This is an optimization exercise on Yosys and OpenROAD, whose aim is small area and a short achievable clock period, not a production implementation. RTL that was checked went through simulation tests only; none was proved equivalent to the original. Some runs may be left out. An edit can pass the tests and still lose a function that they never use. Function not checked in runs 2 to 7: the RTL went through the layout flow alone.

$ cat flow/config.mk
export PLATFORM = sky130hd
export DESIGN_NAME = jh_efield
export DESIGN_NICKNAME = jh_efield
export VERILOG_FILES = /design/flow/design.v
export SDC_FILE = /design/flow/constraint.sdc
export NUM_CORES = 4
export LEC_CHECK = 0
export CAP_MARGIN = 20
export CORE_MARGIN = 2
export CORE_UTILIZATION = 40
export SLEW_MARGIN = 20
$ cat flow/design.v
module fp_multi
#(parameter number_length = 27,
				exponent_length = 8,
				fraction_length = 18)
(
	input [number_length-1:0] in_A,
	input [number_length-1:0] in_B,
	output [number_length-1:0] out_Prod
);
	wire								A_s;
	wire [exponent_length-1:0]	A_e;
	wire [fraction_length-1:0]	A_f;
	wire								B_s;
	wire [exponent_length-1:0]	B_e;
	wire [fraction_length-1:0]	B_f;
	assign A_s = in_A[number_length-1];
	assign A_e = in_A[number_length-2:fraction_length];
	assign A_f = {1'b1, in_A[fraction_length-1:1]};			 
	assign B_s = in_B[number_length-1];
	assign B_e = in_B[number_length-2:fraction_length];
	assign B_f = {1'b1, in_B[fraction_length-1:1]};
	wire        out_Prod_s;
	assign out_Prod_s = A_s ^ B_s;
	wire [fraction_length+fraction_length-1:0] pre_prod_frac;
	assign pre_prod_frac = A_f * B_f;
	wire [exponent_length:0]  pre_prod_exp;		 
	assign pre_prod_exp = A_e + B_e;
	wire [exponent_length-1:0] out_Prod_e;
	wire [fraction_length-1:0] out_Prod_f;
	assign out_Prod_e = pre_prod_frac[fraction_length+fraction_length-1] ? (pre_prod_exp-9'd126) : (pre_prod_exp - 9'd127);  
	assign out_Prod_f = pre_prod_frac[fraction_length+fraction_length-1] ? pre_prod_frac[fraction_length+fraction_length-2:fraction_length-1] : 
																							  pre_prod_frac[fraction_length+fraction_length-3:fraction_length-2];
	wire        underflow;
	assign underflow = pre_prod_exp < 9'h80;
	assign out_Prod = underflow     	  ? 27'b0 :
							(B_e == 8'd0)    ? 27'b0 :
							(A_e == 8'd0)    ? 27'b0 :
							{out_Prod_s, out_Prod_e, out_Prod_f};
endmodule
module fp_adder 
#(parameter number_length = 27,
				exponent_length = 8,
				fraction_length = 18)
(
	input clock,
	input [number_length-1:0] in_A,
	input [number_length-1:0] in_B,
	output [number_length-1:0] out_Sum
);
	wire								A_s;
	wire [exponent_length-1:0]	A_e;
	wire [fraction_length-1:0]	A_f;
	wire								B_s;
	wire [exponent_length-1:0]	B_e;
	wire [fraction_length-1:0]	B_f;
	assign A_s = in_A[number_length-1];
	assign A_e = in_A[number_length-2:fraction_length];
	assign A_f = {1'b1, in_A[fraction_length-1:1]};			 
	assign B_s = in_B[number_length-1];
	assign B_e = in_B[number_length-2:fraction_length];
	assign B_f = {1'b1, in_B[fraction_length-1:1]};
	wire [exponent_length-1:0] exp_diff_A;
	wire [exponent_length-1:0] exp_diff_B;
	wire [exponent_length-1:0] exp_larger;
	wire [fraction_length+fraction_length:0] A_f_shifted;
	wire [fraction_length+fraction_length:0] B_f_shifted;
	wire	A_larger;
	assign A_larger = (A_e > B_e) ? 1'b1:							 
							((A_e == B_e) && (A_f > B_f)) ? 1'b1 : 1'b0;
	assign exp_diff_A = B_e - A_e;  
	assign exp_diff_B = A_e - B_e;  
	assign exp_larger = (B_e > A_e) ? B_e : A_e;
	assign A_f_shifted = A_larger ? {1'b0, A_f, {fraction_length{1'b0}}} : 		 
								(exp_diff_A > 8'd21) ? 37'b0 :
								({1'b0, A_f, {fraction_length{1'b0}}} >> exp_diff_A);	
	assign B_f_shifted = ~A_larger ? {1'b0, B_f, {fraction_length{1'b0}}} : 
								(exp_diff_B > 8'd21) ? 37'b0 :
								({1'b0, B_f, {fraction_length{1'b0}}} >> exp_diff_B);
	wire [fraction_length+fraction_length:0] pre_sum;
	assign pre_sum = ((A_s^B_s) &  A_larger) ? A_f_shifted - B_f_shifted :
                    ((A_s^B_s) & ~A_larger) ? B_f_shifted - A_f_shifted :
                    A_f_shifted + B_f_shifted;
	reg  [fraction_length+fraction_length:0] 		buf_pre_sum;
	reg  [exponent_length-1:0]  						buf_larger_exp;
	reg         											buf_A_e_zero;
	reg         											buf_B_e_zero;
	reg  [number_length-1:0] 							buf_A;
	reg  [number_length-1:0] 							buf_B;
	reg         											buf_out_Sum_s;
	always @(posedge clock) begin
        buf_pre_sum    <= pre_sum;
        buf_larger_exp <= exp_larger;
        buf_A_e_zero   <= (A_e == 8'b0);
        buf_B_e_zero   <= (B_e == 8'b0);
        buf_A          <= in_A;
        buf_B          <= in_B;
        buf_out_Sum_s  <= A_larger ? A_s : B_s;
    end
	wire [fraction_length+fraction_length:0] pre_frac;
	assign pre_frac = buf_pre_sum;
	wire [fraction_length-1:0] out_Sum_f;
	wire [7:0]  shft_amount;
	assign shft_amount =  pre_frac[36] ? 8'd0  : pre_frac[35] ? 8'd1  :
								 pre_frac[34] ? 8'd2  : pre_frac[33] ? 8'd3  :
								 pre_frac[32] ? 8'd4  : pre_frac[31] ? 8'd5  :
								 pre_frac[30] ? 8'd6  : pre_frac[29] ? 8'd7  :
								 pre_frac[28] ? 8'd8  : pre_frac[27] ? 8'd9  :
								 pre_frac[26] ? 8'd10 : pre_frac[25] ? 8'd11 :
								 pre_frac[24] ? 8'd12 : pre_frac[23] ? 8'd13 :
								 pre_frac[22] ? 8'd14 : pre_frac[21] ? 8'd15 :
								 pre_frac[20] ? 8'd16 : pre_frac[19] ? 8'd17 :
								 pre_frac[18] ? 8'd18 : pre_frac[17] ? 8'd19 :
								 pre_frac[16] ? 8'd20 : pre_frac[15] ? 8'd21 :
								 pre_frac[14] ? 8'd22 : pre_frac[13] ? 8'd23 :
								 pre_frac[12] ? 8'd24 : pre_frac[11] ? 8'd25 :
								 pre_frac[10] ? 8'd26 : pre_frac[9]  ? 8'd27 :
								 pre_frac[8]  ? 8'd28 : pre_frac[7]  ? 8'd29 :
								 pre_frac[6]  ? 8'd30 : pre_frac[5]  ? 8'd31 :
								 pre_frac[4]  ? 8'd32 : pre_frac[3]  ? 8'd33 :
								 pre_frac[2]  ? 8'd34 : pre_frac[1]  ? 8'd35 :
								 pre_frac[0]  ? 8'd36 : 8'd37;
	wire [53:0] pre_frac_shft, uflow_shft;
	assign pre_frac_shft = {pre_frac, 17'b0} << (shft_amount+1);
	assign uflow_shft = {pre_frac, 17'b0} << (shft_amount);
	assign out_Sum_f = pre_frac_shft[53:36];
	wire [7:0] out_Sum_e;
	assign out_Sum_e = buf_larger_exp - shft_amount + 8'b1;
	wire underflow;
	assign underflow = ~uflow_shft[53];	 
	assign out_Sum = (buf_A_e_zero && buf_B_e_zero)   ? 27'b0 :		 
							buf_A_e_zero                     ? buf_B :
							buf_B_e_zero                     ? buf_A :
							underflow                        ? 27'b0 :
							(pre_frac == 0)                  ? 27'b0 :
							{buf_out_Sum_s, out_Sum_e, out_Sum_f};
endmodule 
module jh_efield(
	input rst,
	input clock,
	input [26:0] r,				 
	input [26:0] V_right,				 
	input [26:0] V_left,					 
	input [26:0] V_top,		 
	input [26:0] V_bottom,	 
	output [26:0] fdtd_result
);
	wire [26:0] const1, const2, const3, const1xr;
	assign const1 = 27'b001110101110011010101100000;		 
	assign const2 = 27'b001111001010110100000001000;		 
	assign const3 = 27'b001111101111010100101111111;		 
	wire [26:0] out1, out2, out3, out4, out5;
	wire [26:0] out6, out7, out8;
	reg [26:0] dalayed_out4;
	reg [26:0] dalayed_out5;
	reg [26:0] dalayed_out6, dalayed_out6_2, dalayed_out6_3;
	reg [26:0] dalayed_out7;
	always @(posedge clock) begin
		dalayed_out4 <= out4;
		dalayed_out5 <= out5;
		dalayed_out6 <= out6;
		dalayed_out7 <= out7;
		dalayed_out6_2 <= dalayed_out6;
		dalayed_out6_3 <= dalayed_out6_2;
	end
	fp_multi mul0(const1, r, const1xr);
	fp_adder add1(clock, V_top, {~V_bottom[26], V_bottom[25:0]}, out1);	
	fp_adder add2(clock, V_top, V_bottom, out2);
	fp_adder add3(clock, V_right, V_left, out3);
	fp_multi mul1(out1, const1xr, out4);	
	fp_multi mul2(out2, const2, out5);
	fp_multi mul3(out3, const3, out6);
	fp_adder add5(clock, dalayed_out5, dalayed_out4, out7);
	fp_adder add6(clock, dalayed_out6_3, dalayed_out7, out8); 
	assign fdtd_result = out8; 
endmodule 
$ cat flow/run.sh
#!/bin/bash
# synth_recipe.tcl (not shown) runs the flow's synth.tcl, then flattens the netlist and writes it again
# the make line also repeats each setting of config.mk as NAME=value (left out here)
make -C /OpenROAD-flow-scripts/flow DESIGN_CONFIG=/design/flow/config.mk WORK_HOME=/design/flow/orfs CLKGATE_MAP_FILE= SYNTH_SCRIPT=/design/flow/synth_recipe.tcl finish
$ cat flow/constraint.sdc
create_clock -name core_clock -period 17.0 [get_ports {clock}]
set_input_delay 3.4000 -clock core_clock [delete_from_list [all_inputs] [get_ports {clock}]]
set_output_delay 3.4000 -clock core_clock [all_outputs]
set_load 0.01 [all_outputs]
Figure 1. The metal 1 layer (run 1).
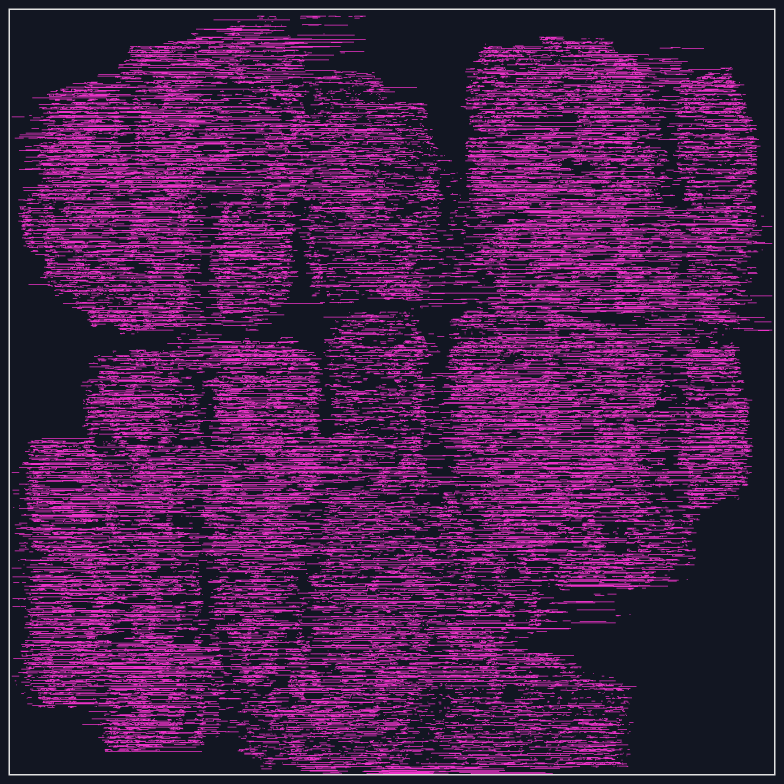
share of all routed wire	44%
main direction	horizontal
via count: 85.82k
Routed WL: 323400 um
met1 global-route usage: 36.79%

Figure 2. Met2 routing (run 1).
Bar = 100 um.
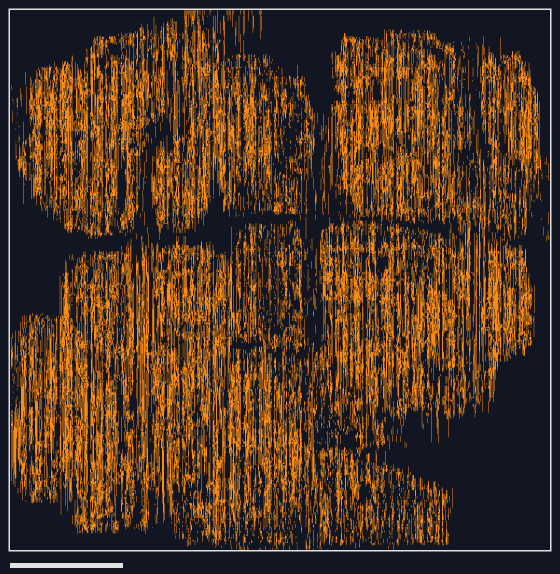
main direction	vertical
share of all routed wire	46%
GR Layer Usage met2: 44.72%

Figure 3. The metal 3 layer (run 1).
Cells faint in the background.
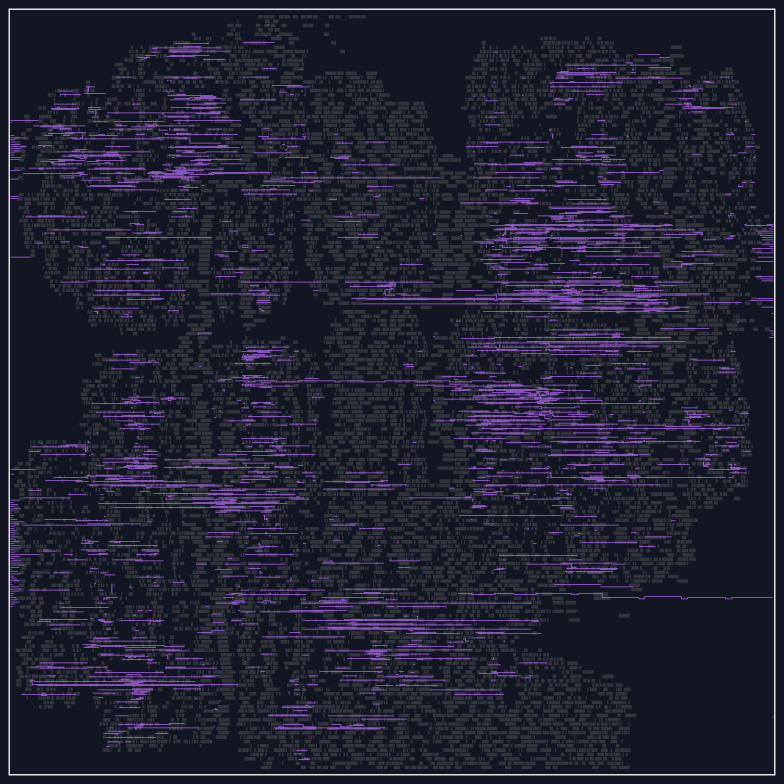
wire length on this layer	23.0 mm
longest straight run	168 um
main direction	horizontal
share of all routed wire	7.1%
GR Util met3: 3.803%

Figure 4. Signal wires on met4 (run 1).
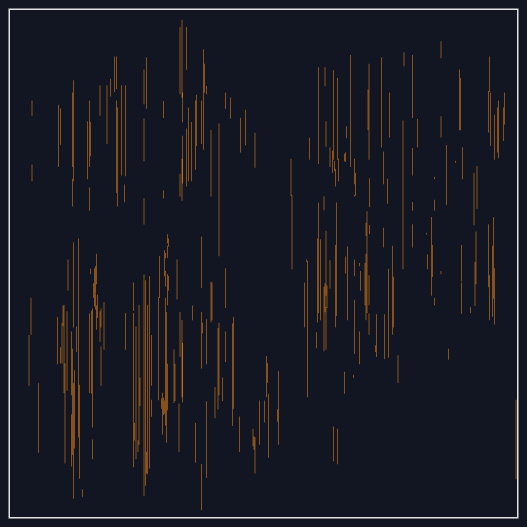
nets with wire on the layer	222
share of all routed wire	3.7%
wire length on this layer	12100 um
longest straight run	209 um

==> key figures, run 1 <==
Run status
  • Status: timing/DRC/antenna clean

Logic synthesis
  • Register area share after synthesis: 13.40%
  • Share of the synthesized area in the top cell type: 13.83%
  • Asr flop ratio synth: 0%
  • Post-Synth Simple-Gate Area: 17.40%
  • EDFF count, synth: 0
  • Count leader, synth: inv_1

Place
  • Final GP Congestion: 1.006
  • DP HPWL: 266700 um

Final layout
  • Most frequent cells in the layout: 1323 x inv_1, 1124 x nand2_1, 1024 x nor2_1, 992 x ha_1, 817 x a21oi_1
  • Area grow syn2layout: 9.709%
  • Buffers, non-clock: 492
  • CLK BUF: 91
  • Top cell category: multi-input gates
  • Number of diodes: 3
  • Post-layout util: 44.10%
  • Comb_multi_in: 9153

Route
  • DR pass1 iterations: 8
  • DR WL met2: 147200 um
  • WL met1: 141000 um
  • 1st-iter DRT viols: 7926

Timing
  • Max Transition Viols Final: 0
  • Minimum clock period: 16410 ps
  • Slew at the pin with the worst max-slew slack: 1267 ps
  • Worst slew margin: 15.05%
  • Setup violators final: 0

Min path
  • Hold WC Path Type: flip-flop to flip-flop
  • Hold Path Stages: 0

GRT
  • Number of global-route vias before repair: 83.50k

Run
  • Max-capacitance violation count: 0

Clock network
  • TritonCTS Buffers: 69

Critical path
  • Slowest cell on crit path: fa_1
  • WP depth: 58

Floorplan
  • Initial Utilization: 40.20%
  • Tap Count: 2992
  • Core area: 0.2245 mm2
  • Die X: 478.9 um
## Run 2: files that changed since run 1, shown whole
==> flow/design.v <==
module fpa_prep (
	input  [26:0] in_A,
	input  [26:0] in_B,
	output        a_gt,
	output [26:0] L,
	output        S_s,
	output [16:0] S_f,
	output [4:0]  d5,
	output        S_z
);
	assign a_gt = in_A[25:1] > in_B[25:1];
	assign L   = a_gt ? in_A : in_B;
	wire [26:0] S = a_gt ? in_B : in_A;
	wire [7:0] d = a_gt ? (in_A[25:18] - in_B[25:18]) : (in_B[25:18] - in_A[25:18]);
	assign S_s = S[26];
	assign S_f = S[17:1];
	assign d5  = (d > 8'd21) ? 5'd31 : d[4:0];
	assign S_z = (S[25:18] == 8'd0);
endmodule
module fpa_align (
	input  [26:0] L,
	input  [16:0] S_f,
	input  [4:0]  d5,
	input         S_z,
	output [20:0] Lt,
	output [19:0] Xw,
	output        st
);
	wire L_z = (L[25:18] == 8'd0);
	wire [17:0] Sf = {1'b1, S_f};
	wire big = (d5 > 5'd21) | S_z;
	assign Lt = L_z ? 21'd0 : {2'b01, L[17:1], L[0] & S_z, 1'b0};
	assign Xw = big ? 20'd0 : ({Sf, 2'b00} >> d5);
	reg s;
	integer i;
	always @* begin
		s = 1'b0;
		for (i = 0; i < 18; i = i + 1)
			if ((i + 18 >= d5) && (i + 3 <= d5)) s = s | Sf[i];
	end
	assign st = s & ~big;
endmodule
module fpa_norm (
	input         sgn,
	input  [7:0]  Le,
	input  [20:0] F,
	output [26:0] out_Sum
);
	reg [4:0] lz;
	integer i;
	always @* begin
		lz = 5'd0;
		for (i = 0; i < 21; i = i + 1) if (F[i]) lz = 5'd20 - i;
	end
	wire [20:0] Fn = F << lz;
	wire [7:0] e = Le + 8'd1 - {3'b0, lz};
	assign out_Sum = (F == 21'd0) ? 27'd0 : {sgn, e, Fn[19:2]};
endmodule
module fpa_norm_add (
	input         sgn,
	input  [7:0]  Le,
	input  [20:0] F,
	output [26:0] out_Sum
);
	assign out_Sum = F[20] ? {sgn, Le + 8'd1, F[19:2]} :
	                 F[19] ? {sgn, Le, F[18:1]} : 27'd0;
endmodule
module fpa_front (
	input  [26:0] in_A,
	input  [26:0] in_B,
	output [29:0] pre
);
	wire a_gt, S_s, S_z;
	wire [26:0] L;
	wire [16:0] S_f;
	wire [4:0] d5;
	fpa_prep p (.in_A(in_A), .in_B(in_B), .a_gt(a_gt), .L(L), .S_s(S_s), .S_f(S_f), .d5(d5), .S_z(S_z));
	wire [20:0] Lt;
	wire [19:0] Xw;
	wire st;
	fpa_align a (.L(L), .S_f(S_f), .d5(d5), .S_z(S_z), .Lt(Lt), .Xw(Xw), .st(st));
	wire sub = L[26] ^ S_s;
	wire [20:0] F = sub ? (Lt - {1'b0, Xw} - {20'd0, st}) : (Lt + {1'b0, Xw});
	assign pre = {L[26], L[25:18], F};
endmodule
module fp_multi (
	input  [26:0] in_A,
	input  [26:0] in_B,
	output [26:0] out_Prod
);
	wire [35:0] p = {1'b1, in_A[17:1]} * {1'b1, in_B[17:1]};
	wire [8:0] es = in_A[25:18] + in_B[25:18];
	wire [7:0] e = es[7:0] + (p[35] ? 8'd130 : 8'd129);
	wire z = (es < 9'h80) | (in_A[25:18] == 8'd0) | (in_B[25:18] == 8'd0);
	assign out_Prod = z ? 27'd0 : {in_A[26] ^ in_B[26], e, p[35] ? p[34:17] : p[33:16]};
endmodule
module fpm_out #(parameter [7:0] ce = 8'd0) (
	input  [26:0] in_A,
	input  [35:0] p,
	output [26:0] out_Prod
);
	wire [8:0] es = in_A[25:18] + ce;
	wire [7:0] e = es[7:0] + (p[35] ? 8'd130 : 8'd129);
	wire z = (es < 9'h80) | (in_A[25:18] == 8'd0);
	assign out_Prod = z ? 27'd0 : {in_A[26], e, p[35] ? p[34:17] : p[33:16]};
endmodule
module fp_mul_c1 (input [26:0] in_A, output [26:0] out_Prod);
	wire [17:0] x = {1'b1, in_A[17:1]};
	wire [35:0] p = {x, 18'd0} - {x, 15'd0} + {x, 13'd0} - {x, 10'd0} - {x, 8'd0} - {x, 6'd0} - {x, 4'd0};
	fpm_out #(8'd117) o (.in_A(in_A), .p(p), .out_Prod(out_Prod));
endmodule
module fp_mul_c2 (input [26:0] in_A, output [26:0] out_Prod);
	wire [17:0] x = {1'b1, in_A[17:1]};
	wire [35:0] p = {x, 18'd0} - {x, 16'd0} - {x, 14'd0} - {x, 12'd0} + {x, 10'd0} + {x, 2'd0};
	fpm_out #(8'd121) o (.in_A(in_A), .p(p), .out_Prod(out_Prod));
endmodule
module fp_mul_c3 (input [26:0] in_A, output [26:0] out_Prod);
	wire [17:0] x = {1'b1, in_A[17:1]};
	wire [35:0] p = {x, 18'd0} - {x, 14'd0} + {x, 12'd0} + {x, 10'd0} + {x, 8'd0} - {x, 6'd0} - {18'd0, x};
	fpm_out #(8'd125) o (.in_A(in_A), .p(p), .out_Prod(out_Prod));
endmodule
module jh_efield(
	input rst,
	input clock,
	input [26:0] r,				 
	input [26:0] V_right,				 
	input [26:0] V_left,					 
	input [26:0] V_top,		 
	input [26:0] V_bottom,	 
	output [26:0] fdtd_result
);
	wire        tb_gt, tb_Ss, tb_Sz;
	wire [26:0] tb_L;
	wire [16:0] tb_Sf;
	wire [4:0]  tb_d5;
	fpa_prep prep12 (.in_A(V_top), .in_B(V_bottom), .a_gt(tb_gt), .L(tb_L), .S_s(tb_Ss),
	                 .S_f(tb_Sf), .d5(tb_d5), .S_z(tb_Sz));
	wire        rl_gt, rl_Ss, rl_Sz;
	wire [26:0] rl_L;
	wire [16:0] rl_Sf;
	wire [4:0]  rl_d5;
	fpa_prep prep3 (.in_A(V_right), .in_B(V_left), .a_gt(rl_gt), .L(rl_L), .S_s(rl_Ss),
	                .S_f(rl_Sf), .d5(rl_d5), .S_z(rl_Sz));
	reg        s0_tb_gt, s0_tb_Ss, s0_tb_Sz, s0_rl_Ss, s0_rl_Sz;
	reg [26:0] s0_tb_L, s0_rl_L, s0_r;
	reg [16:0] s0_tb_Sf, s0_rl_Sf;
	reg [4:0]  s0_tb_d5, s0_rl_d5;
	always @(posedge clock) begin
		s0_tb_gt <= tb_gt; s0_tb_L <= tb_L; s0_tb_Ss <= tb_Ss; s0_tb_Sf <= tb_Sf;
		s0_tb_d5 <= tb_d5; s0_tb_Sz <= tb_Sz;
		s0_rl_L <= rl_L; s0_rl_Ss <= rl_Ss; s0_rl_Sf <= rl_Sf;
		s0_rl_d5 <= rl_d5; s0_rl_Sz <= rl_Sz;
		s0_r <= r;
	end
	wire [20:0] tb_Lt;
	wire [19:0] tb_Xw;
	wire        tb_st;
	fpa_align al12 (.L(s0_tb_L), .S_f(s0_tb_Sf), .d5(s0_tb_d5), .S_z(s0_tb_Sz),
	                .Lt(tb_Lt), .Xw(tb_Xw), .st(tb_st));
	wire [20:0] tb_Fa = tb_Lt + {1'b0, tb_Xw};
	wire [20:0] tb_Fs = tb_Lt - {1'b0, tb_Xw} - {20'd0, tb_st};
	wire sg2 = s0_tb_L[26];
	wire sg1 = s0_tb_L[26] ^ ~s0_tb_gt;
	wire [26:0] tb_sum, tb_dif;
	fpa_norm_add n_a (.sgn(1'b0), .Le(s0_tb_L[25:18]), .F(tb_Fa), .out_Sum(tb_sum));
	fpa_norm     n_s (.sgn(1'b0), .Le(s0_tb_L[25:18]), .F(tb_Fs), .out_Sum(tb_dif));
	wire sub2 = s0_tb_L[26] ^ s0_tb_Ss;
	wire [26:0] out1 = {sg1, sub2 ? tb_sum[25:0] : tb_dif[25:0]};
	wire [26:0] out2 = {sg2, sub2 ? tb_dif[25:0] : tb_sum[25:0]};
	wire [20:0] rl_Lt;
	wire [19:0] rl_Xw;
	wire        rl_st;
	fpa_align al3 (.L(s0_rl_L), .S_f(s0_rl_Sf), .d5(s0_rl_d5), .S_z(s0_rl_Sz),
	               .Lt(rl_Lt), .Xw(rl_Xw), .st(rl_st));
	wire sub3 = s0_rl_L[26] ^ s0_rl_Ss;
	wire [20:0] rl_F = sub3 ? (rl_Lt - {1'b0, rl_Xw} - {20'd0, rl_st}) : (rl_Lt + {1'b0, rl_Xw});
	wire [26:0] out3;
	fpa_norm n3 (.sgn(s0_rl_L[26]), .Le(s0_rl_L[25:18]), .F(rl_F), .out_Sum(out3));
	wire [26:0] c1r;
	fp_mul_c1 mul0 (.in_A(s0_r), .out_Prod(c1r));
	reg [26:1] s1_t1, s1_t2, s1_t3, s1_c1r;
	always @(posedge clock) begin
		s1_t1 <= out1[26:1];
		s1_t2 <= out2[26:1];
		s1_t3 <= out3[26:1];
		s1_c1r <= c1r[26:1];
	end
	wire [26:0] out4, out5, out6;
	fp_multi  mul1 (.in_A({s1_t1, 1'b0}), .in_B({s1_c1r, 1'b0}), .out_Prod(out4));
	fp_mul_c2 mul2 (.in_A({s1_t2, 1'b0}), .out_Prod(out5));
	fp_mul_c3 mul3 (.in_A({s1_t3, 1'b0}), .out_Prod(out6));
	reg [26:0] s2_p4, s2_p5, s2_p6;
	always @(posedge clock) begin
		s2_p4 <= out4;
		s2_p5 <= out5;
		s2_p6 <= out6;
	end
	wire [29:0] pre5;
	fpa_front add5 (.in_A(s2_p5), .in_B(s2_p4), .pre(pre5));
	reg [29:0] s3_pre5;
	reg [26:0] s3_p6;
	always @(posedge clock) begin
		s3_pre5 <= pre5;
		s3_p6 <= s2_p6;
	end
	wire [26:0] out7;
	fpa_norm n5 (.sgn(s3_pre5[29]), .Le(s3_pre5[28:21]), .F(s3_pre5[20:0]), .out_Sum(out7));
	wire [29:0] pre6;
	fpa_front add6 (.in_A(s3_p6), .in_B(out7), .pre(pre6));
	reg [29:0] s4_pre6;
	always @(posedge clock) s4_pre6 <= pre6;
	fpa_norm n6 (.sgn(s4_pre6[29]), .Le(s4_pre6[28:21]), .F(s4_pre6[20:0]), .out_Sum(fdtd_result));
endmodule
==> flow/config.mk <==
export PLATFORM = sky130hd
export DESIGN_NAME = jh_efield
export DESIGN_NICKNAME = jh_efield
export VERILOG_FILES = /design/flow/design.v
export SDC_FILE = /design/flow/constraint.sdc
export NUM_CORES = 4
export LEC_CHECK = 0
export ABC_AREA = 1
export CAP_MARGIN = 20
export CORE_MARGIN = 2
export CORE_UTILIZATION = 40
export SLEW_MARGIN = 20
Figure 5. The metal 3 layer (run 2).
Cells faint in the background.
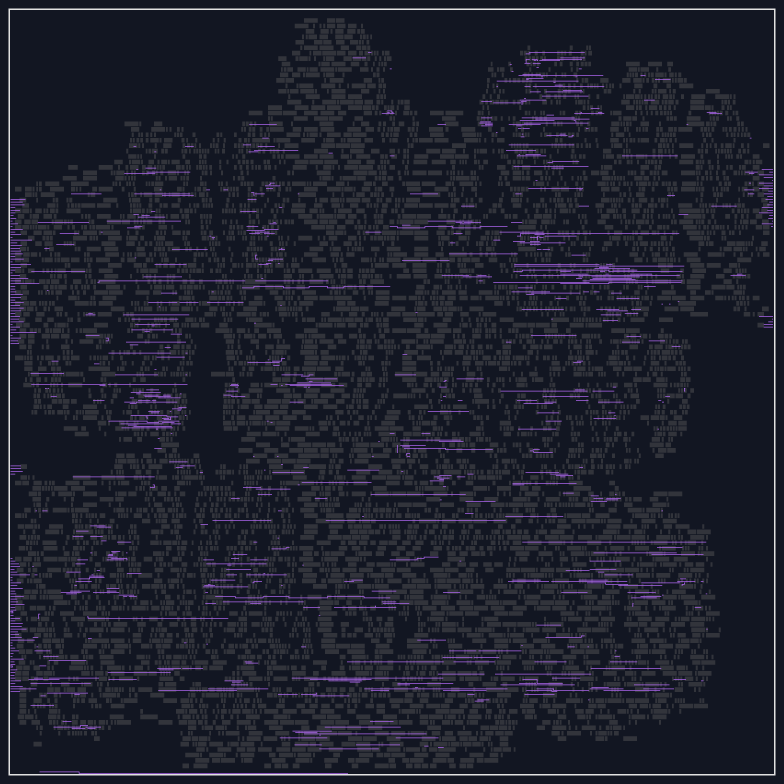
longest straight run	134 um
nets with wire on the layer	598
wire length on this layer	7700 um
share of all routed wire	4.8%
main direction	horizontal
GR Util met3: 2.159%
via count: 52.81k
Routed WL: 161600 um

Figure 6. The metal 1 layer (run 2).
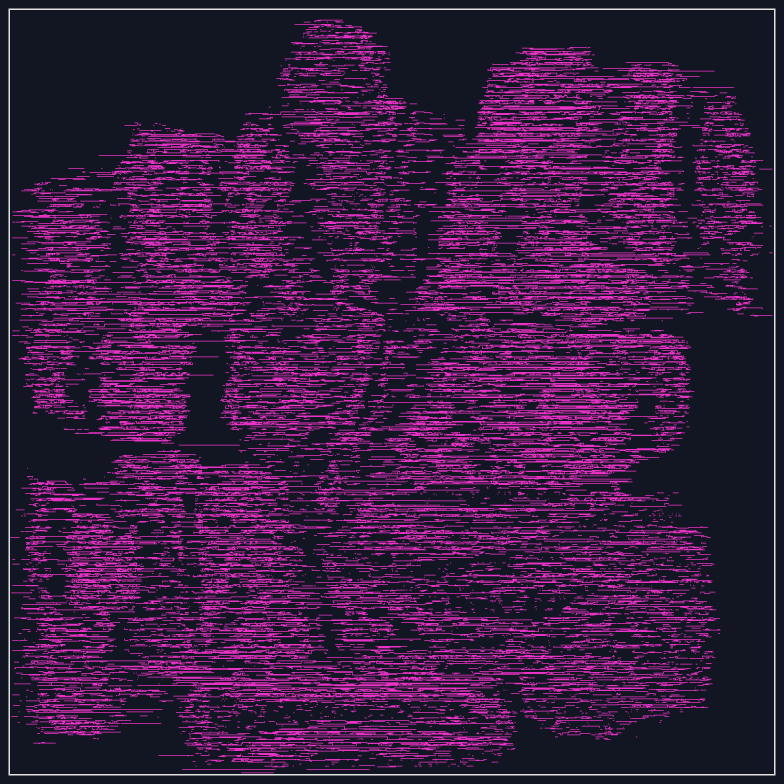
share of all routed wire	48%
longest straight run	86.9 um
nets with wire on the layer	9158
met1 global-route usage: 30.99%

==> key figures, run 2 <==
Run status
  • Status: timing/DRC/antenna clean (unchanged)

GRT
  • Initial antenna violation count: 2 (was 31)
  • Grt peak-use layer: met2 (unchanged)
  • Largest net degree at the start of global routing: 92 (was 71)
  • Number of global-route vias before repair: 51.43k (was 83.50k)

Critical path
  • Cell mode on critical path: nand2_1 (was fa_1)
  • WP depth: 68 (was 58)
  • Critical Path Sink: s4_pre6[20]$_DFF_P_ (was dalayed_out4[22]$_SDFF_PP0_)
  • Crit path from: s3_pre5[2]$_DFF_P_ (was r[2])
  • Slowest cell on crit path: inv_1 (was fa_1)
  • Worst EP required: 17570 ps (was 17560 ps)
  • Top delay family on crit path: simple AND/OR/NAND/NOR gates (was adder cells)
  • Worst EP arrival: 12920 ps (was 16970 ps)
  • CP bufs+invs: 10 (was 14)

Place
  • DP HPWL: 134400 um (was 266700 um)
  • Final GP Congestion: 0.9425 (was 1.006)
  • Pre-CTS setup slack: 4915 ps (was -793.5 ps)
  • Dpl cell area: 0.06045 mm2 (was 0.09651 mm2)

Route
  • DR WL met2: 72680 um (was 147200 um)
  • Post-DRT Antenna Nets: 0 (unchanged)
  • Vias per cell: 5.122 (was 5.835)
  • DR pass1 iterations: 6 (was 8)
  • WL met1: 77310 um (was 141000 um)
  • Top Metal Used: met4 (was met5)
  • 1st-iter DRT viols: 3611 (was 7926)
  • # DRC: 0 (unchanged)

Logic synthesis
  • Synth top area cells: ha_1 17%, fa_1 16%, dfxtp_1 14%, nand2_1 13%, inv_1 9.6% (was ha_1 14%, dfxtp_1 13%, fa_1 12%, inv_1 5.5%, mux2i_1 5.0%)
  • Share of the synthesized area in the top cell type: 16.64% (was 13.83%)
  • Multiplexer share of the synthesized area: 0.2474% (was 9.667%)
  • Count leader, synth: nand2_1 (was inv_1)
  • Synth cell types: 72 (was 104)
  • Synth Area in Compound Gates: 14.06% (was 20.76%)
  • Count of state elements after synthesis: 401 (was 604)
  • Register area share after synthesis: 14.05% (was 13.40%)
  • Main synth FF type: dfxtp_1 (unchanged)
  • Asr flop ratio synth: 0% (unchanged)
  • Post-Synth Simple-Gate Area: 24.32% (was 17.40%)
  • EDFF count, synth: 0 (unchanged)
  • Adder-Cell Fraction of Synth Area: 32.51% (was 25.92%)
  • Largest family of logic cells by synthesized area: adder cells (unchanged)
  • Synth area leader: ha_1 (unchanged)

Timing
  • Setup violators final: 0 (unchanged)
  • Setup ws final: 4648 ps (was 591.9 ps)
  • Final Skew: 35.83 ps (was 39.78 ps)
  • Unrepaired setup endpoints after global routing: no
  • Minimum clock period: 12350 ps (was 16410 ps)
  • Final period util: 72.66% (was 96.52%)
  • Fin Setup TNS: 0 ps (unchanged)
  • Max Transition Viols Final: 0 (unchanged)
  • Worst slew margin: 29.78% (was 15.05%)
  • Slew at the pin with the worst max-slew slack: 1052 ps (was 1267 ps)

Clock network
  • CTS H-Tree Depth: 2 (was 3)
  • TritonCTS clock tree: built (unchanged)
  • CTS Buffer Depth: 3 (unchanged)
  • Post-CTS Hold Buffers: 0 (unchanged)
  • # Post-CTS Setup Buffers: 0 (was 1)
  • Post-cts gate resize count: 0 (was 1)
  • Clock-pin slew on the worst setup and hold paths: 60 ps (about the same)
  • Root buffer cell: clkbuf_16 (unchanged)
  • TritonCTS Buffers: 48 (was 69)

Final layout
  • Comb_multi_in: 6230 (was 9153)
  • Share of cells above drive strength 1: 2.660% (was 7.095%)
  • Post-layout util: 43.83% (was 44.10%)
  • Area grow syn2layout: 8.720% (was 9.709%)
  • Most frequent cells in the layout: 1970 x nand2_1, 1463 x inv_1, 760 x ha_1, 618 x o21ai_0, 584 x nand3_1 (was 1323 x inv_1, 1124 x nand2_1, 1024 x nor2_1, 992 x ha_1, 817 x a21oi_1)
  • CLK BUF: 57 (was 91)
  • Seq cells: 401 (was 604)
  • Filler cells: 14.66k (was 22.61k)
  • Number of diodes: 0 (was 3)
  • Seq/total area: 12.92% (was 12.22%)
  • Non-clock buffer share: 3.174% (was 4.199%)
  • Most common cell after layout, fill and taps aside: nand2_1 (was inv_1)
  • Seq. cell area: 0.008028 mm2 (was 0.01209 mm2)
  • Buffers, non-clock: 209 (was 492)
  • NumNets Final: 9734 (was 13.34k)
  • Top cell category: multi-input gates (unchanged)

Floorplan
  • Core area: 0.1418 mm2 (was 0.2245 mm2)
  • Die X: 382.0 um (was 478.9 um)
  • Tap Count: 1890 (was 2992)
  • Die area: 0.1459 mm2 (was 0.2294 mm2)
  • Initial Utilization: 40.31% (was 40.20%)
  • Num rows: 138 (was 174)

Min path
  • Hold Path Stages: 0 (unchanged)
  • Min-delay src: s2_p6[24]$_SDFF_PP0_ (was dalayed_out6[15]$_SDFF_PP0_)
  • Hold WC Path Type: flip-flop to flip-flop (unchanged)

Run
  • Max-capacitance violation count: 0 (unchanged)
Figure 7. Met2 routing (run 2).
Bar = 100 um.
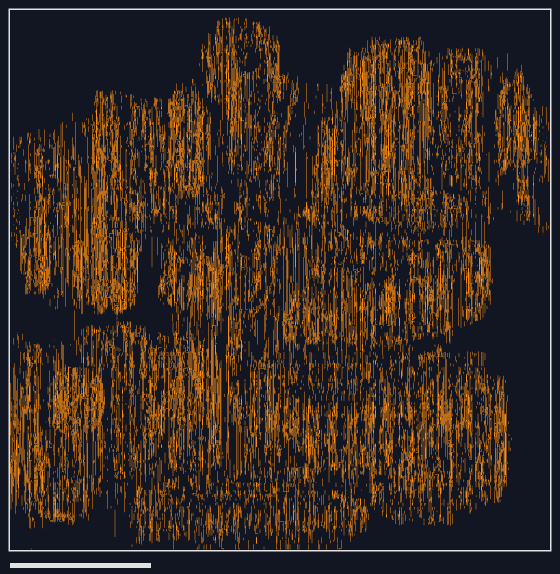
share of all routed wire	45%
longest straight run	91.8 um
wire length on this layer	72.7 mm
GR Layer Usage met2: 36.37%

==> run 3: changes to the inputs <==
--- a/flow/config.mk
+++ b/flow/config.mk
@@ -5,7 +5,7 @@
 export SDC_FILE = /design/flow/constraint.sdc
 export NUM_CORES = 4
 export LEC_CHECK = 0
-export ABC_AREA = 1
+export ABC_AREA = 0
 export CAP_MARGIN = 20
 export CORE_MARGIN = 2
 export CORE_UTILIZATION = 40
Figure 8. Final layout (run 3).
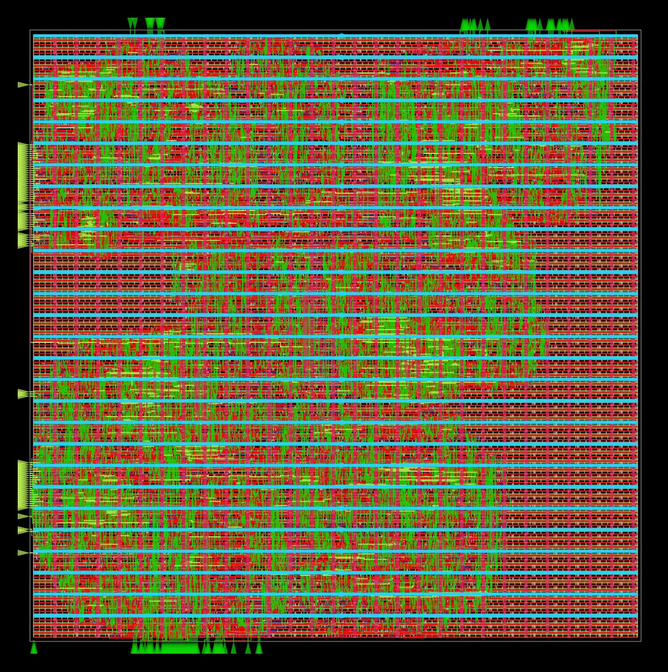
Die X: 387.3 um
final instance area: 0.06413 mm2
num rows: 140

Figure 9. The metal 1 layer (run 3).
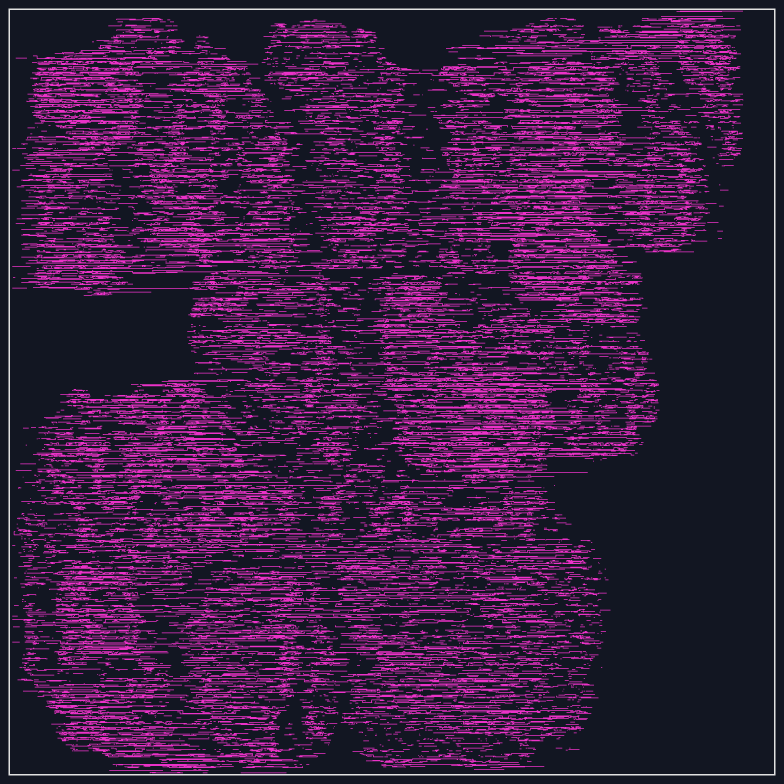
longest straight run	75.0 um
nets with wire on the layer	8115
main direction	horizontal
Routed WL: 165600 um
via count: 51.04k
met1 global-route usage: 29.39%

==> key figures, run 3 <==
Run status
  • Status: timing/DRC/antenna clean (unchanged)

Critical path
  • Worst EP arrival: 12430 ps (was 12920 ps)
  • CP bufs+invs: 4 (was 10)
  • Crit path from: s3_pre5[1]$_DFF_P_ (was s3_pre5[2]$_DFF_P_)
  • Slowest cell on crit path: or4_1 (was inv_1)

Logic synthesis
  • Synth Area in Compound Gates: 18.93% (was 14.06%)
  • Synth top area cells: ha_1 16%, fa_1 15%, dfxtp_1 14%, inv_1 5.9%, nand2_1 4.5% (was ha_1 17%, fa_1 16%, dfxtp_1 14%, nand2_1 13%, inv_1 9.6%)
  • Main synth FF type: dfxtp_1 (unchanged)
  • Count of state elements after synthesis: 401 (unchanged)
  • Multiplexer share of the synthesized area: 6.245% (was 0.2474%)
  • Synth area leader: ha_1 (unchanged)
  • Largest family of logic cells by synthesized area: adder cells (unchanged)
  • Register area share after synthesis: 13.66% (was 14.05%)

Route
  • 1st-iter DRT viols: 3531 (was 3611)
  • Vias per cell: 5.500 (was 5.122)
  • # DRC: 0 (unchanged)

Final layout
  • Number of diodes: 0 (unchanged)
  • Filler cells: 14.61k (was 14.66k)
  • CLK BUF: 57 (unchanged)
  • Buffers, non-clock: 230 (was 209)
  • Top cell category: multi-input gates (unchanged)
  • Comb_multi_in: 5719 (was 6230)
  • Most frequent cells in the layout: 916 x inv_1, 760 x ha_1, 697 x nand2_1, 570 x nor2_1, 481 x a21oi_1 (was 1970 x nand2_1, 1463 x inv_1, 760 x ha_1, 618 x o21ai_0, 584 x nand3_1)
  • Seq. cell area: 0.008028 mm2 (unchanged)
  • NumNets Final: 8674 (was 9734)
  • Most common cell after layout, fill and taps aside: inv_1 (was nand2_1)

Clock network
  • Post-cts gate resize count: 0 (unchanged)
  • CTS H-Tree Depth: 2 (unchanged)
  • # Post-CTS Setup Buffers: 0 (unchanged)
  • CTS Buffer Depth: 3 (unchanged)
  • Post-CTS Hold Buffers: 0 (unchanged)

Timing
  • Minimum clock period: 11910 ps (was 12350 ps)
  • Slew at the pin with the worst max-slew slack: 1050 ps (was 1052 ps)
  • Setup ws final: 5086 ps (was 4648 ps)
  • Fin Setup TNS: 0 ps (unchanged)

GRT
  • Number of global-route vias before repair: 50.52k (was 51.43k)
  • Grt peak-use layer: met2 (unchanged)
  • Largest net degree at the start of global routing: 71 (was 92)

Place
  • DP HPWL: 134600 um (was 134400 um)
  • Pre-CTS setup slack: 5256 ps (was 4915 ps)
  • Dpl cell area: 0.06232 mm2 (was 0.06045 mm2)

Run
  • Max-capacitance violation count: 0 (unchanged)

Min path
  • Hold Path Stages: 0 (unchanged)
  • Min-delay src: s2_p6[11]$_SDFF_PP0_ (was s2_p6[24]$_SDFF_PP0_)
Figure 10. The metal 3 layer (run 3).
Cells faint in the background.
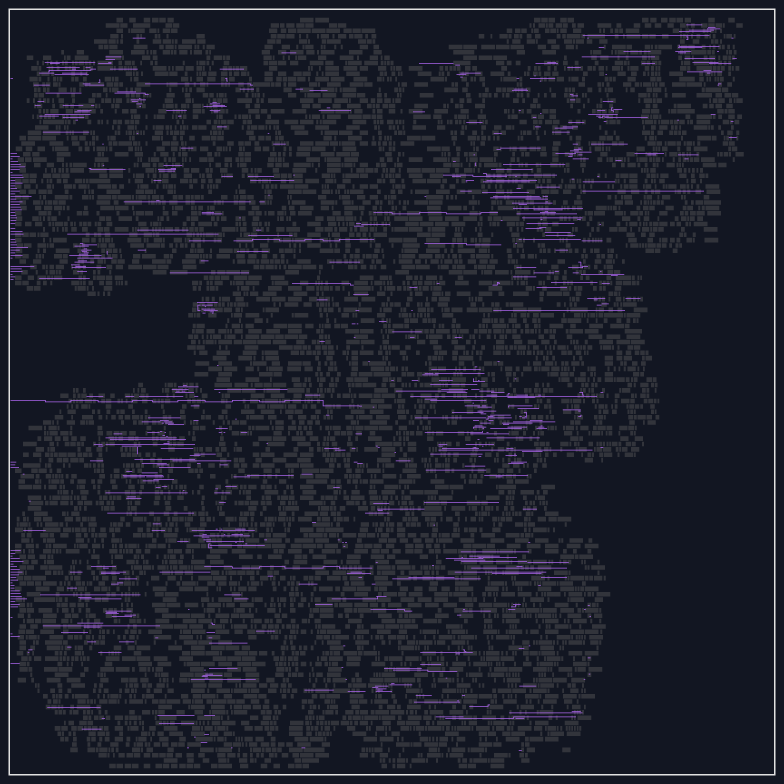
share of all routed wire	4.0%
main direction	horizontal
nets with wire on the layer	517
wire length on this layer	6600 um
GR Util met3: 1.878%

==> run 4: changes to the inputs <==
--- a/flow/config.mk
+++ b/flow/config.mk
@@ -5,8 +5,9 @@
 export SDC_FILE = /design/flow/constraint.sdc
 export NUM_CORES = 4
 export LEC_CHECK = 0
-export ABC_AREA = 0
+export ABC_AREA = 1
 export CAP_MARGIN = 20
 export CORE_MARGIN = 2
-export CORE_UTILIZATION = 40
+export CORE_UTILIZATION = 65
+export SETUP_SLACK_MARGIN = 5
 export SLEW_MARGIN = 20
Figure 11. The metal 3 layer (run 4).
Cells faint in the background.
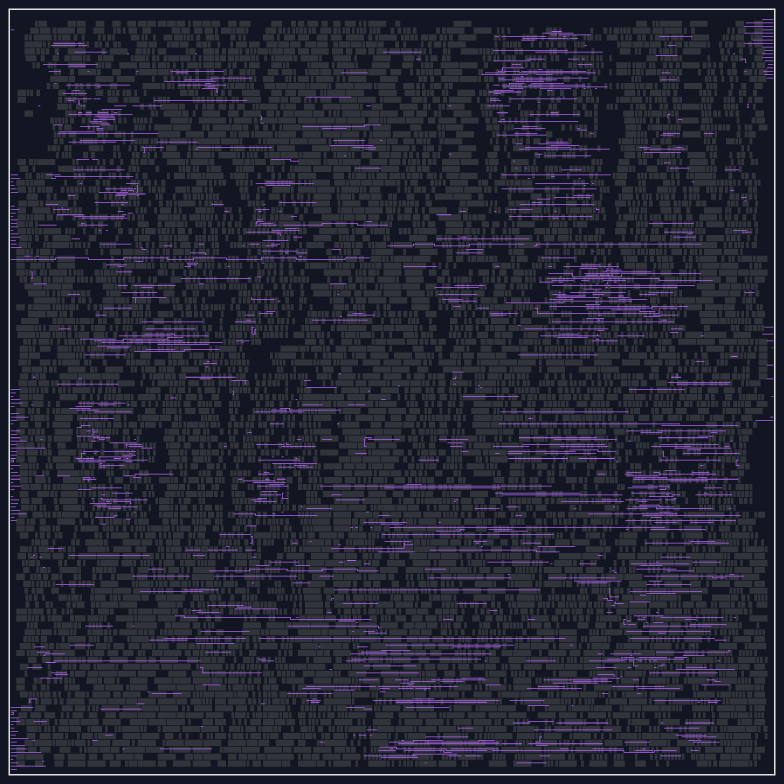
longest straight run	120 um
wire length on this layer	10200 um
nets with wire on the layer	712
via count: 54.06k
Routed WL: 152600 um
GR Util met3: 3.968%

Figure 12. Signal wires on met4 (run 4).
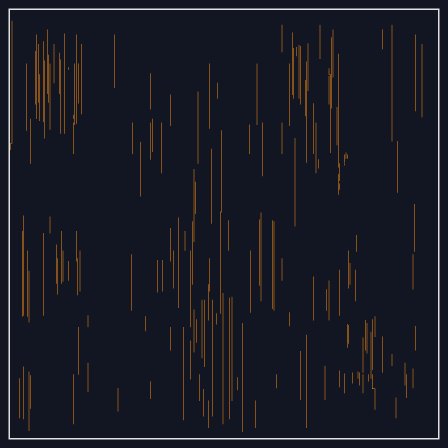
main direction	vertical
share of all routed wire	3.7%
longest straight run	91.8 um
wire length on this layer	5660 um
nets with wire on the layer	137

==> key figures, run 4 <==
Run status
  • Status: timing/DRC/antenna clean (unchanged)

Logic synthesis
  • Count leader, synth: nand2_1 (was inv_1)
  • Asr flop ratio synth: 0% (unchanged)
  • Multiplexer share of the synthesized area: 0.2474% (was 6.245%)
  • Synth area leader: ha_1 (unchanged)
  • Register area share after synthesis: 14.05% (was 13.66%)
  • Adder-Cell Fraction of Synth Area: 32.51% (was 31.62%)
  • Synth cell types: 72 (was 110)
  • Post-Synth Simple-Gate Area: 24.32% (was 17.70%)
  • Main synth FF type: dfxtp_1 (unchanged)
  • Share of the synthesized area in the top cell type: 16.64% (was 16.18%)
  • Largest family of logic cells by synthesized area: adder cells (unchanged)
  • Count of state elements after synthesis: 401 (unchanged)

Final layout
  • Top cell category: multi-input gates (unchanged)
  • Most frequent cells in the layout: 1967 x nand2_1, 1462 x inv_1, 760 x ha_1, 617 x o21ai_0, 583 x nand3_1 (was 916 x inv_1, 760 x ha_1, 697 x nand2_1, 570 x nor2_1, 481 x a21oi_1)
  • Non-clock buffer share: 3.219% (was 3.338%)
  • NumNets Final: 9731 (was 8674)
  • Number of diodes: 0 (unchanged)
  • Seq. cell area: 0.008028 mm2 (unchanged)
  • Comb_multi_in: 6231 (was 5719)
  • Most common cell after layout, fill and taps aside: nand2_1 (was inv_1)
  • Share of cells above drive strength 1: 2.709% (was 5.420%)
  • Post-layout util: 70.42% (was 44.00%)
  • CLK BUF: 55 (was 57)
  • Seq cells: 401 (unchanged)
  • Final instance area: 0.06119 mm2 (was 0.06413 mm2)
  • Buffers, non-clock: 207 (was 230)

Floorplan
  • Tap Count: 1155 (was 1917)
  • Die X: 300.5 um (was 387.3 um)
  • Initial Utilization: 65.77% (was 40.32%)
  • Num rows: 108 (was 140)
  • Core area: 0.08689 mm2 (was 0.1457 mm2)
  • Die area: 0.09031 mm2 (was 0.1500 mm2)

Timing
  • Setup violators final: 0 (unchanged)
  • Final Skew: 34.96 ps (was 28.93 ps)
  • Setup ws final: 6143 ps (was 5086 ps)
  • Worst slew margin: 27.40% (was 29.93%)
  • Max Transition Viols Final: 0 (unchanged)
  • Fin Setup TNS: 0 ps (unchanged)
  • Minimum clock period: 10860 ps (was 11910 ps)
  • Final period util: 63.87% (was 70.08%)
  • Unrepaired setup endpoints after global routing: no (unchanged)

Critical path
  • CP bufs+invs: 7 (was 4)
  • Cell mode on critical path: nor2_1 (was a21oi_1)
  • Top delay family on crit path: simple AND/OR/NAND/NOR gates (was compound AO/OA/AOI/OAI gates)
  • Worst EP required: 17490 ps (was 17510 ps)
  • Critical Path Sink: s4_pre6[20]$_DFF_P_ (was s4_pre6[19]$_DFF_P_)
  • Crit path from: s3_pre5[17]$_DFF_P_ (was s3_pre5[1]$_DFF_P_)
  • Worst EP arrival: 11340 ps (was 12430 ps)
  • Slowest cell on crit path: buf_4 (was or4_1)

Route
  • DR pass1 iterations: 9 (was 7)
  • WL met1: 65520 um (was 77170 um)
  • DR WL met2: 71170 um (was 77610 um)

Place
  • Pre-CTS setup slack: 5267 ps (was 5256 ps)
  • Dpl cell area: 0.05944 mm2 (was 0.06232 mm2)

Clock network
  • Post-cts gate resize count: 0 (unchanged)
  • # Post-CTS Setup Buffers: 0 (unchanged)
  • TritonCTS clock tree: built (unchanged)
  • Root buffer cell: clkbuf_16 (unchanged)

Min path
  • Hold WC Path Type: flip-flop to flip-flop (unchanged)
  • Hold Path Stages: 0 (unchanged)

GRT
  • Grt peak-use layer: met2 (unchanged)
  • Met1 global-route usage: 44.05% (was 29.39%)

Run
  • Max-capacitance violation count: 0 (unchanged)
Figure 13. Met2 routing (run 4).
Bar = 100 um.
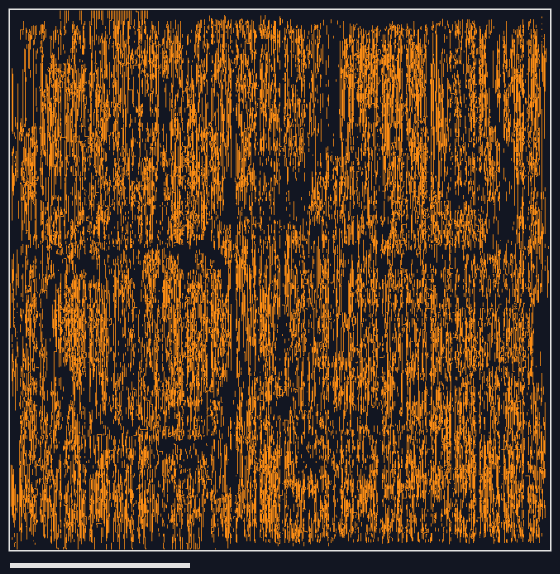
nets with wire on the layer	7919
wire length on this layer	71.2 mm
longest straight run	65.6 um
main direction	vertical
GR Layer Usage met2: 57.60%

==> run 5: a larger rewrite; changed files in full <==
==> flow/design.v <==
module fpa_prep (
	input  [26:0] in_A,
	input  [26:0] in_B,
	output [26:0] L,
	output        S_s,
	output [16:0] S_f,
	output [4:0]  d5,
	output        S_z,
	output        a_gt
);
	wire [8:0] dAB = {1'b0, in_A[25:18]} - {1'b0, in_B[25:18]};
	wire [8:0] dBA = {1'b0, in_B[25:18]} - {1'b0, in_A[25:18]};
	assign a_gt = dBA[8];
	assign L = a_gt ? in_A : in_B;
	wire [26:0] S = a_gt ? in_B : in_A;
	wire [7:0] d = a_gt ? dAB[7:0] : dBA[7:0];
	assign S_s = S[26];
	assign S_f = S[17:1];
	assign d5  = (d > 8'd21) ? 5'd31 : d[4:0];
	assign S_z = (S[25:18] == 8'd0);
endmodule
module fpa_core (
	input  [26:0] L,
	input         L_s,
	input         S_s,
	input         sub,
	input  [16:0] S_f,
	input  [4:0]  d5,
	input         S_z,
	output        sgn,
	output [20:0] F,
	output [4:0]  lz,
	output        z
);
	wire [17:0] Lf = {1'b1, L[17:1]};
	wire [17:0] Sf = {1'b1, S_f};
	wire L_z = (L[25:18] == 8'd0);
	wire big = (d5 > 5'd21) | S_z;
	wire [20:0] Lt = L_z ? 21'd0 : {2'b01, L[17:1], L[0] & S_z, 1'b0};
	wire [19:0] Xw = big ? 20'd0 : ({Sf, 2'b00} >> d5);
	reg s;
	integer i;
	always @* begin
		s = 1'b0;
		for (i = 0; i < 18; i = i + 1)
			if ((i + 18 >= d5) && (i + 3 <= d5)) s = s | Sf[i];
	end
	wire st = s & ~big;
	wire [20:0] Ff = sub ? (Lt - {1'b0, Xw} - {20'd0, st}) : (Lt + {1'b0, Xw});
	wire [4:0] lzf = Ff[20] ? 5'd0 : Ff[19] ? 5'd1 : 5'd2;
	wire close = sub & ~S_z & (d5[4:1] == 4'd0);
	wire [19:0] X1 = {1'b0, Lf, 1'b0} - (d5[0] ? {2'b0, Sf} : {1'b0, Sf, 1'b0});
	wire [18:0] X2 = {Sf, 1'b0} - {Lf, 1'b0};
	wire use1 = d5[0] | ~X1[19];
	wire [18:0] R = use1 ? X1[18:0] : X2;
	reg [4:0] lzc;
	always @* begin
		lzc = 5'd19;
		for (i = 0; i < 19; i = i + 1) if (R[i]) lzc = 5'd18 - i;
	end
	assign sgn = (close & ~use1) ? S_s : L_s;
	assign F  = close ? {1'b0, R, 1'b0} : Ff;
	assign lz = close ? lzc + 5'd1 : lzf;
	assign z  = close ? (R == 19'd0) : L_z;
endmodule
module fpa_back (
	input         sgn,
	input  [7:0]  Le,
	input  [20:0] F,
	input  [4:0]  lz,
	input         z,
	output [26:0] out_Sum
);
	wire [20:0] Fn = F << lz;
	wire [7:0] e = Le + 8'd1 - {3'b0, lz};
	assign out_Sum = z ? 27'd0 : {sgn, e, Fn[19:2]};
endmodule
module fpa_front (
	input  [26:0] in_A,
	input  [26:0] in_B,
	output [35:0] pre
);
	wire [26:0] L;
	wire S_s, S_z;
	wire [16:0] S_f;
	wire [4:0] d5;
	fpa_prep p (.in_A(in_A), .in_B(in_B), .L(L), .S_s(S_s), .S_f(S_f), .d5(d5), .S_z(S_z), .a_gt());
	wire sgn, z;
	wire [20:0] F;
	wire [4:0] lz;
	fpa_core c (.L(L), .L_s(L[26]), .S_s(S_s), .sub(L[26] ^ S_s), .S_f(S_f), .d5(d5), .S_z(S_z), .sgn(sgn), .F(F), .lz(lz), .z(z));
	assign pre = {sgn, L[25:18], F, lz, z};
endmodule
module fpa_norm (
	input  [35:0] pre,
	output [26:0] out_Sum
);
	fpa_back b (.sgn(pre[35]), .Le(pre[34:27]), .F(pre[26:6]), .lz(pre[5:1]), .z(pre[0]), .out_Sum(out_Sum));
endmodule
module fp_multi (
	input  [26:0] in_A,
	input  [26:0] in_B,
	output [26:0] out_Prod
);
	wire [35:0] p = {1'b1, in_A[17:1]} * {1'b1, in_B[17:1]};
	wire [8:0] es = in_A[25:18] + in_B[25:18];
	wire [7:0] e = es[7:0] + (p[35] ? 8'd130 : 8'd129);
	wire z = (es < 9'h80) | (in_A[25:18] == 8'd0) | (in_B[25:18] == 8'd0);
	assign out_Prod = z ? 27'd0 : {in_A[26] ^ in_B[26], e, p[35] ? p[34:17] : p[33:16]};
endmodule
module fpm_out #(parameter [7:0] ce = 8'd0) (
	input  [26:0] in_A,
	input  [35:0] p,
	output [26:0] out_Prod
);
	wire [8:0] es = in_A[25:18] + ce;
	wire [7:0] e = es[7:0] + (p[35] ? 8'd130 : 8'd129);
	wire z = (es < 9'h80) | (in_A[25:18] == 8'd0);
	assign out_Prod = z ? 27'd0 : {in_A[26], e, p[35] ? p[34:17] : p[33:16]};
endmodule
module fp_mul_c1 (input [26:0] in_A, output [26:0] out_Prod);
	wire [17:0] x = {1'b1, in_A[17:1]};
	wire [35:0] p = {x, 18'd0} - {x, 15'd0} + {x, 13'd0} - {x, 10'd0} - {x, 8'd0} - {x, 6'd0} - {x, 4'd0};
	fpm_out #(8'd117) o (.in_A(in_A), .p(p), .out_Prod(out_Prod));
endmodule
module fp_mul_c2 (input [26:0] in_A, output [26:0] out_Prod);
	wire [17:0] x = {1'b1, in_A[17:1]};
	wire [35:0] p = {x, 18'd0} - {x, 16'd0} - {x, 14'd0} - {x, 12'd0} + {x, 10'd0} + {x, 2'd0};
	fpm_out #(8'd121) o (.in_A(in_A), .p(p), .out_Prod(out_Prod));
endmodule
module fp_mul_c3 (input [26:0] in_A, output [26:0] out_Prod);
	wire [17:0] x = {1'b1, in_A[17:1]};
	wire [35:0] p = {x, 18'd0} - {x, 14'd0} + {x, 12'd0} + {x, 10'd0} + {x, 8'd0} - {x, 6'd0} - {18'd0, x};
	fpm_out #(8'd125) o (.in_A(in_A), .p(p), .out_Prod(out_Prod));
endmodule
module jh_efield(
	input rst,
	input clock,
	input [26:0] r,				 
	input [26:0] V_right,				 
	input [26:0] V_left,					 
	input [26:0] V_top,		 
	input [26:0] V_bottom,	 
	output [26:0] fdtd_result
);
	wire        tb_gt, tb_Ss, tb_Sz;
	wire [26:0] tb_L;
	wire [16:0] tb_Sf;
	wire [4:0]  tb_d5;
	fpa_prep prep12 (.in_A(V_top), .in_B(V_bottom), .L(tb_L), .S_s(tb_Ss),
	                 .S_f(tb_Sf), .d5(tb_d5), .S_z(tb_Sz), .a_gt(tb_gt));
	wire        rl_Ss, rl_Sz;
	wire [26:0] rl_L;
	wire [16:0] rl_Sf;
	wire [4:0]  rl_d5;
	fpa_prep prep3 (.in_A(V_right), .in_B(V_left), .L(rl_L), .S_s(rl_Ss),
	                .S_f(rl_Sf), .d5(rl_d5), .S_z(rl_Sz), .a_gt());
	reg        s0_tb_gt, s0_tb_Ss, s0_tb_Sz, s0_rl_Ss, s0_rl_Sz;
	reg [26:0] s0_tb_L, s0_rl_L, s0_r;
	reg [16:0] s0_tb_Sf, s0_rl_Sf;
	reg [4:0]  s0_tb_d5, s0_rl_d5;
	always @(posedge clock) begin
		s0_tb_gt <= tb_gt; s0_tb_L <= tb_L; s0_tb_Ss <= tb_Ss; s0_tb_Sf <= tb_Sf;
		s0_tb_d5 <= tb_d5; s0_tb_Sz <= tb_Sz;
		s0_rl_L <= rl_L; s0_rl_Ss <= rl_Ss; s0_rl_Sf <= rl_Sf;
		s0_rl_d5 <= rl_d5; s0_rl_Sz <= rl_Sz;
		s0_r <= r;
	end
	wire sub2 = s0_tb_L[26] ^ s0_tb_Ss;
	wire dL_s = s0_tb_L[26] ^ ~(sub2 | s0_tb_gt);
	wire dS_s = s0_tb_Ss ^ ~(sub2 | ~s0_tb_gt);
	wire top_s = s0_tb_gt ? s0_tb_L[26] : s0_tb_Ss;
	wire        a_sgn, a_z, d_sgn, d_z;
	wire [20:0] a_F, d_F;
	wire [4:0]  a_lz, d_lz;
	fpa_core c_add (.L(s0_tb_L), .L_s(top_s), .S_s(s0_tb_Ss), .sub(1'b0), .S_f(s0_tb_Sf),
	                .d5(s0_tb_d5), .S_z(s0_tb_Sz), .sgn(a_sgn), .F(a_F), .lz(a_lz), .z(a_z));
	fpa_core c_dif (.L(s0_tb_L), .L_s(sub2 ? s0_tb_L[26] : dL_s), .S_s(sub2 ? s0_tb_Ss : dS_s),
	                .sub(1'b1), .S_f(s0_tb_Sf),
	                .d5(s0_tb_d5), .S_z(s0_tb_Sz), .sgn(d_sgn), .F(d_F), .lz(d_lz), .z(d_z));
	wire [26:0] tb_sum = a_z ? 27'd0 : a_F[20] ? {a_sgn, s0_tb_L[25:18] + 8'd1, a_F[19:2]}
	                                           : {a_sgn, s0_tb_L[25:18], a_F[18:1]};
	wire [26:0] tb_dif;
	fpa_back b_dif (.sgn(d_sgn), .Le(s0_tb_L[25:18]), .F(d_F), .lz(d_lz), .z(d_z), .out_Sum(tb_dif));
	wire [26:0] out1 = sub2 ? tb_sum : tb_dif;
	wire [26:0] out2 = sub2 ? tb_dif : tb_sum;
	wire        rl_sgn, rl_z;
	wire [20:0] rl_F;
	wire [4:0]  rl_lz;
	fpa_core c3 (.L(s0_rl_L), .L_s(s0_rl_L[26]), .S_s(s0_rl_Ss), .sub(s0_rl_L[26] ^ s0_rl_Ss),
	             .S_f(s0_rl_Sf), .d5(s0_rl_d5), .S_z(s0_rl_Sz),
	             .sgn(rl_sgn), .F(rl_F), .lz(rl_lz), .z(rl_z));
	wire [26:0] out3;
	fpa_back b3 (.sgn(rl_sgn), .Le(s0_rl_L[25:18]), .F(rl_F), .lz(rl_lz), .z(rl_z), .out_Sum(out3));
	wire [26:0] c1r;
	fp_mul_c1 mul0 (.in_A(s0_r), .out_Prod(c1r));
	reg [26:1] s1_t1, s1_t2, s1_t3, s1_c1r;
	always @(posedge clock) begin
		s1_t1 <= out1[26:1];
		s1_t2 <= out2[26:1];
		s1_t3 <= out3[26:1];
		s1_c1r <= c1r[26:1];
	end
	wire [26:0] out4, out5, out6;
	fp_multi  mul1 (.in_A({s1_t1, 1'b0}), .in_B({s1_c1r, 1'b0}), .out_Prod(out4));
	fp_mul_c2 mul2 (.in_A({s1_t2, 1'b0}), .out_Prod(out5));
	fp_mul_c3 mul3 (.in_A({s1_t3, 1'b0}), .out_Prod(out6));
	reg [26:0] s2_p4, s2_p5, s2_p6;
	always @(posedge clock) begin
		s2_p4 <= out4;
		s2_p5 <= out5;
		s2_p6 <= out6;
	end
	wire [35:0] pre5;
	fpa_front add5 (.in_A(s2_p5), .in_B(s2_p4), .pre(pre5));
	reg [35:0] s3_pre5;
	reg [26:0] s3_p6;
	always @(posedge clock) begin
		s3_pre5 <= pre5;
		s3_p6 <= s2_p6;
	end
	wire [26:0] out7;
	fpa_norm n5 (.pre(s3_pre5), .out_Sum(out7));
	wire [35:0] pre6;
	fpa_front add6 (.in_A(s3_p6), .in_B(out7), .pre(pre6));
	reg [35:0] s4_pre6;
	always @(posedge clock) s4_pre6 <= pre6;
	fpa_norm n6 (.pre(s4_pre6), .out_Sum(fdtd_result));
endmodule
==> flow/config.mk <==
export PLATFORM = sky130hd
export DESIGN_NAME = jh_efield
export DESIGN_NICKNAME = jh_efield
export VERILOG_FILES = /design/flow/design.v
export SDC_FILE = /design/flow/constraint.sdc
export NUM_CORES = 4
export LEC_CHECK = 0
export ABC_AREA = 1
export CAP_MARGIN = 20
export CORE_MARGIN = 2
export CORE_UTILIZATION = 40
export SLEW_MARGIN = 20
Figure 14. The metal 3 layer (run 5).
Cells faint in the background.
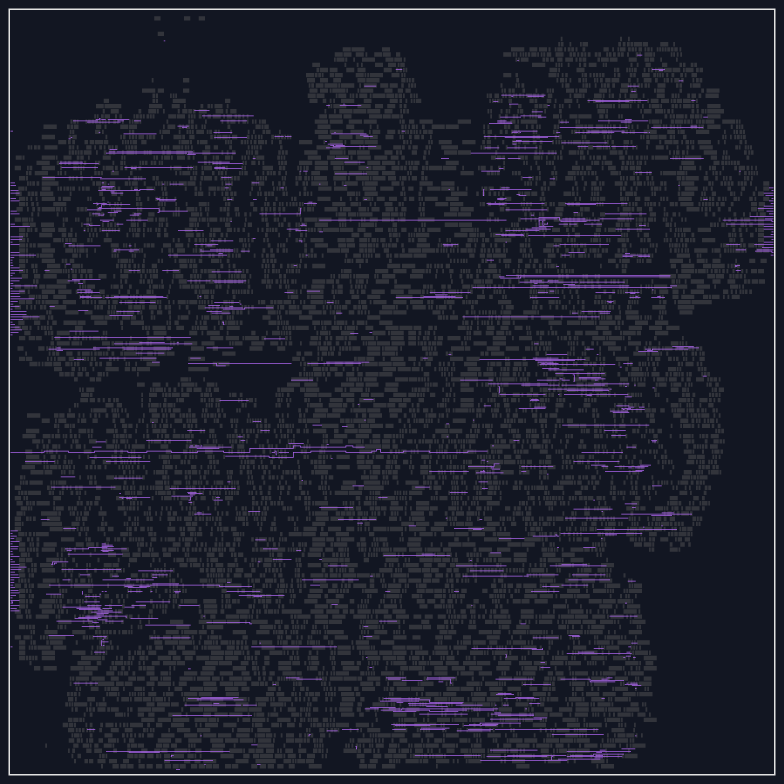
longest straight run	105 um
share of all routed wire	4.7%
main direction	horizontal
wire length on this layer	9030 um
via count: 59.72k
Routed WL: 191400 um
GR Util met3: 2.026%

Figure 15. Final layout (run 5).
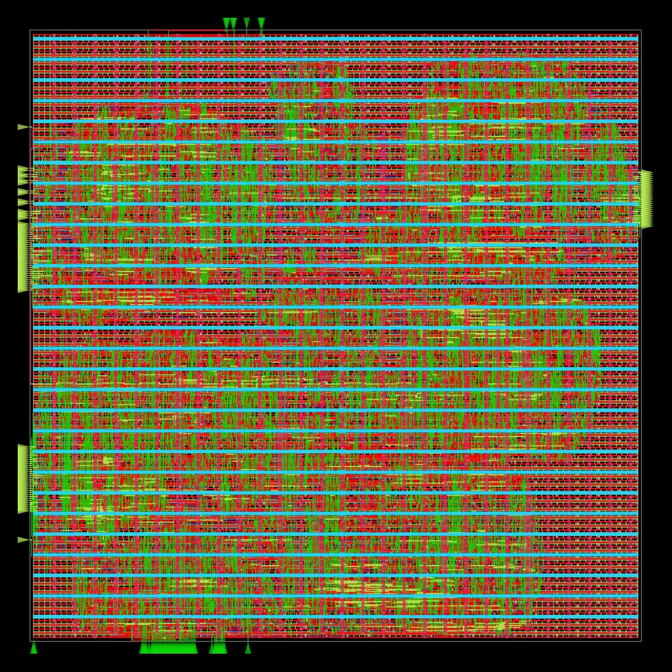
num rows: 146
final instance area: 0.06884 mm2

==> key figures, run 5 <==
Logic synthesis
  • Count leader, synth: nand2_1 (unchanged)
  • Count of state elements after synthesis: 411 (was 401)
  • Synth cell types: 87 (was 72)
  • EDFF count, synth: 0 (unchanged)
  • Synth Area in Compound Gates: 16.56% (was 14.06%)
  • Synth area leader: ha_1 (unchanged)
  • Share of the synthesized area in the top cell type: 15.90% (was 16.64%)
  • Post-Synth Simple-Gate Area: 23.36% (was 24.32%)
  • Largest family of logic cells by synthesized area: adder cells (unchanged)
  • Synth top area cells: ha_1 16%, fa_1 14%, dfxtp_1 13%, nand2_1 13%, inv_1 9.7% (was ha_1 17%, fa_1 16%, dfxtp_1 14%, nand2_1 13%, inv_1 9.6%)
  • Asr flop ratio synth: 0% (unchanged)
  • Main synth FF type: dfxtp_1 (unchanged)
  • Multiplexer share of the synthesized area: 0.4875% (was 0.2474%)

Final layout
  • Buffers, non-clock: 221 (was 207)
  • Most common cell after layout, fill and taps aside: nand2_1 (unchanged)
  • Share of cells above drive strength 1: 3.449% (was 2.709%)
  • Number of diodes: 1 (was 0)
  • Top cell category: multi-input gates (unchanged)
  • Most frequent cells in the layout: 2190 x nand2_1, 1642 x inv_1, 809 x ha_1, 782 x o21ai_0, 708 x nor2_1 (was 1967 x nand2_1, 1462 x inv_1, 760 x ha_1, 617 x o21ai_0, 583 x nand3_1)
  • CLK BUF: 63 (was 55)
  • Area grow syn2layout: 8.153% (was 7.065%)
  • Seq. cell area: 0.008228 mm2 (was 0.008028 mm2)
  • Comb_multi_in: 7090 (was 6231)
  • Filler cells: 16.57k (was 7527)
  • NumNets Final: 10.88k (was 9731)
  • Seq cells: 411 (was 401)
  • Non-clock buffer share: 2.992% (was 3.219%)

Floorplan
  • Die area: 0.1623 mm2 (was 0.09031 mm2)
  • Tap Count: 2072 (was 1155)
  • Core area: 0.1582 mm2 (was 0.08689 mm2)
  • Initial Utilization: 40.24% (was 65.77%)

Route
  • Top Metal Used: met4 (unchanged)
  • Vias per cell: 5.156 (was 5.648)
  • DR WL met2: 85880 um (was 71170 um)
  • 1st-iter DRT viols: 4183 (was 4237)
  • WL met1: 90210 um (was 65520 um)
  • Post-DRT Antenna Nets: 0 (unchanged)

Critical path
  • Worst EP required: 17550 ps (was 17490 ps)
  • CP bufs+invs: 10 (was 7)
  • Top delay family on crit path: simple AND/OR/NAND/NOR gates (unchanged)
  • Critical Path Sink: s4_pre6[2]$_DFF_P_ (was s4_pre6[20]$_DFF_P_)
  • Cell mode on critical path: nand2_1 (was nor2_1)
  • Worst EP arrival: 11760 ps (was 11340 ps)
  • WP depth: 56 (was 58)
  • Crit path from: s3_pre5[3]$_SDFF_PN0_ (was s3_pre5[17]$_DFF_P_)

Run
  • Max-capacitance violation count: 0 (unchanged)

Place
  • Pre-CTS setup slack: 5977 ps (was 5267 ps)
  • Dpl cell area: 0.06706 mm2 (was 0.05944 mm2)
  • Final GP Congestion: 0.9532 (was 1.005)
  • DP HPWL: 159200 um (was 125500 um)

Clock network
  • Post-cts gate resize count: 0 (unchanged)
  • Root buffer cell: clkbuf_16 (unchanged)
  • Clock-pin slew on the worst setup and hold paths: 70 ps (was 60 ps)
  • TritonCTS clock tree: built (unchanged)
  • # Post-CTS Setup Buffers: 0 (unchanged)
  • TritonCTS Buffers: 49 (was 45)
  • CTS H-Tree Depth: 2 (unchanged)
  • CTS Buffer Depth: 3 (unchanged)

Timing
  • Max Transition Viols Final: 0 (unchanged)
  • Fin Setup TNS: 0 ps (unchanged)
  • Worst slew margin: 31.96% (was 27.40%)
  • Setup violators final: 0 (unchanged)
  • Minimum clock period: 11200 ps (was 10860 ps)
  • Final Skew: 37.66 ps (was 34.96 ps)
  • Slew at the pin with the worst max-slew slack: 1017 ps (was 1085 ps)
  • Final period util: 65.90% (was 63.87%)

Run status
  • Status: timing/DRC/antenna clean (unchanged)

GRT
  • Initial antenna violation count: 1 (was 0)
  • GR Layer Usage met2: 38.54% (was 57.60%)
  • Number of global-route vias before repair: 57.65k (was 52.29k)
  • Largest net degree at the start of global routing: 81 (was 92)
  • Grt peak-use layer: met2 (unchanged)

Min path
  • Min-delay src: s2_p6[5]$_SDFF_PP0_ (was s2_p6[24]$_SDFF_PP0_)
  • Hold WC Path Type: flip-flop to flip-flop (unchanged)
  • Hold Path Stages: 0 (unchanged)
Figure 16. The metal 1 layer (run 5).
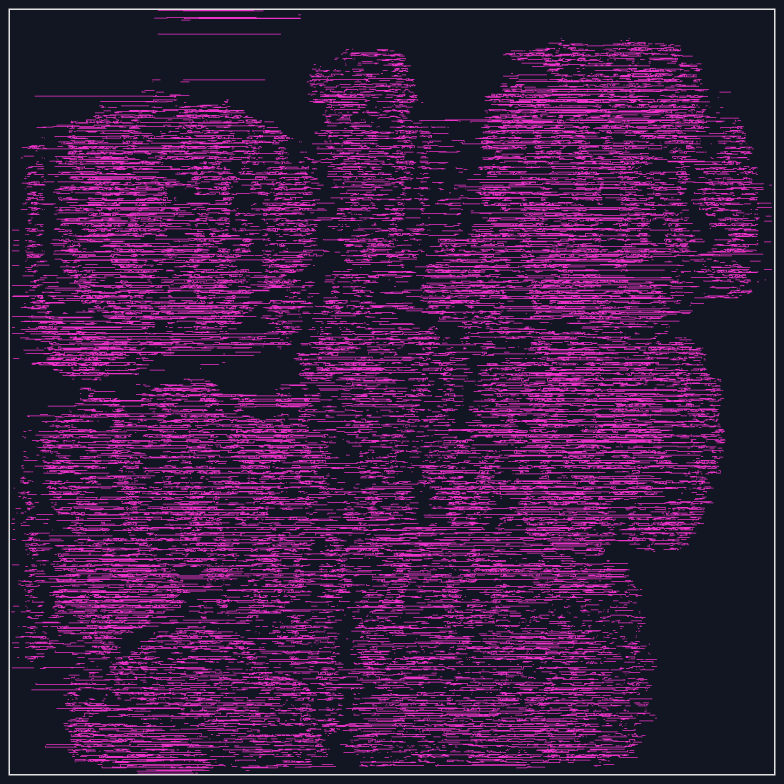
main direction	horizontal
longest straight run	75.9 um
share of all routed wire	47%
nets with wire on the layer	10269
met1 global-route usage: 31.85%

--- run 6 (changed files replaced; the others as in run 5) ---
removed: flow/run.sh
==> flow/design.v <==
module fpa_prep (
	input  [26:0] in_A,
	input  [26:0] in_B,
	output [26:0] L,
	output        S_s,
	output [16:0] S_f,
	output [4:0]  d5,
	output        S_z,
	output        a_gt
);
	wire [8:0] dAB = {1'b0, in_A[25:18]} - {1'b0, in_B[25:18]};
	wire [8:0] dBA = {1'b0, in_B[25:18]} - {1'b0, in_A[25:18]};
	assign a_gt = dBA[8];
	assign L = a_gt ? in_A : in_B;
	wire [26:0] S = a_gt ? in_B : in_A;
	wire [7:0] d = a_gt ? dAB[7:0] : dBA[7:0];
	assign S_s = S[26];
	assign S_f = S[17:1];
	assign d5  = (d > 8'd21) ? 5'd31 : d[4:0];
	assign S_z = (S[25:18] == 8'd0);
endmodule
module fpa_core (
	input  [26:0] L,
	input         L_s,
	input         S_s,
	input         sub,
	input  [16:0] S_f,
	input  [4:0]  d5,
	input         S_z,
	output        sgn,
	output [7:0]  e,
	output [20:0] F,
	output [4:0]  lz,
	output        z
);
	wire [7:0] Le = L[25:18];
	wire [17:0] Lf = {1'b1, L[17:1]};
	wire [17:0] Sf = {1'b1, S_f};
	wire L_z = (L[25:18] == 8'd0);
	wire big = (d5 > 5'd21) | S_z;
	wire [20:0] Lt = L_z ? 21'd0 : {2'b01, L[17:1], L[0] & S_z, 1'b0};
	wire [19:0] Xw = big ? 20'd0 : ({Sf, 2'b00} >> d5);
	reg s;
	integer i;
	always @* begin
		s = 1'b0;
		for (i = 0; i < 18; i = i + 1)
			if ((i + 18 >= d5) && (i + 3 <= d5)) s = s | Sf[i];
	end
	wire st = s & ~big;
	wire [20:0] Ff = sub ? (Lt - {1'b0, Xw} - {20'd0, st}) : (Lt + {1'b0, Xw});
	wire [4:0] lzf = Ff[20] ? 5'd0 : Ff[19] ? 5'd1 : 5'd2;
	wire close = sub & ~S_z & (d5[4:1] == 4'd0);
	wire [19:0] X1 = {1'b0, Lf, 1'b0} - (d5[0] ? {2'b0, Sf} : {1'b0, Sf, 1'b0});
	wire [18:0] X2 = {Sf, 1'b0} - {Lf, 1'b0};
	wire use1 = d5[0] | ~X1[19];
	wire [18:0] R = use1 ? X1[18:0] : X2;
	reg [4:0] lzc;
	always @* begin
		lzc = 5'd19;
		for (i = 0; i < 19; i = i + 1) if (R[i]) lzc = 5'd18 - i;
	end
	assign sgn = (close & ~use1) ? S_s : L_s;
	assign F  = close ? {1'b0, R, 1'b0} : Ff;
	assign lz = close ? lzc + 5'd1 : lzf;
	assign z  = close ? (R == 19'd0) : L_z;
	wire [7:0] ef = Ff[20] ? Le + 8'd1 : Ff[19] ? Le : Le - 8'd1;
	assign e  = close ? Le - {3'b0, lzc} : ef;
endmodule
module fpa_back (
	input         sgn,
	input  [7:0]  e,
	input  [20:0] F,
	input  [4:0]  lz,
	input         z,
	output [26:0] out_Sum
);
	wire [20:0] Fn = F << lz;
	assign out_Sum = z ? 27'd0 : {sgn, e, Fn[19:2]};
endmodule
module fpa_front (
	input  [26:0] in_A,
	input  [26:0] in_B,
	output [35:0] pre
);
	wire [26:0] L;
	wire S_s, S_z;
	wire [16:0] S_f;
	wire [4:0] d5;
	fpa_prep p (.in_A(in_A), .in_B(in_B), .L(L), .S_s(S_s), .S_f(S_f), .d5(d5), .S_z(S_z), .a_gt());
	wire sgn, z;
	wire [7:0] e;
	wire [20:0] F;
	wire [4:0] lz;
	fpa_core c (.L(L), .L_s(L[26]), .S_s(S_s), .sub(L[26] ^ S_s), .S_f(S_f), .d5(d5), .S_z(S_z),
	            .sgn(sgn), .e(e), .F(F), .lz(lz), .z(z));
	assign pre = {sgn, e, F, lz, z};
endmodule
module fpa_norm (
	input  [35:0] pre,
	output [26:0] out_Sum
);
	fpa_back b (.sgn(pre[35]), .e(pre[34:27]), .F(pre[26:6]), .lz(pre[5:1]), .z(pre[0]), .out_Sum(out_Sum));
endmodule
module fp_multi (
	input  [26:0] in_A,
	input  [26:0] in_B,
	output [26:0] out_Prod
);
	wire [35:0] p = {1'b1, in_A[17:1]} * {1'b1, in_B[17:1]};
	wire [8:0] es = in_A[25:18] + in_B[25:18];
	wire [7:0] e = es[7:0] + (p[35] ? 8'd130 : 8'd129);
	wire z = (es < 9'h80) | (in_A[25:18] == 8'd0) | (in_B[25:18] == 8'd0);
	assign out_Prod = z ? 27'd0 : {in_A[26] ^ in_B[26], e, p[35] ? p[34:17] : p[33:16]};
endmodule
module fp_mul_b8 (
	input  [26:0] in_A,
	input  [26:0] in_B,
	input  [19:0] c3,
	output [26:0] out_Prod
);
	wire [17:0] y  = {1'b1, in_A[17:1]};
	wire [17:0] cf = {1'b1, in_B[17:1]};
	wire [18:0] yx = {y, 1'b0};
	reg  [35:0] row [0:5];
	reg  [5:0]  s;
	reg  [19:0] m;
	reg  [3:0]  g;
	integer i;
	always @* begin
		for (i = 0; i < 6; i = i + 1) begin
			g = yx[3*i +: 4];
			s[i] = g[3];
			case (g)
				4'b0001, 4'b0010, 4'b1101, 4'b1110: m = {2'b00, cf};
				4'b0011, 4'b0100, 4'b1011, 4'b1100: m = {1'b0, cf, 1'b0};
				4'b0101, 4'b0110, 4'b1001, 4'b1010: m = c3;
				4'b0111, 4'b1000:                   m = {cf, 2'b00};
				default:                            m = 20'd0;
			endcase
			row[i] = {15'd0, ~s[i], m ^ {20{s[i]}}} << (3 * i);
		end
	end
	wire [35:0] negs = {15'd0, s[5], 2'b00, s[4], 2'b00, s[3], 2'b00, s[2], 2'b00, s[1], 2'b00, s[0]};
	localparam [35:0] K = 36'h0 - 36'h924900000;    
	wire [35:0] p = row[0] + row[1] + row[2] + row[3] + row[4] + row[5] + {cf, 18'd0} + negs + K;
	wire [8:0] es = in_A[25:18] + in_B[25:18];
	wire [7:0] e = es[7:0] + (p[35] ? 8'd130 : 8'd129);
	wire z = (es < 9'h80) | (in_A[25:18] == 8'd0) | (in_B[25:18] == 8'd0);
	assign out_Prod = z ? 27'd0 : {in_A[26] ^ in_B[26], e, p[35] ? p[34:17] : p[33:16]};
endmodule
module fpm_out #(parameter [7:0] ce = 8'd0) (
	input  [26:0] in_A,
	input  [35:0] p,
	output [26:0] out_Prod
);
	wire [8:0] es = in_A[25:18] + ce;
	wire [7:0] e = es[7:0] + (p[35] ? 8'd130 : 8'd129);
	wire z = (es < 9'h80) | (in_A[25:18] == 8'd0);
	assign out_Prod = z ? 27'd0 : {in_A[26], e, p[35] ? p[34:17] : p[33:16]};
endmodule
module fp_mul_c1 (input [26:0] in_A, output [26:0] out_Prod);
	wire [17:0] x = {1'b1, in_A[17:1]};
	wire [35:0] p = {x, 18'd0} - {x, 15'd0} + {x, 13'd0} - {x, 10'd0} - {x, 8'd0} - {x, 6'd0} - {x, 4'd0};
	fpm_out #(8'd117) o (.in_A(in_A), .p(p), .out_Prod(out_Prod));
endmodule
module fp_mul_c2 (input [26:0] in_A, output [26:0] out_Prod);
	wire [17:0] x = {1'b1, in_A[17:1]};
	wire [35:0] p = {x, 18'd0} - {x, 16'd0} - {x, 14'd0} - {x, 12'd0} + {x, 10'd0} + {x, 2'd0};
	fpm_out #(8'd121) o (.in_A(in_A), .p(p), .out_Prod(out_Prod));
endmodule
module fp_mul_c3 (input [26:0] in_A, output [26:0] out_Prod);
	wire [17:0] x = {1'b1, in_A[17:1]};
	wire [35:0] p = {x, 18'd0} - {x, 14'd0} + {x, 12'd0} + {x, 10'd0} + {x, 8'd0} - {x, 6'd0} - {18'd0, x};
	fpm_out #(8'd125) o (.in_A(in_A), .p(p), .out_Prod(out_Prod));
endmodule
module jh_efield(
	input rst,
	input clock,
	input [26:0] r,				 
	input [26:0] V_right,				 
	input [26:0] V_left,					 
	input [26:0] V_top,		 
	input [26:0] V_bottom,	 
	output [26:0] fdtd_result
);
	wire        tb_gt, tb_Ss, tb_Sz;
	wire [26:0] tb_L;
	wire [16:0] tb_Sf;
	wire [4:0]  tb_d5;
	fpa_prep prep12 (.in_A(V_top), .in_B(V_bottom), .L(tb_L), .S_s(tb_Ss),
	                 .S_f(tb_Sf), .d5(tb_d5), .S_z(tb_Sz), .a_gt(tb_gt));
	wire        rl_Ss, rl_Sz;
	wire [26:0] rl_L;
	wire [16:0] rl_Sf;
	wire [4:0]  rl_d5;
	fpa_prep prep3 (.in_A(V_right), .in_B(V_left), .L(rl_L), .S_s(rl_Ss),
	                .S_f(rl_Sf), .d5(rl_d5), .S_z(rl_Sz), .a_gt());
	reg        s0_tb_gt, s0_tb_Ss, s0_tb_Sz, s0_rl_Ss, s0_rl_Sz;
	reg [26:0] s0_tb_L, s0_rl_L;
	reg [16:0] s0_tb_Sf, s0_rl_Sf;
	reg [4:0]  s0_tb_d5, s0_rl_d5;
	always @(posedge clock) begin
		s0_tb_gt <= tb_gt; s0_tb_L <= tb_L; s0_tb_Ss <= tb_Ss; s0_tb_Sf <= tb_Sf;
		s0_tb_d5 <= tb_d5; s0_tb_Sz <= tb_Sz;
		s0_rl_L <= rl_L; s0_rl_Ss <= rl_Ss; s0_rl_Sf <= rl_Sf;
		s0_rl_d5 <= rl_d5; s0_rl_Sz <= rl_Sz;
	end
	reg  [26:1] r_q1, c1r_q2;
	reg  [19:0] c3_q3;
	wire [26:0] c1r;
	fp_mul_c1 mul0 (.in_A({r_q1, 1'b0}), .out_Prod(c1r));
	wire [17:0] c1f = {1'b1, c1r_q2[17:1]};
	always @(posedge clock) begin
		r_q1 <= r[26:1];
		c1r_q2 <= c1r[26:1];
		c3_q3 <= {2'b00, c1f} + {1'b0, c1f, 1'b0};
	end
	wire sub2 = s0_tb_L[26] ^ s0_tb_Ss;
	wire dL_s = s0_tb_L[26] ^ ~(sub2 | s0_tb_gt);
	wire dS_s = s0_tb_Ss ^ ~(sub2 | ~s0_tb_gt);
	wire top_s = s0_tb_gt ? s0_tb_L[26] : s0_tb_Ss;
	wire        a_sgn, a_z, d_sgn, d_z;
	wire [7:0]  a_e, d_e;
	wire [20:0] a_F, d_F;
	wire [4:0]  a_lz, d_lz;
	fpa_core c_add (.L(s0_tb_L), .L_s(top_s), .S_s(s0_tb_Ss), .sub(1'b0), .S_f(s0_tb_Sf),
	                .d5(s0_tb_d5), .S_z(s0_tb_Sz), .sgn(a_sgn), .e(a_e), .F(a_F), .lz(a_lz), .z(a_z));
	fpa_core c_dif (.L(s0_tb_L), .L_s(sub2 ? s0_tb_L[26] : dL_s), .S_s(sub2 ? s0_tb_Ss : dS_s),
	                .sub(1'b1), .S_f(s0_tb_Sf),
	                .d5(s0_tb_d5), .S_z(s0_tb_Sz), .sgn(d_sgn), .e(d_e), .F(d_F), .lz(d_lz), .z(d_z));
	wire [26:0] tb_sum = a_z ? 27'd0 : {a_sgn, a_e, a_F[20] ? a_F[19:2] : a_F[18:1]};
	wire [26:0] tb_dif;
	fpa_back b_dif (.sgn(d_sgn), .e(d_e), .F(d_F), .lz(d_lz), .z(d_z), .out_Sum(tb_dif));
	wire [26:0] out1 = sub2 ? tb_sum : tb_dif;
	wire [26:0] out2 = sub2 ? tb_dif : tb_sum;
	wire        rl_sgn, rl_z;
	wire [7:0]  rl_e;
	wire [20:0] rl_F;
	wire [4:0]  rl_lz;
	fpa_core c3 (.L(s0_rl_L), .L_s(s0_rl_L[26]), .S_s(s0_rl_Ss), .sub(s0_rl_L[26] ^ s0_rl_Ss),
	             .S_f(s0_rl_Sf), .d5(s0_rl_d5), .S_z(s0_rl_Sz),
	             .sgn(rl_sgn), .e(rl_e), .F(rl_F), .lz(rl_lz), .z(rl_z));
	wire [26:0] out3;
	fpa_back b3 (.sgn(rl_sgn), .e(rl_e), .F(rl_F), .lz(rl_lz), .z(rl_z), .out_Sum(out3));
	reg [26:1] s1_t1, s1_t2, s1_t3;
	always @(posedge clock) begin
		s1_t1 <= out1[26:1];
		s1_t2 <= out2[26:1];
		s1_t3 <= out3[26:1];
	end
	wire [26:0] out4, out5, out6;
	fp_mul_b8 mul1 (.in_A({s1_t1, 1'b0}), .in_B({c1r_q2, 1'b0}), .c3(c3_q3), .out_Prod(out4));
	fp_mul_c2 mul2 (.in_A({s1_t2, 1'b0}), .out_Prod(out5));
	fp_mul_c3 mul3 (.in_A({s1_t3, 1'b0}), .out_Prod(out6));
	reg [26:0] s2_p4, s2_p5, s2_p6;
	always @(posedge clock) begin
		s2_p4 <= out4;
		s2_p5 <= out5;
		s2_p6 <= out6;
	end
	wire [35:0] pre5;
	fpa_front add5 (.in_A(s2_p5), .in_B(s2_p4), .pre(pre5));
	reg [35:0] s3_pre5;
	reg [26:0] s3_p6;
	always @(posedge clock) begin
		s3_pre5 <= pre5;
		s3_p6 <= s2_p6;
	end
	wire [26:0] out7;
	fpa_norm n5 (.pre(s3_pre5), .out_Sum(out7));
	wire [35:0] pre6;
	fpa_front add6 (.in_A(s3_p6), .in_B(out7), .pre(pre6));
	reg [35:0] s4_pre6;
	always @(posedge clock) s4_pre6 <= pre6;
	fpa_norm n6 (.pre(s4_pre6), .out_Sum(fdtd_result));
endmodule
==> flow/flow/run.sh <==
#!/bin/bash
# Layout flow: the standard flow (standard.sh), with one change to synthesis:
# Yosys does not map adders onto the library's full/half-adder cells
# (ADDER_MAP_FILE left empty), so ABC maps that logic together with the rest
# and can time it. Everything else is the standard flow and settings.
set -euo pipefail
cd "$(dirname "$0")/.."
export ADDER_MAP_FILE=
bash standard.sh > standard.log 2>&1
==> flow/standard.sh <==
#!/bin/bash
# synth_recipe.tcl (not shown) runs the flow's synth.tcl, then flattens the netlist and writes it again
# the make line also repeats each setting of config.mk as NAME=value (left out here)
make -C /OpenROAD-flow-scripts/flow DESIGN_CONFIG=/design/flow/config.mk WORK_HOME=/design/flow/orfs CLKGATE_MAP_FILE= SYNTH_SCRIPT=/design/flow/synth_recipe.tcl "${@:-finish}"
==> flow/config.mk <==
export PLATFORM = sky130hd
export DESIGN_NAME = jh_efield
export DESIGN_NICKNAME = jh_efield
export VERILOG_FILES = /design/flow/design.v
export SDC_FILE = /design/flow/constraint.sdc
export NUM_CORES = 4
export LEC_CHECK = 0
export ABC_AREA = 1
export CAP_MARGIN = 20
export CORE_MARGIN = 2
export CORE_UTILIZATION = 65
export SETUP_SLACK_MARGIN = 5
export SLEW_MARGIN = 20
Figure 17. The metal 3 layer (run 6).
Cells faint in the background.
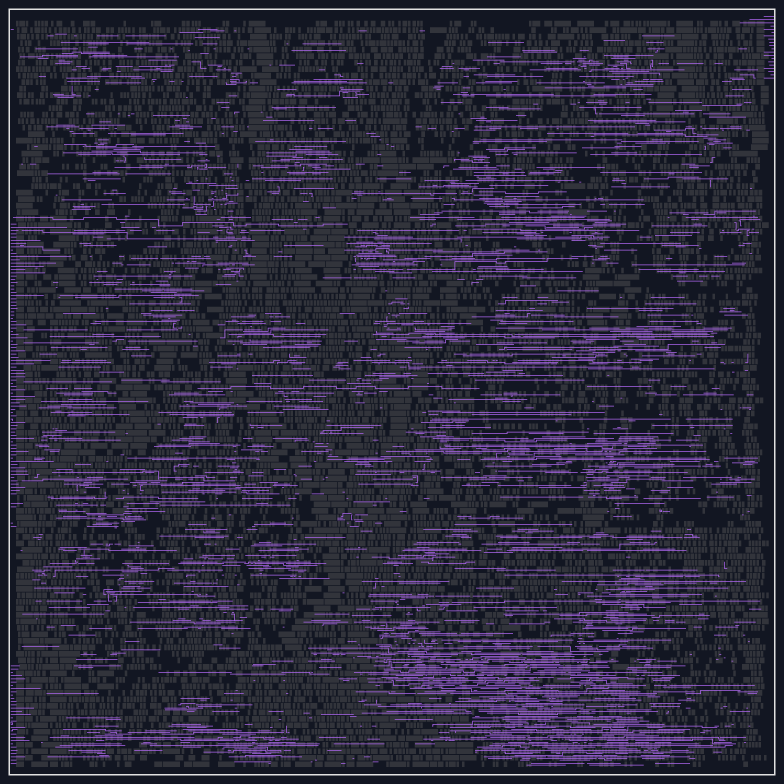
main direction	horizontal
longest straight run	107 um
share of all routed wire	12%
nets with wire on the layer	1705
wire length on this layer	26.6 mm
GR Util met3: 9.055%
Routed WL: 226200 um
via count: 80.97k

Figure 18. Final layout (run 6).
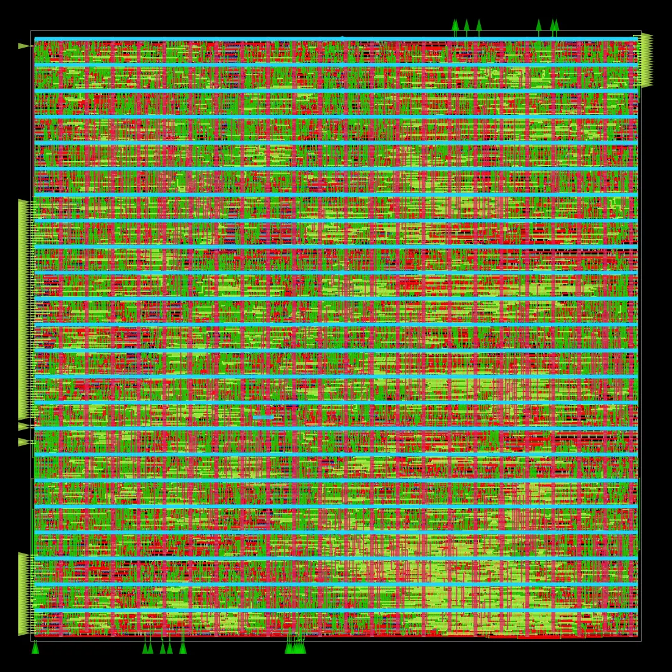
I/O pin count: 164
Die X: 319.9 um
post-layout util: 69.45%
Die Y: 319.9 um
Finished Layout Cells: 13.69k

==> key figures, run 6 <==
GRT
  • Met1 global-route usage: 53.66% (was 31.85%)
  • Initial antenna violation count: 2 (was 1)
  • Number of global-route vias before repair: 72.27k (was 57.65k)
  • Grt peak-use layer: met2 (unchanged)
  • Largest net degree at the start of global routing: 88 (was 81)

Route
  • Post-DRT Antenna Nets: 0 (unchanged)
  • Top Metal Used: met5 (was met4)
  • WL met1: 91060 um (was 90210 um)
  • 1st-iter DRT viols: 10.15k (was 4183)
  • DR pass1 iterations: 13 (was 8)
  • # DRC: 0 (unchanged)
  • DR WL met2: 97320 um (was 85880 um)
  • Vias per cell: 5.916 (was 5.156)

Logic synthesis
  • Post-Synth Simple-Gate Area: 45.47% (was 23.36%)
  • Asr flop ratio synth: 0% (unchanged)
  • Count of state elements after synthesis: 431 (was 411)
  • Multiplexer share of the synthesized area: 0.3434% (was 0.4875%)
  • Main synth FF type: dfxtp_1 (unchanged)
  • Synth cell types: 80 (was 87)
  • Synth Area in Compound Gates: 19.25% (was 16.56%)
  • Register area share after synthesis: 13.30% (was 12.93%)
  • Share of the synthesized area in the top cell type: 23.09% (was 15.90%)
  • Adder-Cell Fraction of Synth Area: 0.2797% (was 30.37%)
  • Count leader, synth: nand2_1 (unchanged)
  • Largest family of logic cells by synthesized area: simple AND/OR/NAND/NOR gates (was adder cells)
  • EDFF count, synth: 0 (unchanged)
  • Synth area leader: nand2_1 (was ha_1)
  • Synth top area cells: nand2_1 23%, dfxtp_1 13%, inv_1 9.6%, nor2_1 8.8%, nand3_1 6.8% (was ha_1 16%, fa_1 14%, dfxtp_1 13%, nand2_1 13%, inv_1 9.7%)

Final layout
  • Filler cells: 9179 (was 16.57k)
  • Seq cells: 431 (was 411)
  • Non-clock buffer share: 2.818% (was 2.992%)
  • Share of cells above drive strength 1: 4.807% (was 3.449%)
  • Most common cell after layout, fill and taps aside: nand2_1 (unchanged)
  • Seq. cell area: 0.008628 mm2 (was 0.008228 mm2)
  • Most frequent cells in the layout: 3989 x nand2_1, 1667 x inv_1, 1518 x nor2_1, 876 x nand3_1, 864 x o21ai_0 (was 2190 x nand2_1, 1642 x inv_1, 809 x ha_1, 782 x o21ai_0, 708 x nor2_1)
  • Top cell category: multi-input gates (unchanged)
  • NumNets Final: 12.50k (was 10.88k)
  • Biggest regs: s3_pre5 (35), s4_pre6 (35) (unchanged)
  • Comb_multi_in: 9891 (was 7090)
  • Number of diodes: 0 (was 1)
  • Buffers, non-clock: 201 (was 221)
  • Seq/total area: 12.59% (was 11.95%)
  • CLK BUF: 64 (was 63)
  • Area grow syn2layout: 5.699% (was 8.153%)
  • Final instance area: 0.06855 mm2 (was 0.06884 mm2)

Min path
  • Min-delay src: s2_p6[6]$_SDFF_PP0_ (was s2_p6[5]$_SDFF_PP0_)
  • Hold Path Stages: 0 (unchanged)
  • Hold WC Path Type: flip-flop to flip-flop (unchanged)

Clock network
  • CTS Buffer Depth: 3 (unchanged)
  • CTS H-Tree Depth: 2 (unchanged)
  • Post-cts gate resize count: 0 (unchanged)
  • Root buffer cell: clkbuf_16 (unchanged)
  • Clock-pin slew on the worst setup and hold paths: 60 ps (was 70 ps)
  • TritonCTS Buffers: 51 (was 49)
  • CTS sink cnt: 431 (was 411)
  • # Post-CTS Setup Buffers: 0 (unchanged)
  • TritonCTS clock tree: built (unchanged)
  • Post-CTS Hold Buffers: 0 (unchanged)

Place
  • Pre-CTS setup slack: 9168 ps (was 5977 ps)
  • DP HPWL: 179600 um (was 159200 um)
  • Final GP Congestion: 1.062 (was 0.9532)

Timing
  • Setup ws final: 8628 ps (was 5797 ps)
  • Unrepaired setup endpoints after global routing: no (unchanged)
  • Worst slew margin: 19.81% (was 31.96%)
  • Final period util: 49.25% (was 65.90%)
  • Minimum clock period: 8372 ps (was 11200 ps)
  • Fin Setup TNS: 0 ps (unchanged)
  • Final Skew: 31.71 ps (was 37.66 ps)
  • Slew at the pin with the worst max-slew slack: 1194 ps (was 1017 ps)
  • Setup violators final: 0 (unchanged)
  • Max Transition Viols Final: 0 (unchanged)

Critical path
  • CP bufs+invs: 5 (was 10)
  • Worst EP required: 17570 ps (was 17550 ps)
  • Worst EP arrival: 8940 ps (was 11760 ps)
  • Critical Path Sink: s3_pre5[34]$_DFF_P_ (was s4_pre6[2]$_DFF_P_)
  • WP depth: 40 (was 56)
  • Cell mode on critical path: nand2_1 (unchanged)
  • Top delay family on crit path: simple AND/OR/NAND/NOR gates (unchanged)
  • Max incr delay on CP: 650 ps (was 590 ps)
  • Slowest cell on crit path: nand3_2 (was clkinv_1)
  • Reg2Reg Depth: 40 (was 56)
  • Crit path from: s2_p4[21]$_SDFF_PP0_ (was s3_pre5[3]$_SDFF_PN0_)

Floorplan
  • Initial Utilization: 65.71% (was 40.24%)
  • Num rows: 115 (was 146)
  • Die area: 0.1023 mm2 (was 0.1623 mm2)
  • Core area: 0.09871 mm2 (was 0.1582 mm2)

Run status
  • Status: timing/DRC/antenna clean (unchanged)
Figure 19. Met2 routing (run 6).
Bar = 100 um.
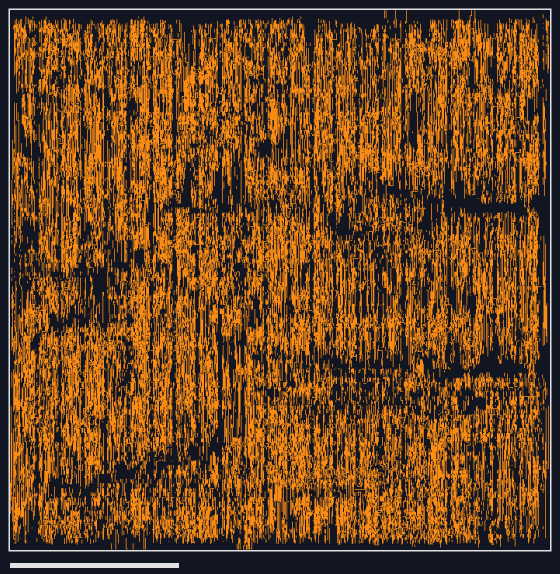
share of all routed wire	43%
wire length on this layer	97.3 mm
GR Layer Usage met2: 67.43%

==> run 7: changes to the inputs <==
--- a/flow/design.v
+++ b/flow/design.v
@@ -8,15 +8,34 @@
 	output        S_z,
 	output        a_gt
 );
+	fpa_diff  df (.in_A(in_A), .in_B(in_B), .a_gt(a_gt), .d5(d5));
+	fpa_swap  sw (.in_A(in_A), .in_B(in_B), .a_gt(a_gt), .L(L), .S_s(S_s), .S_f(S_f), .S_z(S_z));
+endmodule
+module fpa_diff (
+	input  [26:0] in_A,
+	input  [26:0] in_B,
+	output        a_gt,
+	output [4:0]  d5
+);
 	wire [8:0] dAB = {1'b0, in_A[25:18]} - {1'b0, in_B[25:18]};
 	wire [8:0] dBA = {1'b0, in_B[25:18]} - {1'b0, in_A[25:18]};
 	assign a_gt = dBA[8];
+	wire [7:0] d = a_gt ? dAB[7:0] : dBA[7:0];
+	assign d5  = (d > 8'd21) ? 5'd31 : d[4:0];
+endmodule
+module fpa_swap (
+	input  [26:0] in_A,
+	input  [26:0] in_B,
+	input         a_gt,
+	output [26:0] L,
+	output        S_s,
+	output [16:0] S_f,
+	output        S_z
+);
 	assign L = a_gt ? in_A : in_B;
 	wire [26:0] S = a_gt ? in_B : in_A;
-	wire [7:0] d = a_gt ? dAB[7:0] : dBA[7:0];
 	assign S_s = S[26];
 	assign S_f = S[17:1];
-	assign d5  = (d > 8'd21) ? 5'd31 : d[4:0];
 	assign S_z = (S[25:18] == 8'd0);
 endmodule
 module fpa_core (
@@ -184,28 +203,22 @@
 	input [26:0] V_bottom,	 
 	output [26:0] fdtd_result
 );
-	wire        tb_gt, tb_Ss, tb_Sz;
-	wire [26:0] tb_L;
-	wire [16:0] tb_Sf;
-	wire [4:0]  tb_d5;
-	fpa_prep prep12 (.in_A(V_top), .in_B(V_bottom), .L(tb_L), .S_s(tb_Ss),
-	                 .S_f(tb_Sf), .d5(tb_d5), .S_z(tb_Sz), .a_gt(tb_gt));
-	wire        rl_Ss, rl_Sz;
-	wire [26:0] rl_L;
-	wire [16:0] rl_Sf;
-	wire [4:0]  rl_d5;
-	fpa_prep prep3 (.in_A(V_right), .in_B(V_left), .L(rl_L), .S_s(rl_Ss),
-	                .S_f(rl_Sf), .d5(rl_d5), .S_z(rl_Sz), .a_gt());
-	reg        s0_tb_gt, s0_tb_Ss, s0_tb_Sz, s0_rl_Ss, s0_rl_Sz;
-	reg [26:0] s0_tb_L, s0_rl_L;
-	reg [16:0] s0_tb_Sf, s0_rl_Sf;
-	reg [4:0]  s0_tb_d5, s0_rl_d5;
-	always @(posedge clock) begin
-		s0_tb_gt <= tb_gt; s0_tb_L <= tb_L; s0_tb_Ss <= tb_Ss; s0_tb_Sf <= tb_Sf;
-		s0_tb_d5 <= tb_d5; s0_tb_Sz <= tb_Sz;
-		s0_rl_L <= rl_L; s0_rl_Ss <= rl_Ss; s0_rl_Sf <= rl_Sf;
-		s0_rl_d5 <= rl_d5; s0_rl_Sz <= rl_Sz;
-	end
+	reg [26:0] s0_top, s0_bot, s0_rgt, s0_lft;
+	always @(posedge clock) begin
+		s0_top <= V_top; s0_bot <= V_bottom;
+		s0_rgt <= V_right; s0_lft <= V_left;
+	end
+	wire       s0_tb_gt, s0_rl_gt;
+	wire [4:0] s0_tb_d5, s0_rl_d5;
+	fpa_diff diff12 (.in_A(s0_top), .in_B(s0_bot), .a_gt(s0_tb_gt), .d5(s0_tb_d5));
+	fpa_diff diff3 (.in_A(s0_rgt), .in_B(s0_lft), .a_gt(s0_rl_gt), .d5(s0_rl_d5));
+	wire        s0_tb_Ss, s0_tb_Sz, s0_rl_Ss, s0_rl_Sz;
+	wire [26:0] s0_tb_L, s0_rl_L;
+	wire [16:0] s0_tb_Sf, s0_rl_Sf;
+	fpa_swap swap12 (.in_A(s0_top), .in_B(s0_bot), .a_gt(s0_tb_gt), .L(s0_tb_L), .S_s(s0_tb_Ss),
+	                 .S_f(s0_tb_Sf), .S_z(s0_tb_Sz));
+	fpa_swap swap3 (.in_A(s0_rgt), .in_B(s0_lft), .a_gt(s0_rl_gt), .L(s0_rl_L), .S_s(s0_rl_Ss),
+	                .S_f(s0_rl_Sf), .S_z(s0_rl_Sz));
 	reg  [26:1] r_q1, c1r_q2;
 	reg  [19:0] c3_q3;
 	wire [26:0] c1r;
--- a/flow/config.mk
+++ b/flow/config.mk
@@ -8,6 +8,6 @@
 export ABC_AREA = 1
 export CAP_MARGIN = 20
 export CORE_MARGIN = 2
-export CORE_UTILIZATION = 65
+export CORE_UTILIZATION = 55
 export SETUP_SLACK_MARGIN = 5
 export SLEW_MARGIN = 20
Figure 20. Met2 routing (run 7).
Bar = 100 um.
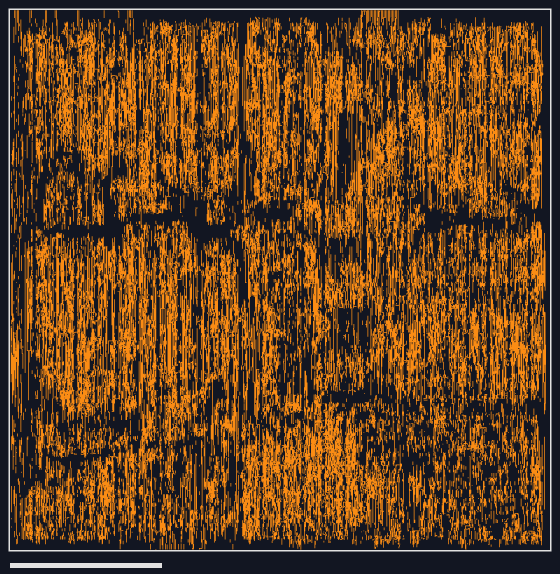
longest straight run	86.7 um
main direction	vertical
wire length on this layer	101 mm
nets with wire on the layer	10668
via count: 83.55k
Routed WL: 242000 um
GR Layer Usage met2: 57.00%

Figure 21. The metal 1 layer (run 7).
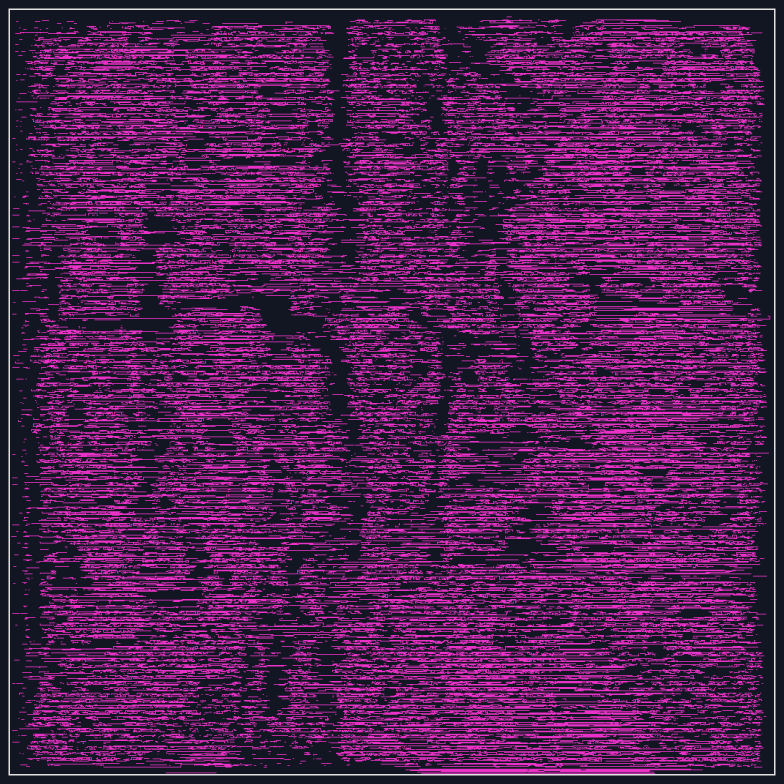
share of all routed wire	43%
nets with wire on the layer	12595
met1 global-route usage: 49.60%

==> key figures, run 7 <==
Run status
  • Status: timing/DRC/antenna clean (unchanged)

Clock network
  • CTS sink cnt: 436 (was 431)
  • Post-cts gate resize count: 0 (unchanged)
  • Root buffer cell: clkbuf_16 (unchanged)
  • # Post-CTS Setup Buffers: 0 (unchanged)
  • Post-CTS Hold Buffers: 0 (unchanged)
  • TritonCTS clock tree: built (unchanged)
  • Clock-pin slew on the worst setup and hold paths: 60 ps (about the same)
  • CTS Buffer Depth: 3 (unchanged)
  • CTS H-Tree Depth: 2 (unchanged)
  • TritonCTS Buffers: 49 (was 51)

Floorplan
  • I/O pin count: 164 (unchanged)
  • Die Y: 354.9 um (was 319.9 um)
  • Die area: 0.1260 mm2 (was 0.1023 mm2)
  • Core area: 0.1220 mm2 (was 0.09871 mm2)
  • Initial Utilization: 55.50% (was 65.71%)
  • Num rows: 128 (was 115)

Critical path
  • Worst EP arrival: 8770 ps (was 8940 ps)
  • Top delay family on crit path: simple AND/OR/NAND/NOR gates (unchanged)
  • Crit path from: s0_rgt[22]$_DFF_P_ (was s2_p4[21]$_SDFF_PP0_)
  • Critical Path Sink: s1_t3[12]$_SDFF_PP0_ (was s3_pre5[34]$_DFF_P_)
  • Reg2Reg Depth: 41 (was 40)
  • WP depth: 41 (was 40)
  • Slowest cell on crit path: o21ai_0 (was nand3_2)
  • Worst EP required: 17520 ps (was 17570 ps)
  • Max incr delay on CP: 880 ps (was 650 ps)
  • CP bufs+invs: 6 (was 5)
  • Cell mode on critical path: nand2_1 (unchanged)

Logic synthesis
  • Post-Synth Simple-Gate Area: 47.51% (was 45.47%)
  • Main synth FF type: dfxtp_1 (unchanged)
  • Count leader, synth: nand2_1 (unchanged)
  • Synth Area in Compound Gates: 18.20% (was 19.25%)
  • Count of state elements after synthesis: 436 (was 431)
  • Syn_nets: 13.16k (was 12.59k)
  • Share of the synthesized area in the top cell type: 24.14% (was 23.09%)
  • Post-Syn Instances: 13.02k (was 12.45k)
  • Register area share after synthesis: 12.89% (was 13.30%)
  • Asr flop ratio synth: 0% (unchanged)
  • Multiplexer share of the synthesized area: 0.2235% (was 0.3434%)
  • Synth top area cells: nand2_1 24%, dfxtp_1 13%, inv_1 9.6%, nor2_1 7.8%, nand3_1 7.8% (was nand2_1 23%, dfxtp_1 13%, inv_1 9.6%, nor2_1 8.8%, nand3_1 6.8%)
  • Syn Area/Cell: 5.203 um2 (was 5.210 um2)
  • Adder-Cell Fraction of Synth Area: 0.2217% (was 0.2797%)
  • Synth area leader: nand2_1 (unchanged)
  • Largest family of logic cells by synthesized area: simple AND/OR/NAND/NOR gates (unchanged)
  • Synth cell types: 96 (was 80)

Min path
  • Hold Path Stages: 0 (unchanged)
  • Min-delay src: s2_p6[2]$_SDFF_PP0_ (was s2_p6[6]$_SDFF_PP0_)
  • Hold WC Path Type: flip-flop to flip-flop (unchanged)

Route
  • DR pass1 iterations: 10 (was 13)
  • DR WL met2: 101200 um (was 97320 um)
  • WL met1: 104700 um (was 91060 um)
  • Top Metal Used: met5 (unchanged)
  • # DRC: 0 (unchanged)
  • Post-DRT Antenna Nets: 0 (unchanged)
  • Vias per cell: 5.721 (was 5.916)

GRT
  • Largest net degree at the start of global routing: 89 (was 88)
  • Number of global-route vias before repair: 74.28k (was 72.27k)
  • Grt peak-use layer: met2 (unchanged)
  • Initial antenna violation count: 6 (was 2)
  • First-pass GRT wire length: 380800 um (was 357200 um)
  • GR Util met3: 7.410% (was 9.055%)

Final layout
  • Seq cells: 436 (was 431)
  • Area grow syn2layout: 5.867% (was 5.699%)
  • Biggest regs: s3_pre5 (35), s4_pre6 (35) (unchanged)
  • Seq. cell area: 0.008728 mm2 (was 0.008628 mm2)
  • CLK BUF: 60 (was 64)
  • Most common cell after layout, fill and taps aside: nand2_1 (unchanged)
  • Number of diodes: 1 (was 0)
  • Top cell category: multi-input gates (unchanged)
  • Seq/total area: 12.17% (was 12.59%)
  • Comb_multi_in: 10.39k (was 9891)
  • Buffers, non-clock: 195 (was 201)
  • Most frequent cells in the layout: 4356 x nand2_1, 1740 x inv_1, 1411 x nor2_1, 1057 x nand3_1, 841 x o21ai_0 (was 3989 x nand2_1, 1667 x inv_1, 1518 x nor2_1, 876 x nand3_1, 864 x o21ai_0)
  • Filler cells: 12.71k (was 9179)
  • NumNets Final: 13.07k (was 12.50k)
  • Non-clock buffer share: 2.603% (was 2.818%)
  • Final instance area: 0.07171 mm2 (was 0.06855 mm2)
  • Share of cells above drive strength 1: 4.800% (was 4.807%)

Place
  • Dpl cell area: 0.06994 mm2 (was 0.06672 mm2)
  • Final GP Congestion: 1.092 (was 1.062)
  • DP HPWL: 198700 um (was 179600 um)
  • Pre-CTS setup slack: 9041 ps (was 9168 ps)

Timing
  • Final hold vios: 0 (unchanged)
  • Unrepaired setup endpoints after global routing: no (unchanged)
  • Setup violators final: 0 (unchanged)
  • Worst slew margin: 19.90% (was 19.81%)
  • Final Skew: 35.99 ps (was 31.71 ps)
  • Fin Setup TNS: 0 ps (unchanged)
  • Final period util: 48.51% (was 49.25%)
  • Slew at the pin with the worst max-slew slack: 1197 ps (was 1194 ps)
  • Setup ws final: 8753 ps (was 8628 ps)
  • Max Transition Viols Final: 0 (unchanged)

Run
  • Max-capacitance violation count: 0 (unchanged)
Figure 22. The worst timing path (run 7).
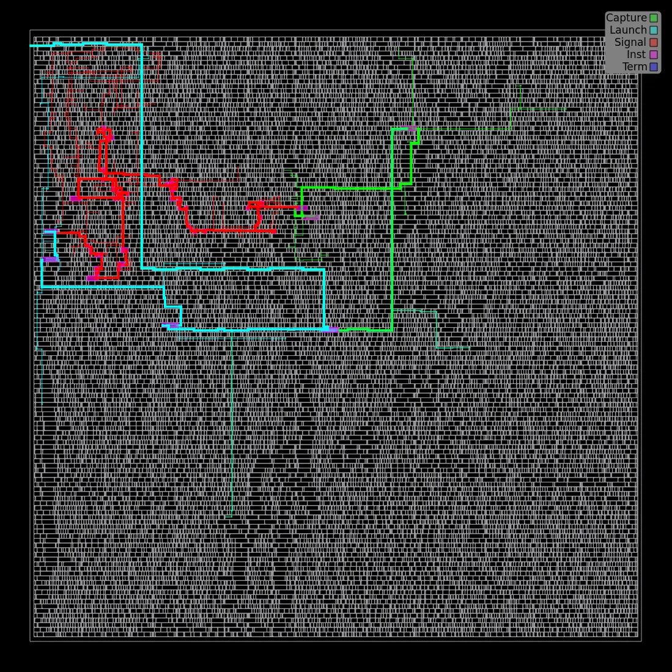
Finished Layout Cells: 14.60k
minimum clock period: 8247 ps
post-layout util: 58.76%

==> run 8: changes to the inputs <==
--- a/flow/design.v
+++ b/flow/design.v
@@ -67,7 +67,7 @@
 			if ((i + 18 >= d5) && (i + 3 <= d5)) s = s | Sf[i];
 	end
 	wire st = s & ~big;
-	wire [20:0] Ff = sub ? (Lt - {1'b0, Xw} - {20'd0, st}) : (Lt + {1'b0, Xw});
+	wire [20:0] Ff = Lt + {sub, Xw ^ {20{sub}}} + {20'd0, sub & ~st};
 	wire [4:0] lzf = Ff[20] ? 5'd0 : Ff[19] ? 5'd1 : 5'd2;
 	wire close = sub & ~S_z & (d5[4:1] == 4'd0);
 	wire [19:0] X1 = {1'b0, Lf, 1'b0} - (d5[0] ? {2'b0, Sf} : {1'b0, Sf, 1'b0});
@@ -273,18 +273,19 @@
 		s2_p6 <= out6;
 	end
 	wire [35:0] pre5;
+	wire [26:0] out7;
 	fpa_front add5 (.in_A(s2_p5), .in_B(s2_p4), .pre(pre5));
-	reg [35:0] s3_pre5;
-	reg [26:0] s3_p6;
-	always @(posedge clock) begin
-		s3_pre5 <= pre5;
+	fpa_norm n5 (.pre(pre5), .out_Sum(out7));
+	reg [26:0] s3_p7, s3_p6;
+	always @(posedge clock) begin
+		s3_p7 <= out7;
 		s3_p6 <= s2_p6;
 	end
-	wire [26:0] out7;
-	fpa_norm n5 (.pre(s3_pre5), .out_Sum(out7));
 	wire [35:0] pre6;
-	fpa_front add6 (.in_A(s3_p6), .in_B(out7), .pre(pre6));
-	reg [35:0] s4_pre6;
-	always @(posedge clock) s4_pre6 <= pre6;
-	fpa_norm n6 (.pre(s4_pre6), .out_Sum(fdtd_result));
-endmodule
+	wire [26:0] out8;
+	fpa_front add6 (.in_A(s3_p6), .in_B(s3_p7), .pre(pre6));
+	fpa_norm n6 (.pre(pre6), .out_Sum(out8));
+	reg [26:0] s4_out;
+	always @(posedge clock) s4_out <= out8;
+	assign fdtd_result = s4_out;
+endmodule
==> flow/flow/run.sh (replaced) <==
#!/bin/bash
# Layout flow: the standard flow (standard.sh) with two changes:
# - synthesis does not map adders onto the library's full/half-adder cells
#   (ADDER_MAP_FILE left empty), so ABC maps and times that logic with the rest;
# - timing repair (floorplan, CTS and global-route steps) aims for 11.5 ns of
#   setup slack instead of 0 (SETUP_SLACK_MARGIN), so that it works on the
#   paths that set the period the design achieves. The clock period and the
#   constraints are the design's, unchanged.
set -euo pipefail
cd "$(dirname "$0")/.."
export ADDER_MAP_FILE=
export SETUP_SLACK_MARGIN=11.5
bash standard.sh > standard.log 2>&1
--- a/flow/config.mk
+++ b/flow/config.mk
@@ -8,6 +8,5 @@
 export ABC_AREA = 1
 export CAP_MARGIN = 20
 export CORE_MARGIN = 2
-export CORE_UTILIZATION = 55
-export SETUP_SLACK_MARGIN = 5
+export CORE_UTILIZATION = 50
 export SLEW_MARGIN = 20
Figure 23. The metal 3 layer (run 8).
Cells faint in the background.
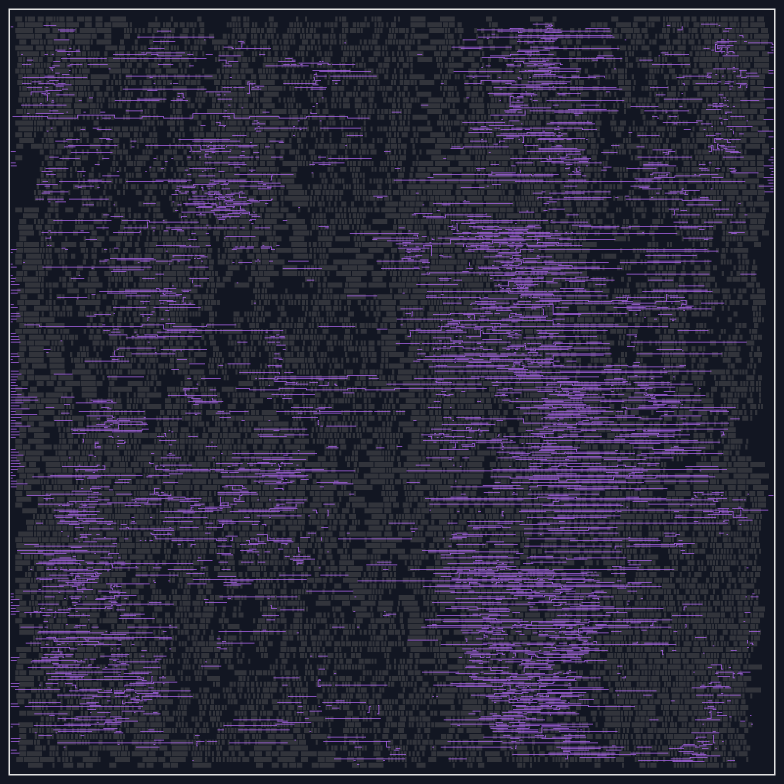
main direction	horizontal
share of all routed wire	9.9%
GR Util met3: 5.438%
via count: 86.26k

Figure 24. The metal 1 layer (run 8).
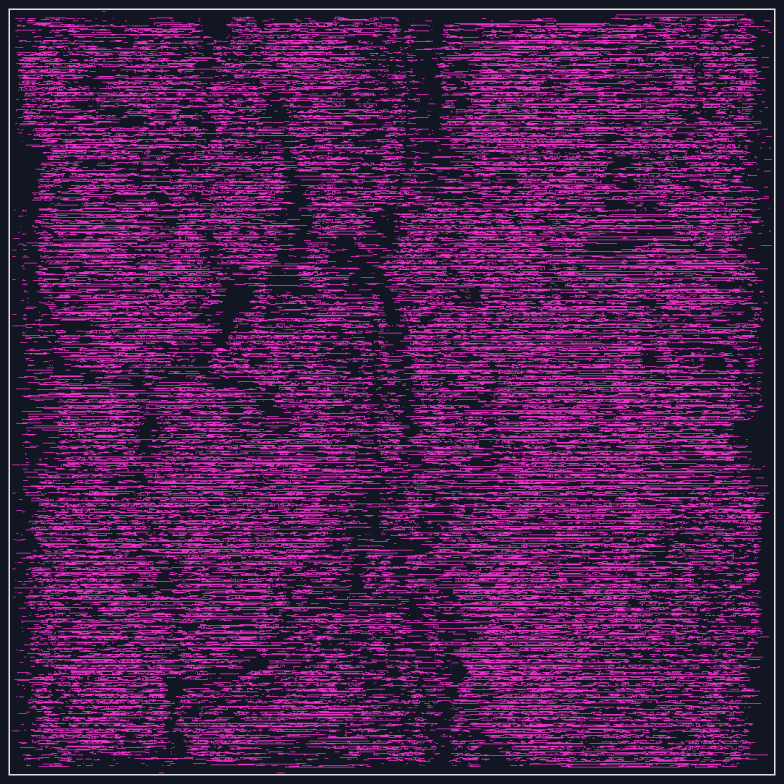
nets with wire on the layer	12504
longest straight run	105 um
wire length on this layer	108 mm
share of all routed wire	39%
Routed WL: 279100 um
met1 global-route usage: 47.12%

==> key figures, run 8 <==
Final layout
  • Area grow syn2layout: 43.54% (was 5.867%)
  • Seq. cell area: 0.008622 mm2 (was 0.008728 mm2)
  • Buffers, non-clock: 1150 (was 195)
  • Most common cell after layout, fill and taps aside: nand2_1 (unchanged)
  • Number of diodes: 0 (was 1)
  • Non-clock buffer share: 11.77% (was 2.603%)
  • Filler cells: 10.28k (was 12.71k)
  • Top cell category: multi-input gates (unchanged)
  • Share of cells above drive strength 1: 32.06% (was 4.800%)
  • CLK BUF: 62 (was 60)
  • Comb_multi_in: 9602 (was 10.39k)

Floorplan
  • Die Y: 359.2 um (was 354.9 um)
  • Num rows: 130 (was 128)
  • Tap Count: 1650 (was 1625)
  • Die X: 359.2 um (was 354.9 um)

Logic synthesis
  • Main synth FF type: dfxtp_1 (unchanged)
  • Post-Synth Simple-Gate Area: 45.95% (was 47.51%)
  • EDFF count, synth: 0 (unchanged)
  • Synth Area in Compound Gates: 17.71% (was 18.20%)
  • Post-Syn Instances: 11.90k (was 13.02k)
  • Share of the synthesized area in the top cell type: 23.53% (was 24.14%)
  • Largest family of logic cells by synthesized area: simple AND/OR/NAND/NOR gates (unchanged)
  • Synth cell types: 94 (was 96)
  • Register area share after synthesis: 13.33% (was 12.89%)

Timing
  • Slew at the pin with the worst max-slew slack: 1086 ps (was 1197 ps)
  • Worst slew margin: 26.82% (was 19.90%)
  • Final period util: 35.00% (was 48.51%)
  • Fin Setup TNS: 0 ps (unchanged)
  • Setup ws final: 11050 ps (was 8753 ps)
  • Max Transition Viols Final: 0 (unchanged)
  • Minimum clock period: 5950 ps (was 8247 ps)

Min path
  • Hold WC Path Type: flip-flop to flip-flop (unchanged)
  • Hold Path Stages: 0 (unchanged)
  • Min-delay src: s2_p6[15]$_SDFF_PP0_ (was s2_p6[2]$_SDFF_PP0_)

Clock network
  • Clock-pin slew on the worst setup and hold paths: 60 ps (about the same)
  • TritonCTS clock tree: built (unchanged)
  • CTS H-Tree Depth: 2 (unchanged)
  • CTS Buffer Depth: 3 (unchanged)
  • TritonCTS Buffers: 48 (was 49)
  • Root buffer cell: clkbuf_16 (unchanged)
  • Post-CTS Hold Buffers: 0 (unchanged)

Critical path
  • Slowest cell on crit path: dfxtp_4 (was o21ai_0)
  • Worst EP arrival: 6570 ps (was 8770 ps)
  • Reg2Reg Depth: 49 (was 41)
  • Worst EP required: 17620 ps (was 17520 ps)

Run status
  • Status: timing/DRC/antenna clean (unchanged)

GRT
  • Largest net degree at the start of global routing: 53 (was 89)
  • Grt peak-use layer: met2 (unchanged)
  • GR Layer Usage met2: 60.32% (was 57.00%)
  • Initial antenna violation count: 1 (was 6)
  • First-pass GRT wire length: 391100 um (was 380800 um)

Place
  • Pre-CTS setup slack: 8618 ps (was 9041 ps)
  • Dpl cell area: 0.06544 mm2 (was 0.06994 mm2)
  • Final GP Congestion: 1.015 (was 1.092)

Route
  • Vias per cell: 5.928 (was 5.721)
  • 1st-iter DRT viols: 10.41k (was 9262)
  • Top Metal Used: met5 (unchanged)
  • DR WL met2: 124200 um (was 101200 um)
  • WL met1: 107900 um (was 104700 um)
  • DR pass1 iterations: 10 (unchanged)
Figure 25. Signal wires on met4 (run 8).
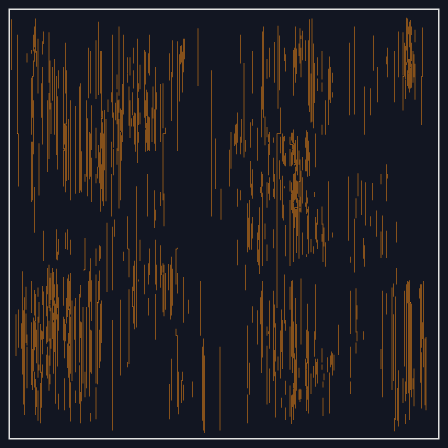
share of all routed wire	7.0%
longest straight run	146 um
main direction	vertical


## Gallery

Final layout.
(a)
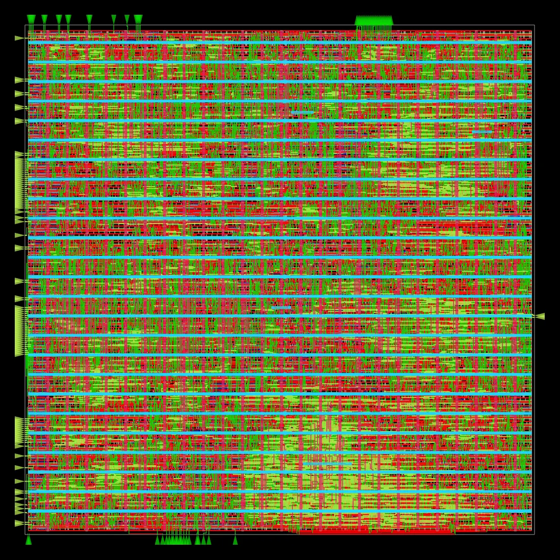
(b)
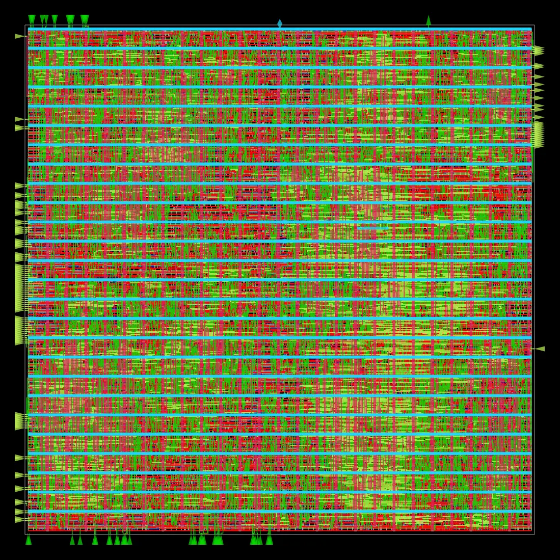
(c)
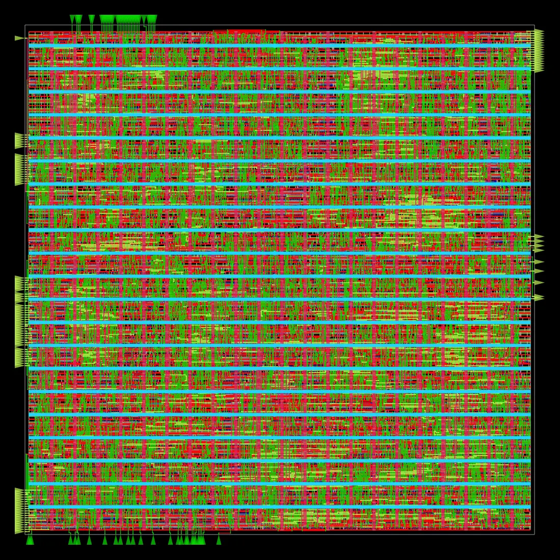
(d)
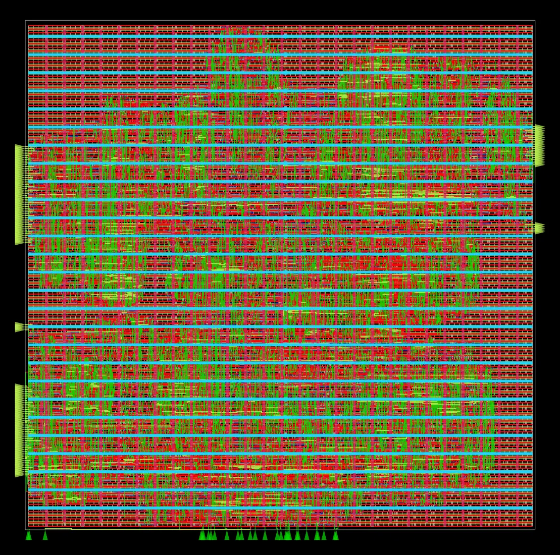
(e)
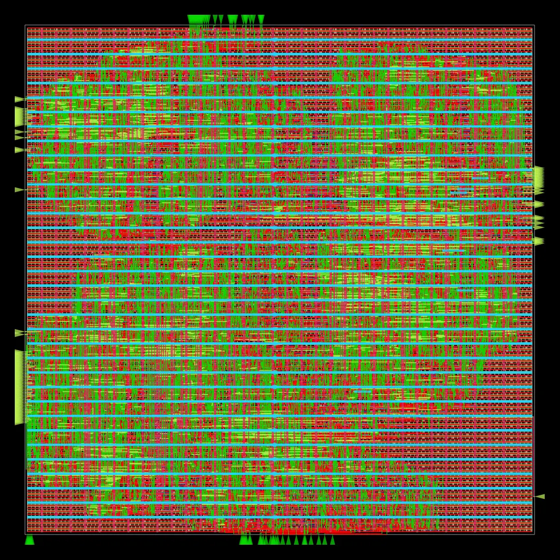
(c): run 4
(e): run 1
(d): run 2
(a): run 7
(b): run 8
The one with the most wire is (e).
The one with the smallest die is (c).


==> screenshots <==
Met2 routing.
Bar = 100 um.
image #1
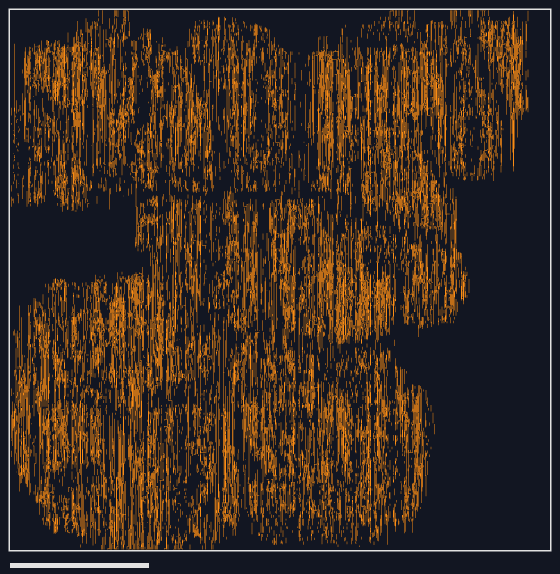
image #2
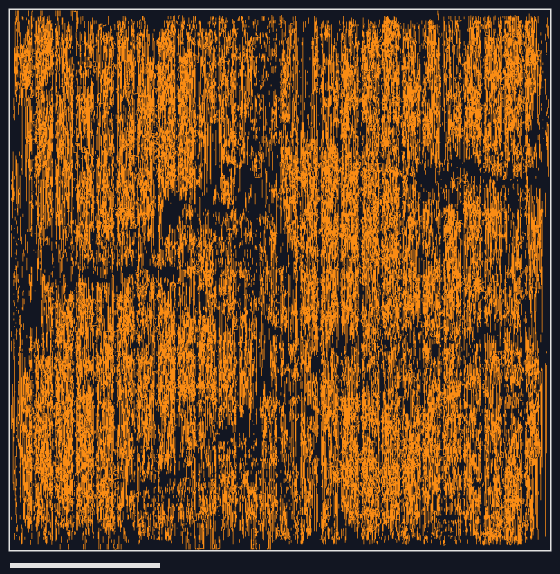
image #3
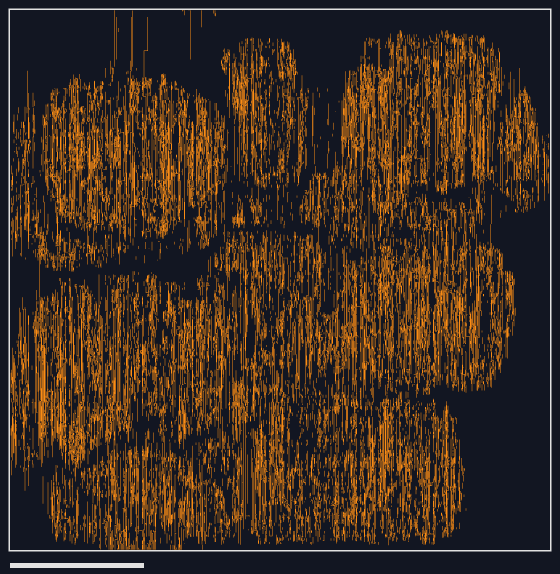
- run 8 = image #2
- run 3 = image #1
- run 5 = image #3

[afterwards: timing with drivers on the ports]
How much do the figures lean on ideal ports? The routed layouts below were timed once more, with nothing changed but the port constraints.
Step 1, drivers: a clkbuf_16 drives clock and a buf_2 each remaining input, both assumed.
Step 2 moves the port delays by t, midway between the first and last clock arrival at a register: inputs arrive t later, outputs are due t later. That takes back most of the time a late clock gives input paths.
Slacks: ideal ports / drivers / drivers and shift; pairs: ideal ports / drivers.
run	shift t [ns]	slack for setup (ns)	latest minus earliest clock arrival (ns)	cell pins on the clock port's net
run 1	0.784	0.592 / 0.629 / -0.156	0.051 / 0.051	1
run 2	0.699	4.648 / 4.648 / 4.648	0.040 / 0.041	1
run 3	0.700	5.086 / 5.086 / 5.086	0.033 / 0.032	1
run 4	0.655	6.143 / 6.143 / 6.143	0.044 / 0.044	1
run 5	0.716	5.797 / 5.797 / 5.797	0.037 / 0.038	1
run 6	0.756	8.628 / 8.628 / 8.628	0.036 / 0.037	1
run 7	0.727	8.753 / 8.753 / 8.753	0.039 / 0.040	1
run 8	0.740	11.050 / 11.050 / 11.050	0.055 / 0.055	1
Met with ideal ports but missed after step 2: setup timing in run 1. For run 1, which loses most, drivers alone change the setup slack by +0.037 ns; drivers and shift together by -0.748 ns.
